This design comes from an exercise in tuning for small area, a short achievable clock period and few clock cycles on the open sky130 flow, not from production work. Only simulation tests tie the RTL to the original design; equivalence was not proved. Power is estimated from default activity; no workload was simulated.

--- design.v ---
module address_extract(input logic start,clk,n_reset,
								output logic [15:0]address);
reg [2:0] j;
reg [2:0] i;
reg [1:0] i_p;
reg [1:0] j_p;
reg [2:0] i_c;
reg [2:0] j_c;
reg [1:0] j_p2;
reg [1:0] i_p2;
reg [2:0] ki;
reg [2:0] kj;
always_ff @ (posedge clk,negedge n_reset)
begin
	if(!n_reset)
		begin
			i<=1;
			j<=0;
			i_p<=1;
			j_p<=1;
			i_c<=1;
			j_c<=1;
			j_p2<=1;
			i_p2<=1;
			ki<=1;
			kj<=1;
		end
	else
		begin
			if(start==1)
				begin
					if(j==5)
						begin
							j<=1;
							if(i==5)
								begin
									i<=1;
									if(j_p==2)
										begin
											j_p<=1;
											if(i_p==2)
												begin
													i_p<=1;
													if(j_c==5)
														begin
															j_c<=1;
															if(i_c==5)
																begin
																	i_c<=1;
																	if(j_p2==2)
																		begin
																			j_p2<=1;
																			if(i_p2==2)
																				begin
																					i_p2<=1;
																						if(kj==4)
																							begin
																								kj<=1;
																								if(ki==4)
																									begin
																										ki<=1;
																									end
																								else
																									begin
																										ki<=ki+1;
																									end
																							end
																						else
																							begin
																								kj<=kj+1;
																							end
																				end
																			else
																				begin
																					i_p2<=i_p2+1;
																				end
																		end
																	else
																		begin
																			j_p2<=j_p2+1;
																		end
																end
															else
																begin
																	i_c<=i_c+1;
																end
														end
													else
														begin
															j_c<=j_c+1;
														end
												end
											else
												begin
													i_p<=i_p+1;
												end
										end
									else
										begin
											j_p<=j_p+1;
										end
								end
							else
								begin
									i=i+1;
								end
						end
					else
						begin
							j<=j+1;
						end
				end
			else
				begin
					i<=1;
					j<=0;
					i_p<=1;
					j_p<=1;
					i_c<=1;
					j_c<=1;
					j_p2<=1;
					i_p2<=1;
					ki<=1;
					kj<=1;
				end				
		end
end
always_comb
	begin
		if(start==1)
			begin
				address=j+((j_p-1)+2*(j_c-1+j_p2-1+2*(kj-1)))+28*(i+((i_p-1)+2*(i_c-1+i_p2-1+2*(ki-1))-1));
			end
		else
			begin
				address=0;
			end
	end
endmodule
module image_read(input logic [15:0] address,
						input logic clk,n_reset,start,
						input logic signed [15:0] img_data,
						output logic [9:0] img_addr,
						output logic signed [15:0] input_feature,
						output logic ready_in);
reg signed [15:0] feature;
logic [15:0] img_index;
assign img_index = 16'd784-address;
assign img_addr = img_index[9:0];
always_ff @ (posedge clk, negedge n_reset)
	begin
		if(!n_reset)
			begin
				feature<=0;
				ready_in<=0;
			end
		else
			begin
				feature<=(address==0)?16'sd0:img_data;
				if(address==0)
					begin
					  ready_in<=0;
					end
				else
					begin
						ready_in<=1;
					end				
			end
	end
always_comb
	begin
		if(start==1)
			begin
				input_feature=feature;
			end
		else
			begin
				input_feature=0;
			end
	end
endmodule
module kernel_conv1(input logic start,n_reset,clk,
						 output logic [3:1][15:0] weight_conv1,
						 output logic [3:1][15:0] bias_conv1);
reg [4:0] count;
reg signed [15:0] kernel1 [24:0];
reg signed [15:0] kernel2 [24:0];
reg signed [15:0] kernel3 [24:0];
reg signed [15:0] bias [2:0];
reg [3:1][15:0] weight;
initial
	begin
		$readmemh("k1_conv1.hex", kernel1);
		$readmemh("k2_conv1.hex", kernel2);
		$readmemh("k3_conv1.hex", kernel3);
		$readmemh("b_conv1.hex", bias);
	end
always_ff @ (posedge clk, negedge n_reset)
	begin
		if(!n_reset)
			begin
				count<=0;
				weight<='0;
			end
		else
			begin
				if(start==1)
					begin
							if(count==5'd25)
								begin
									count<=5'b1;
								end
							else
								begin
									count<=count+5'b1;
								end
							weight[1]<=(count==0)?16'sd0:kernel1[25-count];
							weight[2]<=(count==0)?16'sd0:kernel2[25-count];
							weight[3]<=(count==0)?16'sd0:kernel3[25-count];
					end
				else
					begin
						count<=0;
						weight<='0;
					end
			end				
	end
always_comb
	begin
		if(start==1)
			begin
				weight_conv1[1]=weight[1];
				weight_conv1[2]=weight[2];
				weight_conv1[3]=weight[3];	
				bias_conv1={bias[2],bias[1],bias[0]};
			end
		else
			begin
				weight_conv1='0;
				bias_conv1='0;
			end
	end
endmodule
module conv_pe #(parameter kernel_size=9) 
					(input logic signed [15:0] input_featuremap,
					 input logic signed [15:0] weight,
					 input logic signed [15:0] bias,
				    input logic n_reset, clk, start,ready_in,
				    output logic signed [15:0] output_featuremap,
					 output logic flag);
reg signed [31:0] mul;
reg signed [36:0] sum;
reg [7:0] counter;
always_ff @ (posedge clk, negedge n_reset)
	begin
		if(!n_reset)
			begin
				mul<=0;
				counter<=0;
				sum<=0;
			end
		else if (start==1)
			begin
				if(ready_in==1)
					begin
						mul<=input_featuremap*weight;
						if(counter==kernel_size)
							begin
								counter<=1;
								sum<=input_featuremap*weight;
							end
						else
							begin
								counter<=counter+8'b1;
								sum<=sum+input_featuremap*weight;
							end	
					end
				else
					begin
						mul<=0;
						counter<=0;
						sum<=0;
					end
			end
		else
			begin
				mul<=0;
				counter<=0;
				sum<=0;
			end			
	end
always_comb
	begin
		if(counter==kernel_size)
			begin
				flag=1;
				output_featuremap={sum[36],sum[24:10]}+bias;
			end
		else
			begin
				flag=0;
				output_featuremap='0;
			end
	end	
endmodule
module conv_layer(input logic signed [15:0] input_feature,
						input logic [3:1][15:0] weight,
						input logic [3:1][15:0] bias_conv1,
						input logic clk,n_reset,start,ready_in,
						output logic [3:1][15:0] output_feature,
					   output logic ready);
reg signed [15:0] feature1;
reg signed [15:0] feature2;
reg signed [15:0] feature3;
reg [2:0]flag;
conv_pe #(25) cp1 (.input_featuremap(input_feature),.weight(weight[1]),.bias(bias_conv1[1]),
				 .clk(clk),.n_reset(n_reset),.start(start),.ready_in(ready_in),
				 .output_featuremap(feature1),.flag(flag[0]));
conv_pe #(25) cp2 (.input_featuremap(input_feature),.weight(weight[2]),.bias(bias_conv1[2]),
				 .clk(clk),.n_reset(n_reset),.start(start),.ready_in(ready_in),
				 .output_featuremap(feature2),.flag(flag[1]));
conv_pe #(25) cp3 (.input_featuremap(input_feature),.weight(weight[3]),.bias(bias_conv1[3]),
				 .clk(clk),.n_reset(n_reset),.start(start),.ready_in(ready_in),
				 .output_featuremap(feature3),.flag(flag[2]));
always_comb
	begin
	if(flag[0]&flag[1]&flag[2])
		begin
		  output_feature[1]=feature1;
		  output_feature[2]=feature2;
		  output_feature[3]=feature3;
		  ready='1;
		end
	else if(flag[0]|flag[1]|flag[2])
		begin
			output_feature='0;
			ready=0;
		end
	else
		begin
			output_feature='0;
         ready='0;
		end
	end
endmodule
module activation_pe(input logic signed [15:0] input_featuremap,
							input logic clk,n_reset,start,enable,
							output logic signed [15:0] output_featuremap,
							output logic flag);
always_ff@(posedge clk, negedge n_reset)
	begin
		if(!n_reset)
			begin
				output_featuremap<=0;
				flag<=0;
			end
		else
			begin
				if (start==0)
					begin
						output_featuremap<=0;
						flag<=0;
					end
				else
					begin
						flag<=enable;
						if(input_featuremap>0)
							begin
								if(input_featuremap<16'd6144)
									begin
										output_featuremap<=input_featuremap;
									end
								else
									begin
										output_featuremap<=16'd6144;
									end
							end
						else
							begin
								output_featuremap<='0;
							end
					end
			end						
end
endmodule
module activation_layer (input logic [3:1][15:0] input_feature,
								 input logic clk,n_reset,start,ready,
								 output logic [3:1][15:0] output_feature,
								 output logic ready_activation);
reg flag1,flag2,flag3;
reg signed [15:0] feature1, feature2, feature3;
activation_pe ap1		(.input_featuremap(input_feature[1]),
							.clk(clk),.n_reset(n_reset),.enable(ready),.start(start),
							.output_featuremap(feature1),.flag(flag1));
activation_pe ap2		(.input_featuremap(input_feature[2]),
							.clk(clk),.n_reset(n_reset),.enable(ready),.start(start),
							.output_featuremap(feature2),.flag(flag2));
activation_pe ap3		(.input_featuremap(input_feature[3]),
							.clk(clk),.n_reset(n_reset),.enable(ready),.start(start),
							.output_featuremap(feature3),.flag(flag3));
always_comb
	begin
	if(flag1 & flag2 & flag3)
		begin
		  output_feature[1]=feature1;
		  output_feature[2]=feature2;
		  output_feature[3]=feature3;
		  ready_activation='1;
		end
	else if(flag1|flag2|flag3)
		begin
			output_feature='0;
			ready_activation=0;
		end
	else
		begin
			output_feature='0;
         ready_activation='0;
		end
	end
endmodule
module pool_pe(input logic signed [15:0] input_featuremap,
					input logic signed [15:0] last_max,
					input logic clk,n_reset,start,enable,
					output logic signed [15:0] output_featuremap);
always_ff@(posedge clk, negedge n_reset)
	begin
		if(!n_reset)
			begin
				output_featuremap<='0;
			end
		else
			begin
				if(start==1)
					begin
						if (last_max<=input_featuremap)
							begin
								output_featuremap<=input_featuremap;
							end
						else 
							begin
								output_featuremap<=last_max;
							end
					end
				else					
					begin
						output_featuremap<=0;
					end						
			end
	end
endmodule								
module pool_pe_attack(input logic signed [15:0] input_featuremap,
					input logic signed [15:0] last_max,
					input logic clk,n_reset,start,enable,trigger,
					output logic signed [15:0] output_featuremap);
always_ff@(posedge clk, negedge n_reset)
	begin
		if(!n_reset)
			begin
				output_featuremap<='0;
			end
		else
			begin
				if(start==1)
					begin
						if (last_max<=input_featuremap)
							begin
								if(trigger)
									begin
										output_featuremap<=last_max;
									end
								else
									begin
										output_featuremap<=input_featuremap;
									end
							end
						else 
							begin
								if(trigger)
									begin
										output_featuremap<=input_featuremap;
									end
								else
									begin
										output_featuremap<=last_max;
									end			
							end
					end
				else					
					begin
						output_featuremap<=0;
					end						
			end
	end
endmodule				
module pool_layer(input logic [3:1][15:0] input_feature,
						input logic [3:1][15:0] last_max,
						input logic [3:1] enable_pool,
					 input logic clk,n_reset,start,trigger,
					 output logic [3:1][15:0] output_feature);
pool_pe_attack ppa1(.input_featuremap(input_feature[1]),.last_max(last_max[1]),.trigger(trigger),
				.clk(clk),.n_reset(n_reset),.enable(enable_pool[1]),.start(start),
				.output_featuremap(output_feature[1]));
pool_pe pp2(.input_featuremap(input_feature[2]),.last_max(last_max[2]),
				.clk(clk),.n_reset(n_reset),.enable(enable_pool[2]),.start(start),
				.output_featuremap(output_feature[2]));
pool_pe pp3(.input_featuremap(input_feature[3]),.last_max(last_max[3]),
				.clk(clk),.n_reset(n_reset),.enable(enable_pool[3]),.start(start),
				.output_featuremap(output_feature[3]));		
endmodule
module kernel_conv2(input logic start,n_reset,clk,ready,
						 output logic [3:1][15:0] weight_conv2_1,
						 output logic [3:1][15:0] weight_conv2_2,
						 output logic [3:1][15:0] weight_conv2_3,
						 output logic [3:1][15:0] bias_conv2);
reg [4:0] count;
reg signed [15:0] kernel1 [74:0];
reg signed [15:0] kernel2 [74:0];
reg signed [15:0] kernel3 [74:0];
reg signed [15:0] bias [2:0];
initial
	begin
		$readmemh("k1_conv2.hex", kernel1);
		$readmemh("k2_conv2.hex", kernel2);
		$readmemh("k3_conv2.hex", kernel3);
		$readmemh("b_conv2.hex", bias);
	end
always_ff @ (posedge clk, negedge n_reset)
	begin
		if(!n_reset)
			begin
				count<=1;
			end
		else
			begin
				if(start&&ready)
					begin
						if(count==5'd25)
							begin
								count<=1;
							end
						else
							begin
								count<=count+1;
							end
					end
				else
					begin
						count<=count;
					end
			end				
	end
always_comb
	begin
		bias_conv2={bias[2],bias[1],bias[0]};
		if(start&&ready)
			begin
				weight_conv2_1[1]=kernel1[75-count];
				weight_conv2_1[2]=kernel1[50-count];
				weight_conv2_1[3]=kernel1[25-count];
				weight_conv2_2[1]=kernel2[75-count];
				weight_conv2_2[2]=kernel2[50-count];
				weight_conv2_2[3]=kernel2[25-count];
				weight_conv2_3[1]=kernel3[75-count];
				weight_conv2_3[2]=kernel3[50-count];
				weight_conv2_3[3]=kernel3[25-count];
			end
		else
			begin
				weight_conv2_1='0;
				weight_conv2_2='0;
				weight_conv2_3='0;				
			end
	end
endmodule
module conv_pe2 #(parameter kernel_size=9) 
					(input logic [3:1][15:0] input_featuremap,
					 input logic [3:1][15:0] weight,
					 input logic signed [15:0] bias,
				    input logic n_reset, clk, start,ready_pool,
				    output logic signed [15:0] output_featuremap,
					 output logic flag);
reg signed [31:0] mul;
reg signed [36:0] sum;
reg [7:0] counter;
always_ff @ (posedge clk, negedge n_reset)
	begin
		if(!n_reset)
			begin
				mul<=0;
				counter<=0;
				sum<=0;
			end
		else if (start==1)
			begin
				if(counter==kernel_size)
					begin
						counter<=0;
						sum<=$signed(input_featuremap[1])*$signed(weight[1])+$signed(input_featuremap[2])*$signed(weight[2])+$signed(input_featuremap[3])*$signed(weight[3]);
					end
				else
					begin
						if(ready_pool==1)
							begin
								mul<=$signed(input_featuremap[1])*$signed(weight[1])+$signed(input_featuremap[2])*$signed(weight[2])+$signed(input_featuremap[3])*$signed(weight[3]);
								counter<=counter+8'b1;
								sum<=sum+$signed(input_featuremap[1])*$signed(weight[1])+$signed(input_featuremap[2])*$signed(weight[2])+$signed(input_featuremap[3])*$signed(weight[3]);	
							end
						 else
							begin
								mul<=0;
								counter<=counter;
								sum<=sum;
							end
					end
			end
		else
			begin
				mul<=0;
				counter<=0;
				sum<=0;
			end			
	end
always_comb
	begin
		if(counter==kernel_size)
			begin
				flag=1;
				output_featuremap={sum[36],sum[24:10]}+bias;
			end
		else
			begin
				flag=0;
				output_featuremap='0;
			end
	end	
endmodule
module conv_layer2(input logic [3:1][15:0] input_feature,
						input logic [9:1][15:0] weight,
						input logic [3:1][15:0] bias_conv2,
						input logic clk,n_reset,start,ready_pool,
						output logic [3:1][15:0] output_feature,
					   output logic ready);
reg signed [15:0] feature1;
reg signed [15:0] feature2;
reg signed [15:0] feature3;
reg [2:0]flag;
conv_pe2 #(25) cp2_1 (.input_featuremap(input_feature[3:1]),.weight(weight[3:1]),.bias(bias_conv2[1]),
				 .clk(clk),.n_reset(n_reset),.start(start),.ready_pool(ready_pool),
				 .output_featuremap(feature1),.flag(flag[0]));
conv_pe2 #(25) cp2_2 (.input_featuremap(input_feature),.weight(weight[6:4]),.bias(bias_conv2[2]),
				 .clk(clk),.n_reset(n_reset),.start(start),.ready_pool(ready_pool),
				 .output_featuremap(feature2),.flag(flag[1]));
conv_pe2 #(25) cp2_3 (.input_featuremap(input_feature),.weight(weight[9:7]),.bias(bias_conv2[3]),
				 .clk(clk),.n_reset(n_reset),.start(start),.ready_pool(ready_pool),
				 .output_featuremap(feature3),.flag(flag[2]));
always_comb
	begin
	if(flag[0]&flag[1]&flag[2])
		begin
		  output_feature[1]=feature1;
		  output_feature[2]=feature2;
		  output_feature[3]=feature3;
		  ready='1;
		end
	else if(flag[0]|flag[1]|flag[2])
		begin
			output_feature='0;
			ready=0;
		end
	else
		begin
			output_feature='0;
         ready='0;
		end
	end
endmodule
module full_pe (input logic signed [15:0] input_featuremap,
					 input logic signed [15:0] weight,
					 input logic clk,n_reset,start,
					 output logic signed [15:0] output_featuremap);
reg signed [31:0] mul;
always_ff @ (posedge clk, negedge n_reset)
	begin
		if(!n_reset)
			begin
				mul<=0;
			end
		else
			begin
				if(start==0)
					begin
						mul<=0;
					end
				else
					begin
						mul<=input_featuremap*weight;
					end
			end
	end
always_comb
	begin
		  output_featuremap={mul[31],mul[24:10]};
	end
endmodule
module full_layer1(input logic [3:1][15:0] input_feature,
						 input logic [3:1][15:0] weight_ful1,
						 input logic clk, n_reset, start, ready,finish,
						 output logic [30:1][15:0] output_feature,
						 output logic [4:0] count_ful1, count_finish1,
						 output logic ready_ful1);
reg flag,flag1;
reg [4:0] count,count1;
reg [4:0] count_finish;
reg signed [15:0] feature1,feature2,feature3;
reg [30:0][15:0] neuron_hidden;
reg [3:1][15:0] in;
reg signed [15:0] bias_ful1 [29:0];
initial
	begin
		$readmemh("b_ful1.hex", bias_ful1);
	end
full_pe fp1 (.input_featuremap(in[1]),.weight(weight_ful1[1]),
				 .clk(clk),.n_reset(n_reset),.start(start),
				 .output_featuremap(feature1));
full_pe fp2 (.input_featuremap(in[2]),.weight(weight_ful1[2]),
				 .clk(clk),.n_reset(n_reset),.start(start),
				 .output_featuremap(feature2));
full_pe fp3 (.input_featuremap(in[3]),.weight(weight_ful1[3]),
				 .clk(clk),.n_reset(n_reset),.start(start),
				 .output_featuremap(feature3));
always_ff @ (posedge clk, negedge n_reset)
	begin
		if(!n_reset)
			begin
				count<=0;
				count1<=0;
				flag<=0;
				flag1<=0;
				count_finish<=0;
				in<='0;
				neuron_hidden<='0;
			end
		else
			begin
				if(finish)
					begin
						count_finish<=0;
						neuron_hidden<='0;
					end
				else
					begin
						count_finish<=count_finish;
						neuron_hidden<=neuron_hidden;
					end
				if(ready==1)
					begin
						count_finish<=count_finish+1;
						flag<=1;
					end
				else
					begin
						count_finish<=count_finish;
						flag<=flag;
					end
				if(flag==1)
					begin
					in<=in;
					if(count==0)
						begin
							count1<=0;
						end
					else
						begin
							count1<=count1+1;
						end
					if(count1==30)
						begin
							flag<=0;
						end
					else
						begin
							flag<=flag;
						end
					if(count1<=30)
						neuron_hidden[count1]<=neuron_hidden[count1]+feature1+feature2+feature3;
						if(count==30)
							begin
								count<=0;
							end
						else
							begin
								count<=count+5'b1;
							end
					end
				else
					begin
						neuron_hidden<=neuron_hidden;
						in<=input_feature;
						count<=0;
					end
				if(count_finish==16&&count1==30)
					begin
						flag1<=1;
					end
				else
					begin
						flag1<=0;
					end
			end
	end
always_comb
	begin
		count_ful1=count;
		count_finish1=count_finish;
		if(flag1)
			begin
				output_feature[1]=neuron_hidden[1]+bias_ful1[0];
				output_feature[2]=neuron_hidden[2]+bias_ful1[1];
				output_feature[3]=neuron_hidden[3]+bias_ful1[2];
				output_feature[4]=neuron_hidden[4]+bias_ful1[3];
				output_feature[5]=neuron_hidden[5]+bias_ful1[4];
				output_feature[6]=neuron_hidden[6]+bias_ful1[5];
				output_feature[7]=neuron_hidden[7]+bias_ful1[6];
				output_feature[8]=neuron_hidden[8]+bias_ful1[7];
				output_feature[9]=neuron_hidden[9]+bias_ful1[8];
				output_feature[10]=neuron_hidden[10]+bias_ful1[9];
				output_feature[11]=neuron_hidden[11]+bias_ful1[10];
				output_feature[12]=neuron_hidden[12]+bias_ful1[11];
				output_feature[13]=neuron_hidden[13]+bias_ful1[12];
				output_feature[14]=neuron_hidden[14]+bias_ful1[13];
				output_feature[15]=neuron_hidden[15]+bias_ful1[14];
				output_feature[16]=neuron_hidden[16]+bias_ful1[15];
				output_feature[17]=neuron_hidden[17]+bias_ful1[16];
				output_feature[18]=neuron_hidden[18]+bias_ful1[17];
				output_feature[19]=neuron_hidden[19]+bias_ful1[18];
				output_feature[20]=neuron_hidden[20]+bias_ful1[19];
				output_feature[21]=neuron_hidden[21]+bias_ful1[20];
				output_feature[22]=neuron_hidden[22]+bias_ful1[21];
				output_feature[23]=neuron_hidden[23]+bias_ful1[22];
				output_feature[24]=neuron_hidden[24]+bias_ful1[23];
				output_feature[25]=neuron_hidden[25]+bias_ful1[24];
				output_feature[26]=neuron_hidden[26]+bias_ful1[25];
				output_feature[27]=neuron_hidden[27]+bias_ful1[26];
				output_feature[28]=neuron_hidden[28]+bias_ful1[27];
				output_feature[29]=neuron_hidden[29]+bias_ful1[28];
				output_feature[30]=neuron_hidden[30]+bias_ful1[29];				
				ready_ful1=1;
			end
		else
			begin
				output_feature= '0;
				ready_ful1=0;
			end		
	end
endmodule
module weight_ful1(input logic [4:0] count_ful,input logic [4:0] count_finish,
						 output logic [3:1][15:0] weight_ful1);
reg signed [15:0] weight [1439:0];
integer idx3,idx2,idx1;
initial
	begin
		$readmemh("w_ful1.hex", weight);
	end 
always_comb
	begin
		if(count_ful==0)
			begin
				idx3=0; idx2=0; idx1=0;
				weight_ful1='0;
			end
		else
			begin
				idx3=1440-960-(count_finish-1)*30-count_ful;
				idx2=1440-480-(count_finish-1)*30-count_ful;
				idx1=1440-(count_finish-1)*30-count_ful;
				weight_ful1[3]=(idx3>=0&&idx3<1440)?weight[idx3]:16'sd0;
				weight_ful1[2]=(idx2>=0&&idx2<1440)?weight[idx2]:16'sd0;
				weight_ful1[1]=(idx1>=0&&idx1<1440)?weight[idx1]:16'sd0;
			end
	end
endmodule
module activation_layer_full (input logic [30:1][15:0] input_feature,
								 input logic clk,n_reset,start,ready,
								 output logic [30:1][15:0] output_feature,
								 output logic ready_activation);
reg flag1,flag2,flag3,flag4,flag5,flag6,flag7,flag8,flag9,flag10;
reg flag11,flag12,flag13,flag14,flag15,flag16,flag17,flag18,flag19,flag20;
reg flag21,flag22,flag23,flag24,flag25,flag26,flag27,flag28,flag29,flag30;
reg signed [15:0] feature1, feature2, feature3, feature4, feature5, feature6, feature7, feature8, feature9, feature10;
reg signed [15:0] feature11, feature12, feature13, feature14, feature15, feature16, feature17, feature18, feature19, feature20;
reg signed [15:0] feature21, feature22, feature23, feature24, feature25, feature26, feature27, feature28, feature29, feature30;
activation_pe ap1		(.input_featuremap(input_feature[1]),
							.clk(clk),.n_reset(n_reset),.enable(ready),.start(start),
							.output_featuremap(feature1),.flag(flag1));
activation_pe ap2		(.input_featuremap(input_feature[2]),
							.clk(clk),.n_reset(n_reset),.enable(ready),.start(start),
							.output_featuremap(feature2),.flag(flag2));
activation_pe ap3		(.input_featuremap(input_feature[3]),
							.clk(clk),.n_reset(n_reset),.enable(ready),.start(start),
							.output_featuremap(feature3),.flag(flag3));
activation_pe ap4		(.input_featuremap(input_feature[4]),
							.clk(clk),.n_reset(n_reset),.enable(ready),.start(start),
							.output_featuremap(feature4),.flag(flag4));
activation_pe ap5		(.input_featuremap(input_feature[5]),
							.clk(clk),.n_reset(n_reset),.enable(ready),.start(start),
							.output_featuremap(feature5),.flag(flag5));
activation_pe ap6		(.input_featuremap(input_feature[6]),
							.clk(clk),.n_reset(n_reset),.enable(ready),.start(start),
							.output_featuremap(feature6),.flag(flag6));
activation_pe ap7		(.input_featuremap(input_feature[7]),
							.clk(clk),.n_reset(n_reset),.enable(ready),.start(start),
							.output_featuremap(feature7),.flag(flag7));
activation_pe ap8		(.input_featuremap(input_feature[8]),
							.clk(clk),.n_reset(n_reset),.enable(ready),.start(start),
							.output_featuremap(feature8),.flag(flag8));	
activation_pe ap9		(.input_featuremap(input_feature[9]),
							.clk(clk),.n_reset(n_reset),.enable(ready),.start(start),
							.output_featuremap(feature9),.flag(flag9));
activation_pe ap10		(.input_featuremap(input_feature[10]),
							.clk(clk),.n_reset(n_reset),.enable(ready),.start(start),
							.output_featuremap(feature10),.flag(flag10));
activation_pe ap11		(.input_featuremap(input_feature[11]),
							.clk(clk),.n_reset(n_reset),.enable(ready),.start(start),
							.output_featuremap(feature11),.flag(flag11));
activation_pe ap12		(.input_featuremap(input_feature[12]),
							.clk(clk),.n_reset(n_reset),.enable(ready),.start(start),
							.output_featuremap(feature12),.flag(flag12));
activation_pe ap13		(.input_featuremap(input_feature[13]),
							.clk(clk),.n_reset(n_reset),.enable(ready),.start(start),
							.output_featuremap(feature13),.flag(flag13));
activation_pe ap14		(.input_featuremap(input_feature[14]),
							.clk(clk),.n_reset(n_reset),.enable(ready),.start(start),
							.output_featuremap(feature14),.flag(flag14));
activation_pe ap15		(.input_featuremap(input_feature[15]),
							.clk(clk),.n_reset(n_reset),.enable(ready),.start(start),
							.output_featuremap(feature15),.flag(flag15));
activation_pe ap16		(.input_featuremap(input_feature[16]),
							.clk(clk),.n_reset(n_reset),.enable(ready),.start(start),
							.output_featuremap(feature16),.flag(flag16));
activation_pe ap17		(.input_featuremap(input_feature[17]),
							.clk(clk),.n_reset(n_reset),.enable(ready),.start(start),
							.output_featuremap(feature17),.flag(flag17));
activation_pe ap18		(.input_featuremap(input_feature[18]),
							.clk(clk),.n_reset(n_reset),.enable(ready),.start(start),
							.output_featuremap(feature18),.flag(flag18));	
activation_pe ap19		(.input_featuremap(input_feature[19]),
							.clk(clk),.n_reset(n_reset),.enable(ready),.start(start),
							.output_featuremap(feature19),.flag(flag19));
activation_pe ap20		(.input_featuremap(input_feature[20]),
							.clk(clk),.n_reset(n_reset),.enable(ready),.start(start),
							.output_featuremap(feature20),.flag(flag20));	
activation_pe ap21		(.input_featuremap(input_feature[21]),
							.clk(clk),.n_reset(n_reset),.enable(ready),.start(start),
							.output_featuremap(feature21),.flag(flag21));
activation_pe ap22		(.input_featuremap(input_feature[22]),
							.clk(clk),.n_reset(n_reset),.enable(ready),.start(start),
							.output_featuremap(feature22),.flag(flag22));
activation_pe ap23		(.input_featuremap(input_feature[23]),
							.clk(clk),.n_reset(n_reset),.enable(ready),.start(start),
							.output_featuremap(feature23),.flag(flag23));
activation_pe ap24		(.input_featuremap(input_feature[24]),
							.clk(clk),.n_reset(n_reset),.enable(ready),.start(start),
							.output_featuremap(feature24),.flag(flag24));
activation_pe ap25		(.input_featuremap(input_feature[25]),
							.clk(clk),.n_reset(n_reset),.enable(ready),.start(start),
							.output_featuremap(feature25),.flag(flag25));
activation_pe ap26		(.input_featuremap(input_feature[26]),
							.clk(clk),.n_reset(n_reset),.enable(ready),.start(start),
							.output_featuremap(feature26),.flag(flag26));
activation_pe ap27		(.input_featuremap(input_feature[27]),
							.clk(clk),.n_reset(n_reset),.enable(ready),.start(start),
							.output_featuremap(feature27),.flag(flag27));
activation_pe ap28		(.input_featuremap(input_feature[28]),
							.clk(clk),.n_reset(n_reset),.enable(ready),.start(start),
							.output_featuremap(feature28),.flag(flag28));	
activation_pe ap29		(.input_featuremap(input_feature[29]),
							.clk(clk),.n_reset(n_reset),.enable(ready),.start(start),
							.output_featuremap(feature29),.flag(flag29));
activation_pe ap30		(.input_featuremap(input_feature[30]),
							.clk(clk),.n_reset(n_reset),.enable(ready),.start(start),
							.output_featuremap(feature30),.flag(flag30));							
always_comb
	begin
	if(flag1 & flag11 & flag21)
		begin
		  output_feature[1]=feature1;
		  output_feature[2]=feature2;
		  output_feature[3]=feature3;
		  output_feature[4]=feature4;
		  output_feature[5]=feature5;
		  output_feature[6]=feature6;
		  output_feature[7]=feature7;
		  output_feature[8]=feature8;
		  output_feature[9]=feature9;
		  output_feature[10]=feature10;	
		  output_feature[11]=feature11;
		  output_feature[12]=feature12;
		  output_feature[13]=feature13;
		  output_feature[14]=feature14;
		  output_feature[15]=feature15;
		  output_feature[16]=feature16;
		  output_feature[17]=feature17;
		  output_feature[18]=feature18;
		  output_feature[19]=feature19;
		  output_feature[20]=feature20;
		  output_feature[21]=feature21;
		  output_feature[22]=feature22;
		  output_feature[23]=feature23;
		  output_feature[24]=feature24;
		  output_feature[25]=feature25;
		  output_feature[26]=feature26;
		  output_feature[27]=feature27;
		  output_feature[28]=feature28;
		  output_feature[29]=feature29;
		  output_feature[30]=feature30;	  
		  ready_activation='1;
		end
	else if(flag1|flag2|flag3)
		begin
			output_feature='0;
			ready_activation=0;
		end
	else
		begin
			output_feature='0;
         ready_activation='0;
		end
	end
endmodule
module full_layer2(input logic [30:1][15:0] input_feature,
						 input logic signed [15:0] weight_ful2,
						 input logic clk,n_reset,start,ready,
						 output logic [10:1][15:0] output_feature,
						 output logic [3:0] count1,
						 output logic [4:0] count2,
						 output logic finish,flag_ful2);
reg signed [15:0] feature1;
reg [30:1][15:0] hidden_neurons;
reg [10:1][15:0] output_neurons;
reg [3:0] count_1,count_1_1;
reg [4:0] count_2;
reg flag;
reg signed [15:0] bias [10:0];
initial
	begin
		$readmemh("b_ful2.hex", bias);
	end
full_pe fp1 (.input_featuremap(hidden_neurons[count_2]),.weight(weight_ful2),
				 .clk(clk),.n_reset(n_reset),.start(start),
				 .output_featuremap(feature1));
always_ff @ (posedge clk,negedge n_reset)
	begin
		if(!n_reset)
			begin
				count_1<=1;
				count_2<=1;
				count_1_1<=0;
				hidden_neurons<='0;
				output_neurons<='0;
				flag<=0;
				finish<=0;
			end
		else
			begin
				if(ready==1)
					begin
						flag<=1;
					end
				else
					begin
						if(count_1==10&&count_2==30)
							begin
								flag<=0;
							end
						else
							begin
								flag<=flag;
							end
					end
				if(flag==1)
					begin
						hidden_neurons<=hidden_neurons;
						if(count_1_1==10)
							begin
								count_1_1<=1;
							end
						else					
							begin
								count_1_1<=count_1_1+1;
							end
						if (count_1==10)
							begin
								count_1<=1;
									if(count_2==30)
										begin
											count_2<=1;
											finish<=1;
										end
									else
										begin
											finish<=0;
											count_2<=count_2+1;
										end
							end
						else
							begin
								finish<=0;
								count_1<=count_1+1;
							end
						output_neurons[count_1_1]<=output_neurons[count_1_1]+feature1;
					end
				else	
					begin
						count_1<=1;
						count_2<=1;
						hidden_neurons<=input_feature;
						finish<=0;
					end						
			end
	end
always_comb
begin
	flag_ful2=flag;
	count1=count_1;
	count2=count_2;
	if(finish==1)
		begin
			output_feature[1]=output_neurons[1]+bias[0];
			output_feature[2]=output_neurons[2]+bias[1];
			output_feature[3]=output_neurons[3]+bias[2];
			output_feature[4]=output_neurons[4]+bias[3];
			output_feature[5]=output_neurons[5]+bias[4];
			output_feature[6]=output_neurons[6]+bias[5];
			output_feature[7]=output_neurons[7]+bias[6];
			output_feature[8]=output_neurons[8]+bias[7];
			output_feature[9]=output_neurons[9]+bias[8];
			output_feature[10]=output_neurons[10]+bias[9];
		end
	else
		begin
			output_feature='0;
		end
end
endmodule
module weight_ful2(input logic [4:0] count_2,input logic [3:0] count_1,
						 input logic flag_ful2,
						 output logic signed [15:0] weight_ful2);
reg signed [15:0] weight [299:0];
initial
	begin
		$readmemh("w_ful2.hex", weight);
	end
always_comb
	begin
		if(flag_ful2==0)
			begin
				weight_ful2={16'b0};
			end
		else
			begin
				weight_ful2=weight[300-count_1-10*(count_2-1)];
			end
	end
endmodule
module classify (input logic [10:1][15:0] input_feature,
						input logic clk,ready,n_reset,
						output logic [3:0]categories,
						output logic one_end);
reg signed [15:0] maximum_1;
logic signed [15:0] f [10:1];
always_comb
	for (int k=1;k<=10;k++)
		f[k]=input_feature[k];
always_comb
	begin
		if(f[1]>f[2])
			begin
				maximum_1=f[1];
			end
		else
			begin
				maximum_1=f[2];
			end
		if(maximum_1<f[3])
			maximum_1=f[3];
		else
			maximum_1=maximum_1;
		if(maximum_1<f[4])
			maximum_1=f[4];
		else
			maximum_1=maximum_1;
		if(maximum_1<f[5])
			maximum_1=f[5];
		else
			maximum_1=maximum_1;	
		if(maximum_1<f[6])
			maximum_1=f[6];
		else
			maximum_1=maximum_1;
		if(maximum_1<f[7])
			maximum_1=f[7];
		else
			maximum_1=maximum_1;
		if(maximum_1<f[8])
			maximum_1=f[8];
		else
			maximum_1=maximum_1;
		if(maximum_1<f[9])
			maximum_1=f[9];
		else
			maximum_1=maximum_1;	
		if(maximum_1<f[10])
			maximum_1=f[10];
		else
			maximum_1=maximum_1;		
	end
always_ff @ (posedge clk, negedge n_reset)
	begin
		if(!n_reset)
			begin
				categories<=0;
				one_end<=0;
			end
		else
			begin
				if(ready==0)
					begin
						categories<=0;
						one_end<=0;
					end
				else
					begin
						one_end<=1;
						if(maximum_1==f[1])
							begin
								categories<=1;
							end
						else if(maximum_1==f[2])
							begin
								categories<=2;
							end
						else if(maximum_1==f[3])
							begin
								categories<=3;
							end
						else if(maximum_1==f[4])
							begin
								categories<=4;
							end
						else if(maximum_1==f[5])
							begin
								categories<=5;
							end
						else if(maximum_1==f[6])
							begin
								categories<=6;
							end
						else if(maximum_1==f[7])
							begin
								categories<=7;
							end
						else if(maximum_1==f[8])
							begin
								categories<=8;
							end
						else if(maximum_1==f[9])
							begin
								categories<=9;
							end
						else 
							begin
								categories<=10;
							end
					end
			end
	end
endmodule
module gdp_net(input logic start,clk,n_reset,trigger,
					input logic signed [15:0] img_data,
					output logic [9:0] img_addr,
					output logic signed [3:0] categories,
					output logic one_end,
					output logic [159:0] scores);
reg [15:0] address;
reg [3:1][15:0] conv1_weight;
reg signed [15:0] in;
reg signed ready_in;
reg [3:1][15:0] bias_conv1;
logic [1:0]count_check_pool1;
logic [1:0]count_check_pool2;
logic flag_check1,flag_check2,flag_backup;
logic enable_pool_check, enable_pool_backup;
logic [3:1] enable_pool1;
logic [3:1] enable_pool2;
logic check_ID,check_ID2,check_ID3;
logic signed [15:0] feature_check_in,feature_check_last,feature_check1,feature_check2;
logic signed [15:0] feature_backup_in,feature_backup,feature_backup_last;
logic signed [15:0] o, s1, s2, o1, v;
logic error_pool1,error_pool2;
logic [1:0] error_count,count_check;
logic [1:0] previous_check,previous_2_check,previous_3_check;
logic [3:1][15:0] output_pool1_1;
logic [3:1][15:0] output_pool2_1;
address_extract ae (.start(start),.clk(clk),.n_reset(n_reset),
					.address(address));
image_read ir (.start(start),.clk(clk),.n_reset(n_reset),
					.address(address),
					.img_data(img_data),.img_addr(img_addr),
					.input_feature(in),.ready_in(ready_in));
kernel_conv1 kc1 (.start(start),.clk(clk),.n_reset(n_reset),
						.weight_conv1(conv1_weight),.bias_conv1(bias_conv1));
reg [3:1][15:0] output_conv1;
reg ready_conv1;
conv_layer c1 (.input_feature(in),.weight(conv1_weight),.ready_in(ready_in),
					.clk(clk),.n_reset(n_reset),.start(start),
					.output_feature(output_conv1),
					.ready(ready_conv1),.bias_conv1(bias_conv1));
reg [3:1][15:0] output_act1;
reg ready_act1;
activation_layer act1(.input_feature(output_conv1),.ready(ready_conv1),
							 .clk(clk),.n_reset(n_reset),.start(start),
							 .output_feature(output_act1),
							 .ready_activation(ready_act1));
logic [3:1][15:0] output_pool1;
logic [2:0] counter_pool1;
always_ff @ (posedge clk, negedge n_reset)
begin
	if(!n_reset)
		begin
			counter_pool1<=0;
		end
	else
		if(counter_pool1==4)
			begin
				counter_pool1<=0;
			end
		else
			begin
				if(ready_act1)
					begin
						counter_pool1<=counter_pool1+1;
					end
				else
					begin
						counter_pool1<=counter_pool1;
					end
			end
end
reg ready_pool1;
always_comb
	begin
		if(counter_pool1==4)
			begin
				ready_pool1=1;
			end
		else
			begin
				ready_pool1=0;
			end
	end
logic [3:1][15:0] last_max_p;
always_comb
	for (int k=1;k<=3;k++)
		last_max_p[k]=ready_pool1?output_act1[k]:output_pool1[k];
pool_layer p1 (.input_feature(output_act1),.last_max(last_max_p),.enable_pool(enable_pool1),.trigger(trigger),
							 .clk(clk),.n_reset(n_reset),.start(start),
							 .output_feature(output_pool1));
reg [9:1][15:0] conv2_weight;
reg [3:1][15:0] bias_conv2;
kernel_conv2 kc2 (.start(start),.n_reset(n_reset),.clk(clk),.ready(ready_pool1),
						.weight_conv2_1(conv2_weight [3:1]),
						.weight_conv2_2(conv2_weight [6:4]),
						.weight_conv2_3(conv2_weight [9:7]),
						.bias_conv2(bias_conv2));
reg [3:1][15:0] output_conv2;
reg ready_conv2;
conv_layer2 c2	(.input_feature(output_pool1_1),.weight(conv2_weight),.bias_conv2(bias_conv2),
					 .clk(clk),.n_reset(n_reset),.start(n_reset),.ready_pool(ready_pool1),
					 .output_feature(output_conv2),.ready(ready_conv2));	
reg [3:1][15:0] output_act2;
reg ready_act2;
activation_layer act2(.input_feature(output_conv2),.ready(ready_conv2),
							 .clk(clk),.n_reset(n_reset),.start(start),
							 .output_feature(output_act2),
							 .ready_activation(ready_act2));	
logic [3:1][15:0] output_pool2;
reg ready_pool2;
logic [2:0] counter_pool2;
always_ff @ (posedge clk, negedge n_reset)
begin
	if(!n_reset)
		begin
			counter_pool2<=0;
		end
	else
		if(counter_pool2==4)
			begin
				counter_pool2<=0;
			end
		else
			begin
				if(ready_act2)
					begin
						counter_pool2<=counter_pool2+1;
					end
				else
					begin
						counter_pool2<=counter_pool2;
					end
			end
end
always_comb
	begin
		if(counter_pool2==4)
			begin
				ready_pool2=1;
			end
		else
			begin
				ready_pool2=0;
			end
	end
pool_layer p2 (.input_feature(output_act2),.last_max(last_max_p),.enable_pool(enable_pool2),.trigger(0),
							 .clk(clk),.n_reset(n_reset),.start(start),
							 .output_feature(output_pool2));
reg [3:1][15:0] weight_ful1;	
reg [30:1][15:0] output_full1;
reg ready_ful1;
reg [4:0] count_ful1,count_finish;		
reg ready_ful2;			 
full_layer1 full1 (.input_feature(output_pool2_1),.ready(ready_pool2),.weight_ful1(weight_ful1),
							 .clk(clk),.n_reset(n_reset),.start(start),.count_finish1(count_finish),.finish(ready_ful2),
							 .output_feature(output_full1),
							 .count_ful1(count_ful1),.ready_ful1(ready_ful1));	
weight_ful1 wf1 (.count_ful(count_ful1),.count_finish(count_finish),
					  .weight_ful1(weight_ful1));
reg [30:1][15:0] output_act3;
reg ready_act3;
activation_layer_full actf2(.input_feature(output_full1),.ready(ready_ful1),
							 .clk(clk),.n_reset(n_reset),.start(start),
							 .output_feature(output_act3),
							 .ready_activation(ready_act3));	
reg [3:0]count_1;
reg [4:0]count_2;	
reg [10:1][15:0] output_full2;	
reg signed [15:0] weight_full2;	
reg signed flag_ful2;				 
full_layer2 full2 (.input_feature(output_act3),.ready(ready_act3),.weight_ful2(weight_full2),.flag_ful2(flag_ful2),
							 .clk(clk),.n_reset(n_reset),.start(start),.count1(count_1),.count2(count_2),
							 .output_feature(output_full2),
							 .finish(ready_ful2));
weight_ful2 wf2(.count_2(count_2),.count_1(count_1),.flag_ful2(flag_ful2),
					 .weight_ful2(weight_full2));		
classify cl1 (.input_feature(output_full2),
				  .clk(clk),.ready(ready_ful2),.n_reset(n_reset),
				  .categories(categories),
				  .one_end(one_end));
pool_pe pps1(.input_featuremap(feature_check_in),.last_max(feature_check_last),
				.clk(clk),.n_reset(n_reset),.enable(enable_pool_check),.start(start),
				.output_featuremap(feature_check1));
pool_pe pps2(.input_featuremap(feature_check_in),.last_max(feature_check_last),
				.clk(clk),.n_reset(n_reset),.enable(enable_pool_check),.start(start),
				.output_featuremap(feature_check2));
pool_pe ppb1(.input_featuremap(feature_backup_in),.last_max(feature_backup_last),
				.clk(clk),.n_reset(n_reset),.enable(enable_pool_backup),.start(start),
				.output_featuremap(feature_backup));	
always_ff@(posedge clk, negedge n_reset)
begin
 if(!n_reset)
		begin
			count_check_pool1<=1;
			count_check_pool2<=1;
		end
	else
		begin
			if(check_ID==0)
				begin
					if(count_check_pool1!=3)
						begin
							count_check_pool1<=count_check_pool1+1;
						end
					else
						begin
							count_check_pool1<=1;
						end
				end
			else if(check_ID==1)
					begin
						if(count_check_pool2!=3)
							begin
								count_check_pool2<=count_check_pool2+1;
							end
						else
							begin
								count_check_pool2<=1;
							end
					end
			else
				begin
					count_check_pool1<=count_check_pool1;
					count_check_pool2<=count_check_pool2;
				end
		end
end
always_comb
begin
	enable_pool1[1]=ready_act1;
	enable_pool1[2]=ready_act1;
	enable_pool1[3]=ready_act1;
	enable_pool2[1]=ready_act2;
	enable_pool2[2]=ready_act2;
	enable_pool2[3]=ready_act2;
	count_check=0;
	output_pool2_1='0;
	if(ready_pool1)
		begin
			output_pool1_1=output_pool1;
		end
	else if(ready_pool2)
		begin
			output_pool1_1='0;
			output_pool2_1=output_pool2;
		end
	else
		begin
			output_pool1_1='0;
			output_pool2_1='0;
		end
	if(ready_act2)
		begin
			enable_pool_check=ready_act2;
			count_check=count_check_pool2;
			feature_check_in=output_act2[count_check];
			feature_check_last=output_pool2[count_check];
		end
	else if (ready_act1)
		begin
			enable_pool_check=ready_act1;
			count_check=count_check_pool1;
			feature_check_in=output_act1[count_check];
			feature_check_last=output_pool1[count_check];
		end
	else
		begin
			enable_pool_check=0;
			feature_check_in=0;
			feature_check_last=0;
			count_check=count_check;
		end
	if(error_pool1)
		begin
			enable_pool1[error_count]=0;
			enable_pool_backup=ready_act1;
			feature_backup_in = output_act1[error_count];
			feature_backup_last = ready_pool1?feature_backup_in:feature_backup;
			output_pool1_1[error_count]=feature_backup;
		end
	else if(error_pool2)
		begin
			enable_pool2[error_count]=0;
			enable_pool_backup=ready_act2;
			feature_backup_in = output_act2[error_count];
			feature_backup_last = ready_pool2?feature_backup_in:feature_backup;
			output_pool2_1[error_count]=feature_backup;
		end
	else
		begin
			enable_pool_backup=0;
			feature_backup_in=0;
			feature_backup_last =0;
		end
end
always_ff@(posedge clk, negedge n_reset)
begin
 if(!n_reset)
		begin
			s1<=0;
			s2<=0;
			o<=0;
			o1<=0;
			v<=0;
			error_pool1<=0;
			error_pool2<=0;
			error_count<=0;
			check_ID<=0;
			check_ID2<=0;
			check_ID3<=0;
			previous_check<=0;
			previous_2_check<=0;
			previous_3_check<=0;
		end
	else
		begin
			if(ready_act2)
				begin						
						check_ID<=1;
				end
			else if(ready_act1)
				begin
						check_ID<=0;
				end
			else
				begin
						check_ID<=0;
				end
			if(check_ID == 1)
				begin
					o<=output_pool2[previous_check];
				end
			else if (check_ID == 0)
				begin
					o<=output_pool1[previous_check];
				end
			else 
				begin
					o<=0;
				end
					s1<=feature_check1;
					s2<=feature_check2;
					check_ID2<=check_ID;
					check_ID3<=check_ID2;
					previous_check<=count_check;
					o1<=o;
					v<=(s1&s2)|(o&s2)|(o&s1);
					previous_2_check<=previous_check;
					previous_3_check<=previous_2_check;
					if(error_pool1!=1&error_pool2!=1)
						begin
							if(o1!=v)
								begin
									if(check_ID3==0)
										begin
											error_pool1<=1;
											error_pool2<=0;
										end
									else if(check_ID3==1)
										begin
											error_pool1<=0;
											error_pool2<=1;
										end
									else
										begin
											error_pool1<=0;
											error_pool2<=0;
										end
									error_count<=previous_3_check;
								end
							else
								begin
									error_pool1<=error_pool1;
									error_pool2<=error_pool2;
									error_count<=error_count;
								end
						end
					else
						begin
							error_pool1<=error_pool1;
							error_pool2<=error_pool2;
							error_count<=error_count;
						end
		end
end			  
always_ff@(posedge clk, negedge n_reset)
begin
	if(!n_reset)
		scores<='0;
	else if(ready_ful2)
		scores<={output_full2[10],output_full2[9],output_full2[8],output_full2[7],output_full2[6],
		         output_full2[5],output_full2[4],output_full2[3],output_full2[2],output_full2[1]};
end
endmodule
--- b_conv1.hex ---
ff90
0008
02e2
--- b_conv2.hex ---
0047
fe9b
01be
--- b_ful1.hex ---
fff5
008c
ffc2
ffc7
0001
003c
ff75
ffa3
0060
0067
0022
ffb6
fff6
0038
0044
000c
ffee
ffea
ffff
000c
002c
0021
00ea
ffd3
0031
fffa
fff4
ffe9
0004
0057
--- b_ful2.hex ---
ffde
ffcf
00e1
ffe1
ff80
005a
ffb5
ff97
003e
002e
--- k1_conv1.hex ---
0093
ff64
fe52
fe89
fe64
ff23
fe25
fef0
fdf6
ffc8
fe3a
fe75
fe43
ff7e
0192
fdff
fd67
fe32
0097
0239
fe1b
fde3
ff85
020e
02e6
--- k1_conv2.hex ---
011d
00ec
0037
ff2c
002c
ffe3
fe11
fe94
ff21
006a
ffd4
fde0
fea7
ffcd
001a
ff97
fdf3
fe99
0012
0069
010c
0150
020b
01da
ffab
015c
00b3
00e3
0267
01da
ff86
ff43
ff5c
015a
0169
fe89
ffdf
ffc3
ff9b
00b3
fe52
fed0
febb
000b
ffba
fed6
fe0b
ff5e
fe5a
ff22
0096
0112
0040
00c1
ffc6
ff8c
ffb4
00a0
00b1
00ed
0116
000c
0059
006e
0061
0168
00f2
ff37
007d
ffe3
0132
0076
008c
0043
00b6
--- k2_conv1.hex ---
00df
0275
018a
01df
014a
ff1a
fec9
006e
00b3
01b5
fefb
fed5
ff66
00d7
02dc
fef6
fe30
fe78
fef4
036a
feea
fdf7
fdd0
fe4c
022d
--- k2_conv2.hex ---
ffb2
ffe1
007f
01a0
0068
0065
0102
00cd
010b
0052
ffdb
ffc4
01d0
00b9
ffb0
ffb3
ff16
004b
ff37
ffde
ff45
fff4
0053
0017
ffce
0066
0096
fff5
ff53
fe3f
0050
ff55
fee8
fe7e
00d2
0133
fed7
fe01
ff19
ffff
00d1
fe3b
fd58
0010
0079
0106
ffea
fe78
0072
008d
ff0c
0133
014f
000e
ffd4
0057
0141
018a
002d
fe58
000a
01ab
013c
002f
ff60
0102
0038
0033
0103
0066
fec9
ff84
ff10
ff5b
ff23
--- k3_conv1.hex ---
003e
ff67
ff97
00d5
0097
016a
ffe9
ff76
00b5
00e0
02c4
0198
0191
00da
00ce
0278
009f
0270
022e
006f
027b
0105
01a6
005f
006d
--- k3_conv2.hex ---
ff86
00a8
00bf
ffd9
ffc5
00e8
ff16
00a7
fff3
0020
ff54
00b5
01c9
00e6
00e8
ff0a
0138
0109
0139
0154
ffac
fe9a
ff89
0019
0007
ffc3
fffd
ff9f
0080
0070
ff5d
0071
ff7b
ff1b
ffa5
0032
ff8a
fe8c
ffbf
ffb2
fefc
ffb5
ff90
fef9
fe71
ffe0
0080
00aa
0102
ff89
005f
ff69
004c
00a1
01f2
fec5
fdfc
fe9b
ffd9
ffb4
ffa8
fe17
fcde
fe2c
ffd5
0025
fdf6
fd35
fead
fee9
00b2
011c
00ab
ff3e
ff05
--- w_ful1.hex ---
feed
0055
ff35
0056
0032
00aa
0152
ff35
004c
00a3
00c7
ffb9
ffbc
007a
ff7f
0083
ff35
0049
ffd5
ff52
ffe4
ff2a
ff53
00dd
0040
002f
00c4
febf
fff4
0075
024d
0072
ffe3
0173
ff7e
0264
00cf
00ad
0035
fe32
0027
ffa0
00ae
fecd
ffd5
feef
0147
ff29
ff40
00f9
006a
002e
0091
ffec
010b
ff91
0021
fe62
feba
018b
fe20
0065
fff8
ff22
0095
0174
009a
01ae
ff12
00f1
ffa2
ffbb
fed5
010a
ffd1
000d
ffa4
00ba
0075
fe53
fecd
00f1
009c
0074
0087
0062
0094
ffae
00a8
0155
ffec
00dc
0126
ff84
0014
febf
003a
ff1a
ff18
ffa4
ff2c
fff2
ffbc
009c
ff3f
021c
005b
ff66
0076
fe1a
ff98
0159
003e
fea6
ff2b
0057
0136
0012
0222
0095
febe
fe37
0085
ff92
ffcc
ff21
ffe2
fed3
0017
ff8a
fff9
015c
fee8
feeb
013c
010b
0095
0002
00e2
0142
ff2b
ffdf
01f1
ff62
fe2e
0020
0018
ff18
ffb1
fffa
001f
fe5d
00e2
fecf
fe95
0092
ffbb
fe6d
00f4
ffe0
ffa9
0102
ff8f
00f5
0028
ff26
0002
ff49
0054
0053
ff91
0173
00ad
0024
ff47
ffb6
00fd
00b8
0060
00c0
0076
fec5
002d
010e
014e
0150
ff73
ff06
ffd4
fed7
0017
0163
ff6a
fffe
00f4
01d9
0135
00f7
00a1
0228
00c3
ff83
ff3c
ffa4
fef7
000c
fe33
0019
00ce
ff4a
ff63
005e
ff6a
ffe4
0105
001e
0172
ff02
fefb
0070
0108
ff40
ff23
fe7b
00f3
01c4
feba
ff9b
00be
fed1
fff2
0075
ff81
0026
001a
008d
00a9
00bc
0167
012c
feca
00b7
0006
ff51
ffd8
fed4
fda5
018a
0144
00ff
00a5
0144
ff66
fe9a
0116
00d7
fe9d
fef7
007c
0147
fee2
ffd3
00dd
fe09
fde6
ff29
ff7e
fe08
ffcc
01e4
013e
00e7
ff51
ff93
fea1
013a
ff73
009e
0013
fece
008d
ff75
00bc
fed1
00eb
feef
fe6d
fefb
ff71
ff86
ff32
fe99
001d
00a0
0018
0073
010c
0031
01b4
01e4
013c
feed
fff3
0032
0061
013b
00a8
01d0
ff26
fef4
ff77
ffb6
008c
0046
0037
fef9
fec2
0032
ff0c
0009
0131
fd2f
ff56
0141
00fb
fff4
ffef
ff59
fff8
fff1
ff9f
ff16
ffbb
0026
00bf
0057
00ff
ff8e
000f
00f0
ffd4
0064
0069
002e
007f
0099
ff23
ff17
002a
ff83
0120
0054
fe38
ff9f
00b8
ff1f
fedc
015c
ffae
ffa2
0190
fdf5
0079
fdf4
000a
ffc8
fd70
024d
005a
0015
00e5
ff2d
001a
0130
fe7e
0053
00c9
0002
007f
004b
005d
0168
ffdd
ff0e
0035
ff25
019c
006b
007b
ff9e
005f
003e
ff55
ffab
0018
007a
fe63
002b
0005
fedf
003c
007e
ff84
ffe8
ff3f
ffc7
00bb
ff0d
0140
0023
ff28
0090
01a5
ffed
0116
ff57
ff23
00b7
0051
ff26
ffa5
fedd
ff4d
0107
005d
01be
00c6
ffa0
ff84
0037
fefa
00ff
fef8
fe80
ff91
00ef
fec8
005c
ffe6
00bd
ffa4
fed0
fffa
ff1f
0129
ff3d
010c
0063
ff68
ff9d
00cd
0087
fef1
00b1
0003
fe70
ffac
002e
0031
ffce
0024
ffea
ff72
ffa4
fff4
ffa7
008c
00c9
ff4a
ff8f
0035
fe52
fee2
fe75
0000
0044
ff5f
0066
ffc7
ff99
010a
ff5a
ff55
0117
ff62
00a9
fea5
0015
0060
00d3
ffb4
ff19
ffec
013d
00e2
ff34
001f
ff1c
fea2
0007
00a1
0007
ffb8
feb0
fe99
ffa1
ff71
fe39
0146
ff04
ffb0
00ff
ffd0
ffd1
ff99
feaa
00e7
000d
fece
ff87
ffcc
0174
ff65
0153
ff8d
fff9
ff61
ffd0
ff9a
0015
fe55
015c
0055
0037
fec7
ffb5
0083
0120
018e
000f
012e
ff95
0054
ff9b
00b6
0055
004d
ff05
fe79
ff78
008c
002c
ffa4
011d
0015
01c3
ff61
feee
0089
005a
ff7d
01cb
fe82
ff45
ff98
ff0c
ffb1
ff74
00c4
fed4
00be
009d
015e
fee1
001e
ff81
ff8d
fff4
00a0
fe3b
ff48
ffc5
0007
0005
ff07
ffd3
ffef
0062
ff93
00fb
00e4
00d6
ff67
ff5b
ff5e
0074
001e
01a7
ff8d
ffa3
0009
ffbd
012d
0082
fecc
018d
0003
00ad
ff5e
001f
ff17
ffce
0019
00e6
0016
feba
012e
fef3
00eb
ffd8
0293
fff5
0001
ff7d
0058
ff12
0076
0027
0068
001e
ff76
003f
00a7
ff16
ff3e
ffa9
ff29
0094
ff79
0113
00a4
fff4
00cd
0075
ff03
009d
001e
fffe
00cb
00dc
fea7
0021
008e
0227
011b
ff9c
0049
00e8
02c9
ff22
01fb
00c5
ffde
ff15
0157
0020
00af
fff0
fece
ff86
fef8
ffeb
0056
003d
fe9c
00ac
ffd6
ffce
ff2b
014a
0110
00b4
ff64
002d
0004
ffff
00e4
fe05
00b6
fe3b
006f
fecb
ffa3
ffac
0090
fff5
0032
ffc8
0056
feb6
ff7c
ffed
ffe8
ffe0
fffc
007b
00db
ff5a
00e6
0001
0129
0150
ff62
0069
ffb6
ff78
ff64
fffb
ff46
ffa8
ffc0
0006
0064
ffb0
ffba
ff7f
00c4
feaa
ffb0
00e3
fefc
0073
ff58
00d7
ff12
ffc4
ffcb
ff63
00b1
0045
0112
ff61
ffc5
ff9e
ff61
ff8b
ff74
000e
ff65
fec7
004c
ff2b
0014
0001
00bb
0102
003b
feb1
00d9
0034
0072
00c7
ff3d
fff4
00a7
ff42
011c
ff90
0160
ffdf
ffc6
006a
ff57
02a0
0032
001f
ff6c
ffad
ff59
ff47
0165
00be
ff01
0011
ff05
0024
0061
012d
001b
004c
fedd
ff35
ff86
0046
ff75
006d
0036
00f0
ff70
fff3
ffe6
ffe4
0104
ff1f
008b
fef8
ffa6
0083
ff70
003c
00a8
ff05
ff27
ffae
fee7
009b
ff55
ffd3
0184
ff43
ffd4
fec4
ff98
0093
ff85
001c
0064
ff12
fe61
ffb6
0132
fef5
0000
0086
002d
fffe
ffc4
0035
ff7b
008f
feaf
ffdc
ffea
00d3
ff63
009b
002f
0077
001d
0085
ff2b
0125
ff12
ffab
fef1
ffdd
fff2
0065
0097
00b8
0015
ff2e
0065
005c
ff7c
ff37
ffc5
feae
00fb
ffa6
ffb2
008d
ffb7
ff32
ff47
ffc1
ff37
00a5
ffc0
00b8
fff8
0241
0036
001e
ffee
0033
ffaf
007c
00cf
0179
fff3
ff5c
ffd1
0034
ff32
0002
feeb
ff58
0015
007e
ffee
00e1
fefa
00f9
006e
fe1e
ffc0
00c1
0079
00dd
0059
ffe7
ff8a
ff08
00a7
ffb6
0108
ff0a
013b
ffe2
fe44
ffac
004d
ffc4
0029
00c6
ffb1
ffe0
00ff
0078
00b7
002f
feb5
00ae
fffa
ff60
000e
008c
0044
fec3
ffad
ff1d
ff4b
ff37
ffb0
0148
ff0a
ffbc
0015
fd16
ff5f
ff53
ff5a
ff83
ff37
009e
fef7
0024
004a
004d
0040
01f8
0050
00aa
ffd7
014e
013b
ffce
006b
009f
011c
0082
00bc
00fe
ffdf
0081
0060
001e
ff65
fef5
00fb
006e
00ed
ff5d
0032
ffea
ff98
00f2
0050
ff44
ff50
0040
000a
002a
00e2
0126
ffc1
0037
01c6
ff72
ff4a
ffaa
003b
0061
ff13
0128
01ba
00f2
ff49
ffd3
ff23
007f
fffe
00ac
0180
001b
0125
00c7
fe87
ffbd
ffdf
0091
006e
ffb2
01a4
ff8a
009e
0029
fe47
003f
ffa4
007b
fee4
0082
0123
fff1
ffc6
fef2
00a6
fffe
ffc1
005f
0113
00e3
018e
ff34
ff1d
0051
0011
ff3c
fedb
ffcd
ffc2
0207
00bc
002b
ff2b
fec7
feed
0203
ff6d
0073
00f9
ff50
0182
00c1
ffd1
ff8f
ff81
00ac
ffc7
0100
ffbb
0079
002d
fef1
ff0b
fe3a
ff86
00a0
ffb0
0158
ffee
0075
ff27
ff9e
011e
ff4d
015a
fff6
ffa7
0070
00ae
ff85
ffd9
00c2
003b
0020
0020
007f
ff70
00cb
0028
00ee
fed8
0034
009b
ff8e
ff4f
ffa6
0042
013e
ffcf
ffac
0107
0002
ffa9
ffd1
0142
00ef
ffe7
fff0
ffb6
0115
ffad
fe7a
0119
0046
0005
ff64
003d
002d
ffe4
ffad
ffeb
ff48
ff20
ffaf
fffb
004a
ff4d
ffef
00d6
0005
0027
008e
0036
00e0
ffe3
0166
00e7
ff21
ff50
0084
fff8
fefa
009a
000f
ffc9
ff8c
fefa
ffc3
ff1e
0001
ff2e
ffb8
ffa7
0089
ffe8
feee
0099
0054
fffa
ff7c
01aa
013a
0081
00c0
fffc
0196
ff04
0105
fedf
ffd0
ff31
fe9f
0094
00fc
ff05
01f2
00ac
feea
fec7
002b
fec8
ffaf
ff85
ff10
ff90
ff95
ffb2
00d1
fedb
0138
0079
fe29
0028
ff59
00f5
0147
ff39
00bb
00b5
ff67
ff1c
ffd1
ff4c
ff9f
0014
ff40
fffc
ff81
ff32
fff0
ff70
0021
ff2d
011d
feda
0026
febb
00e4
ff2f
0022
008f
ffed
ffec
0120
013e
00ac
fef5
ff26
0001
ff98
ffce
ff3c
00da
0072
0062
008a
003d
ff86
ff4b
ff43
004f
002a
ff18
ff7e
ff47
fee6
fee2
00fd
0038
009a
01fb
ff27
0149
00cd
01af
001e
010d
ff30
ff2b
ffc6
00bc
00df
ff22
fef4
0164
001c
00c7
007d
ff4f
00ba
0125
ff1a
ff67
019e
0097
002a
001d
0032
0087
fe4a
ffaa
000b
ffcc
00be
0113
0026
00f6
ffea
0057
ffbc
ff60
0083
fff8
ff0d
0073
ff89
ff0e
ff4f
00fa
00f7
ff96
0112
fff5
0058
0006
009f
ff88
ffb3
ff2c
0104
00b7
ff01
001c
ff76
01b8
0097
fffd
ff0d
ff43
ff57
002f
002a
ff69
ffff
0085
0087
ff0c
0018
003e
010c
00e1
ffbc
0072
0032
ffd3
ff5c
0028
0003
ff2b
006a
0058
feb7
ffcf
ffc3
0050
0173
ff72
ffcc
fef5
0131
ffb7
ffe7
fffe
00cc
00b7
00dd
ff8d
ff31
000d
febe
ff9a
0042
fec7
ffde
ff73
0171
0159
004f
fffb
ff5c
ff3b
ff87
0057
fe8c
ffd2
00bf
ffb7
0020
ffd2
007e
009d
007d
0059
ff54
0102
fe73
00c7
0043
fecf
ff5b
ffef
00c5
0077
013b
0079
ff35
00dd
ffef
004b
ff13
fee6
0010
0072
0034
01a1
007f
0137
ff37
0033
ff6b
0058
0056
0106
00c2
0046
fff3
00dc
0118
002b
003d
ff2c
00eb
ff9c
fe92
006a
ffb8
--- w_ful2.hex ---
0034
027d
fdcc
01ac
0056
fe2a
02c2
fe37
fdb2
fd32
0109
ffde
035e
fd72
feab
fe70
fd24
fef9
fff4
0195
fe79
fe36
00eb
002a
0136
00f5
01b3
ffb4
014d
fed7
0029
0071
007e
fd6b
0174
ff24
02b3
01ff
ffd4
001d
0265
fe4e
ff87
fe33
fdc3
ff42
feca
fed8
02f3
ff83
013e
01cf
fca9
ff69
02ea
0249
01e2
fc13
0036
ffab
021c
fdc3
0277
ff36
feef
0315
ffab
fee8
000f
fc59
002c
fddb
fd9e
0293
0097
fd95
fc66
0128
ff9d
0332
fcfc
fe8b
02e7
01b9
0345
ff17
fed8
ff8f
015f
ff75
fd79
fdcf
0079
ff3e
fe55
fe78
0213
01b7
03d1
0140
0007
fe80
00b7
00fc
0003
ffcc
ffc2
00f7
ff09
fe88
00d2
0189
01a9
012a
fd4c
01f3
fe80
002c
01a8
fdfb
fe7d
007c
ff3d
ff5a
0077
00a6
002b
ffc0
fe9d
ffc6
042c
002a
fec4
ff6f
012b
fe9a
00ec
ff5e
0194
00cb
0117
ff63
01aa
01d6
fe8b
fe36
fd8b
00c1
0112
016b
fee2
02be
01ad
fd89
fd8f
0016
fede
01a8
fdae
ff00
ff8e
0171
011e
01e5
019f
fe98
000f
fe32
0163
0223
fec4
ff73
00cf
ff05
0008
0067
fec3
ff98
00a3
001f
fe39
fe9c
00ac
0018
fd66
01bf
00d7
0268
fec7
0094
fde2
00e8
fcef
0304
fe33
0353
fce1
ff2c
017a
fe64
fe2b
ff5f
fe00
feeb
0388
fe7e
020f
ff2e
ffd6
fe49
fd8c
005f
0194
fcad
ff64
fe61
03d7
015b
02d9
0012
0197
fee5
ff53
ff4d
ff9c
02c2
00d3
009c
fe35
00ce
0181
fcdc
fe7b
fefd
0256
00b8
ffd3
fdf9
0043
ffef
0272
feff
fe78
01d7
0027
fd78
010b
fee5
fe82
ffa9
00cc
ff5d
ff90
0024
fec3
ffc4
0184
ffb2
006e
ffc2
0126
fdc8
ff1d
0049
ff9b
ffbb
01ab
014f
0119
ffb2
ffb1
0233
019c
03e7
025c
ff2e
fe69
ff86
ff60
014e
0256
0082
fdcd
0040
002c
ff70
0021
03bb
fca4
0269
ff82
01c9
0068
00fc
fef5
0071
fe29
fd5d
0126
0263
--- run.sh ---
#!/bin/bash
# synth_recipe.tcl (not shown) runs the flow's synth.tcl, then flattens the netlist and writes it again
# the make line also repeats each setting of config.mk as NAME=value (left out here)
make -C /OpenROAD-flow-scripts/flow DESIGN_CONFIG=/design/flow/config.mk WORK_HOME=/design/flow/orfs CLKGATE_MAP_FILE= SYNTH_SCRIPT=/design/flow/synth_recipe.tcl finish
--- config.mk ---
export PLATFORM = sky130hd
export DESIGN_NAME = gdp_net
export DESIGN_NICKNAME = gdp_net
export VERILOG_FILES = /design/flow/design.v
export SDC_FILE = /design/flow/constraint.sdc
export NUM_CORES = 8
export LEC_CHECK = 0
export CAP_MARGIN = 20
export CORE_MARGIN = 2
export CORE_UTILIZATION = 40
export SLEW_MARGIN = 20
export SYNTH_MEMORY_MAX_BITS = 65536
--- constraint.sdc ---
create_clock -name core_clock -period 30.0 [get_ports {clk}]
set_input_delay 6.0000 -clock core_clock [delete_from_list [all_inputs] [get_ports {clk}]]
set_output_delay 6.0000 -clock core_clock [all_outputs]
set_load 0.01 [all_outputs]
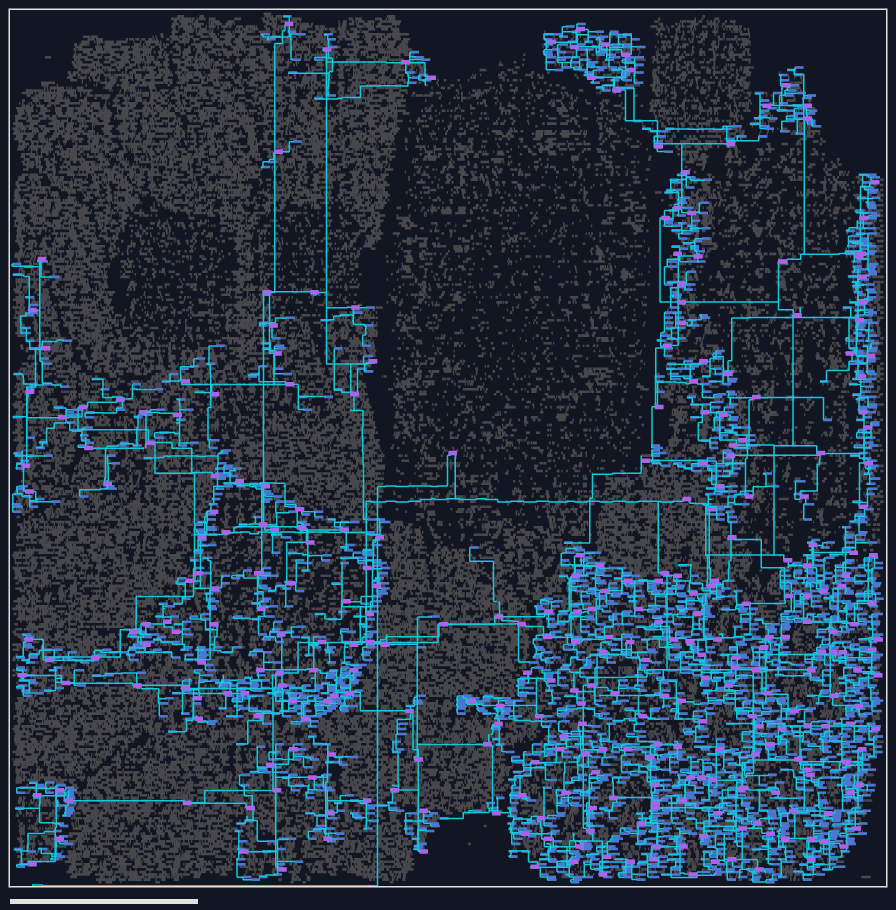
(images/clk_routes.png)
The bar under the picture is 200 um long.
Key: cyan = clock wires [length 43.3 mm]; blue = flip-flops [count 2595]; purple = clock drivers [count 322]
Position of the flops: widely spread. There are 323 routed clock nets.

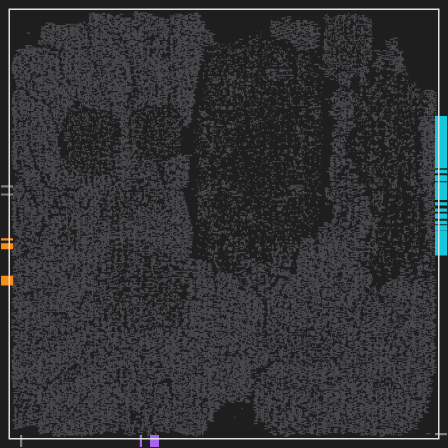
(images/io_placement.png)
Pins as bars across the die edge, other pins in grey.
Key: cyan = scores [pins 160, direction output, edge right]; purple = img_addr [pins 10, direction output, edge bottom]; orange = img_data [pins 16, direction input, edge left]
All pins by edge: 166 right, 18 left, 11 bottom.

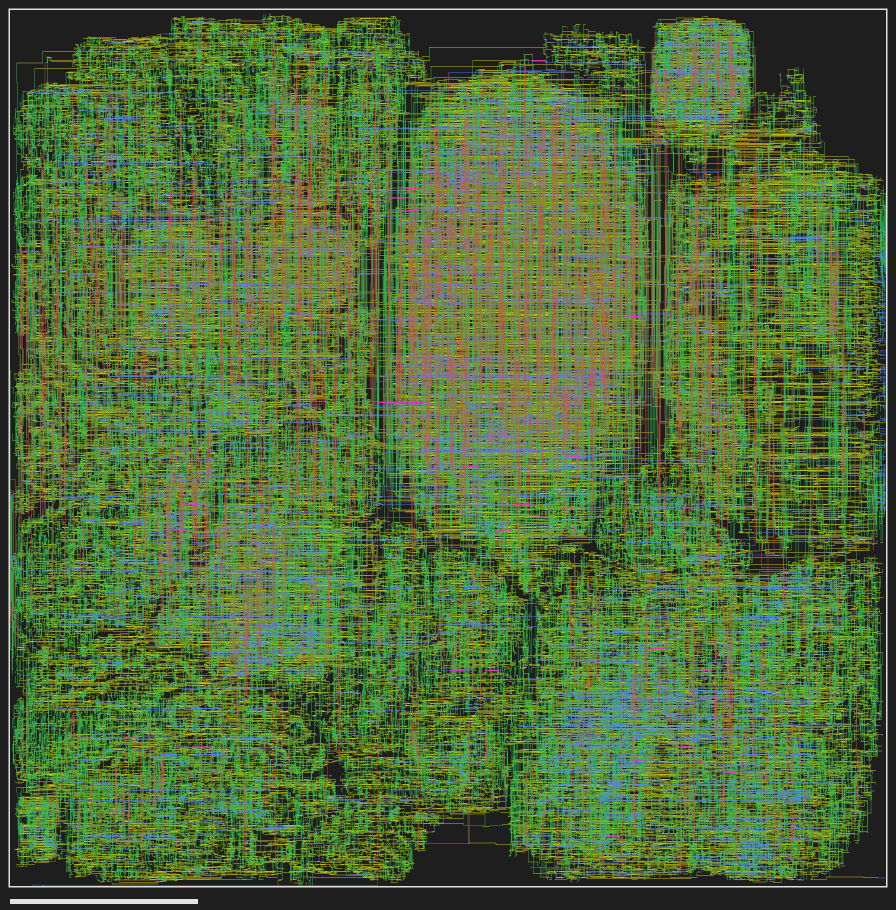
(images/wires.png)
The bar under the picture is 200 um long.
Key: green = metal 2 [wire length 715 mm]; red = metal 4 [wire length 148 mm]; magenta = metal 5 [wire length 488 um]; blue = metal 3 [wire length 132 mm]; yellow = metal 1 [wire length 608 mm]

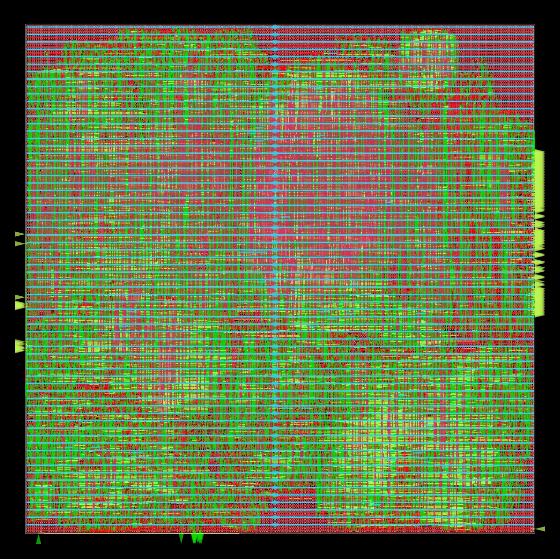
(images/chip.png)
Die Y-Extent: 933 um
row cnt: 341
io pins: 195
die area: 870000 um2
final core utilization: 0.440

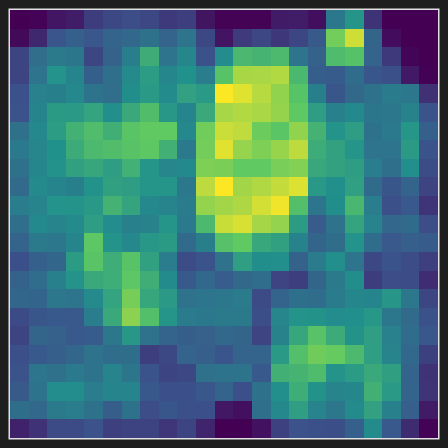
(images/metal_density.png)
The die is cut into 23 by 23 equal tiles; dark purple is low, yellow is high, scaled to the fullest tile. Values are wire area over tile area, all layers added.
The mean over all tiles is 0.32. The emptiest ninth of the die: bottom centre. 34% of the tiles are over half the peak. The fullest tile reaches 0.74. The densest ninth of the die: centre. 3.0% of the tiles are nearly empty.

==> run_results.csv <==
group,metric,value,unit
outcome,status,"no timing/DRC/antenna violations",
setup_path,crit_cells,120,
floorplanning,start_util,0.401,
clock_network,cts.clk_slew.worst_paths,0.06,ns
logic_synthesis,yosys.area.top_type,"fa_1",
place,dpl_cell_area,366000,um2
logic_synthesis,synth-seq-area-share,0.188,
logic_synthesis,ys_types,108,
logic_synthesis,syn_inst,40300,
logic_synthesis,ys_seq_elements,2595,
sta,min_period_over_period,0.915,
place,dp_slack,2.59,ns
route,first_iter_violations,30800,
setup_path,startpoint,"full2.output_neurons[16]",
grt,grt_pass1_wl,2290000,um
sta,slew_headroom,0.0704,
setup_path,max_stage_delay,0.62,ns
sta,rsz0062_at_grt,"no",
cells_and_area,seq_area,65000,um2
setup_path,crit_fanout,13,
cells_and_area,final_common_cell,"inv_1",
route,dr.pass1.iters,9,
clock_network,clkSinkCount,2595,
cells_and_area,syn2layout_area_growth,9.71,%
place,place_inst,51200,
grt,grt_overflow,0,
place,portBuffers,194,
logic_synthesis,synth.top_cell.area_share,0.259,
route,via_per_inst,5.83,
sta,worst_pin_slew,1.38,ns
route,drc_errors,0,
cells_and_area,final_cell_mix,"inv_1, nand2_1, fa_1",
place,gp_congestion,1.11,
setup_path,r2r_start,"full2.output_neurons[16]",
pwr,ir_worst_vdd,3.68,mV
Testbench counts, summed over its fixed seeds: cycles 1,924,116.
## metal layers
metal	vias to the layer above	global-route usage	share of wire	wire [um]
li1	131000	-	-	-
met1	153000	0.445	0.38	608000
met2	14300	0.563	0.45	715000
met3	4016	0.0877	0.083	132000
met4	68	0.274	0.092	148000
met5	-	0	0.00030	488
## logic make-up (layout without fill, tap and decap cells)
kind of cell | Yosys count | in the layout | share of synthesized area
compound gates | 7518 | 7518 | 0.136
xor+xnor | 1620 | 1620 | 0.0412
fa+ha+maj | 6744 | 6744 | 0.342
buf+inv | 8591 | 8462 | 0.0935
flops | 2595 | 2595 | 0.188
mux | 897 | 897 | 0.0437
other cells | 1 | 254 | 0.0000109
simple gates | 12400 | 12400 | 0.156
## power groups by stage
stage	combinational (W)	clock, W	sequential (W)
after global placement	0.0256	0	0.00396
final	0.0263	0.00428	0.00391
after CTS	0.0262	0.00436	0.00390
after detailed placement	0.0260	0	0.00396
after floorplan	0.0202	0	0.00384
after global routing	0.0284	0.00449	0.00391
## final timing paths
kind / end / slack [ns]
max in group asynchronous: full2.flag / 19.60
hold / removal: s2[3] / 0.34
min in group asynchronous: full1.neuron_hidden[167] / 4.72
setup / recovery: cl1.categories[3] / 2.54
setup reg to reg: cl1.categories[3] / 2.54
hold reg to reg: s2[3] / 0.34
## worst register-to-register path: cells and delay by family (launching register included)
family | cells | cell delay [ns]
xor+xnor | 3 | 0.67
buf+inv | 21 | 3.98
simple gates | 31 | 5.52
fa+ha+maj | 10 | 3.03
mux | 11 | 3.87
flops | 1 | 0.43
compound gates | 44 | 9.89
## cells in the mapped netlist, types with 55 or more instances
master     number
inv_1        6343
nand2_1      5821
fa_1         4473
nor2_1       3004
o21ai_0      2678
dfrtp_1      2581
ha_1         2268
clkbuf_1     1938
a21oi_1      1633
xnor2_1      1112
nand3_1       718
nor3_1        698
xor2_1        505
mux4_2        466
a211oi_1      421
and2_1        382
and3_1        355
nand2b_1      347
a31oi_1       316
o211ai_1      280
nor2b_1       274
buf_1         262
mux2i_1       225
a21o_1        204
mux2_2        200
a22oi_1       172
o21bai_1      167
nand4_1       166
a22o_1        163
or3_1         135
o31ai_1       132
o211a_1       112
nor4_1        109
o21a_1        109
or2_2         108
o22ai_1       101
a311oi_1       99
o311ai_0       97
a221oi_1       91
o221ai_1       88
a21boi_0       86
a32oi_1        82
o21ai_1        62
o2111ai_1      56
nor3b_1        55
## sequential cells by signal, indices dropped and copies added (netlist names), 33 cells and up
signal                cells
full1.neuron_hidden     496
full2.hidden_neurons    480
full2.output_neurons    160
scores                  160
full1.in                 48
c1.cp1.sum               37
c1.cp2.sum               37
c1.cp3.sum               37
c2.cp2_1.sum             37
c2.cp2_2.sum             37
c2.cp2_3.sum             37
kc1.weight               33
## cell type report
class,count,area share
inverters,6363,0.0631
clock inverters,143,0.00605
diodes,146,0.000965
multi-input cells,29200,0.663
flip-flops and latches,2595,0.172
repair buffers,1516,0.0329
clock buffers,440,0.0243
well taps,11500,0.0380
## through the flow
stage | utilization | total power, W | hold slack, ns
after floorplan | - | 0.0240 | 0.331
after global placement | 0.425 | 0.0296 | 0.331
after detailed placement | 0.425 | 0.0299 | 0.335
after CTS | 0.439 | 0.0345 | 0.333
after global routing | 0.439 | 0.0368 | 0.351
final | 0.440 | 0.0345 | 0.337

==> port drivers added, routing unchanged <==
The results above use ideal ports. As a check the final layout listed here was re-extracted and re-timed, cells and wires unchanged. Step 1 (the two cells are an assumption about what drives the block):
set clk [get_ports {clk}]
set_driving_cell -lib_cell sky130_fd_sc_hd__clkbuf_16 $clk
set_driving_cell -lib_cell sky130_fd_sc_hd__buf_2 [delete_from_list [all_inputs] $clk]
Step 2 also shifts input and output timing later by t, the mid clock arrival at the registers, as if the neighbouring blocks saw the same clock. Three values: ideal, step 1, step 2; two values: the first two.
shift t [ns]: 1.187
setup slack, ns: 2.536 / 2.536 / 2.536
worst setup path after step 2: register to register
After both steps this run still meets setup and hold. The setup slack of this run moves by 0.000 ns with the drivers and by 0.000 ns with both steps.
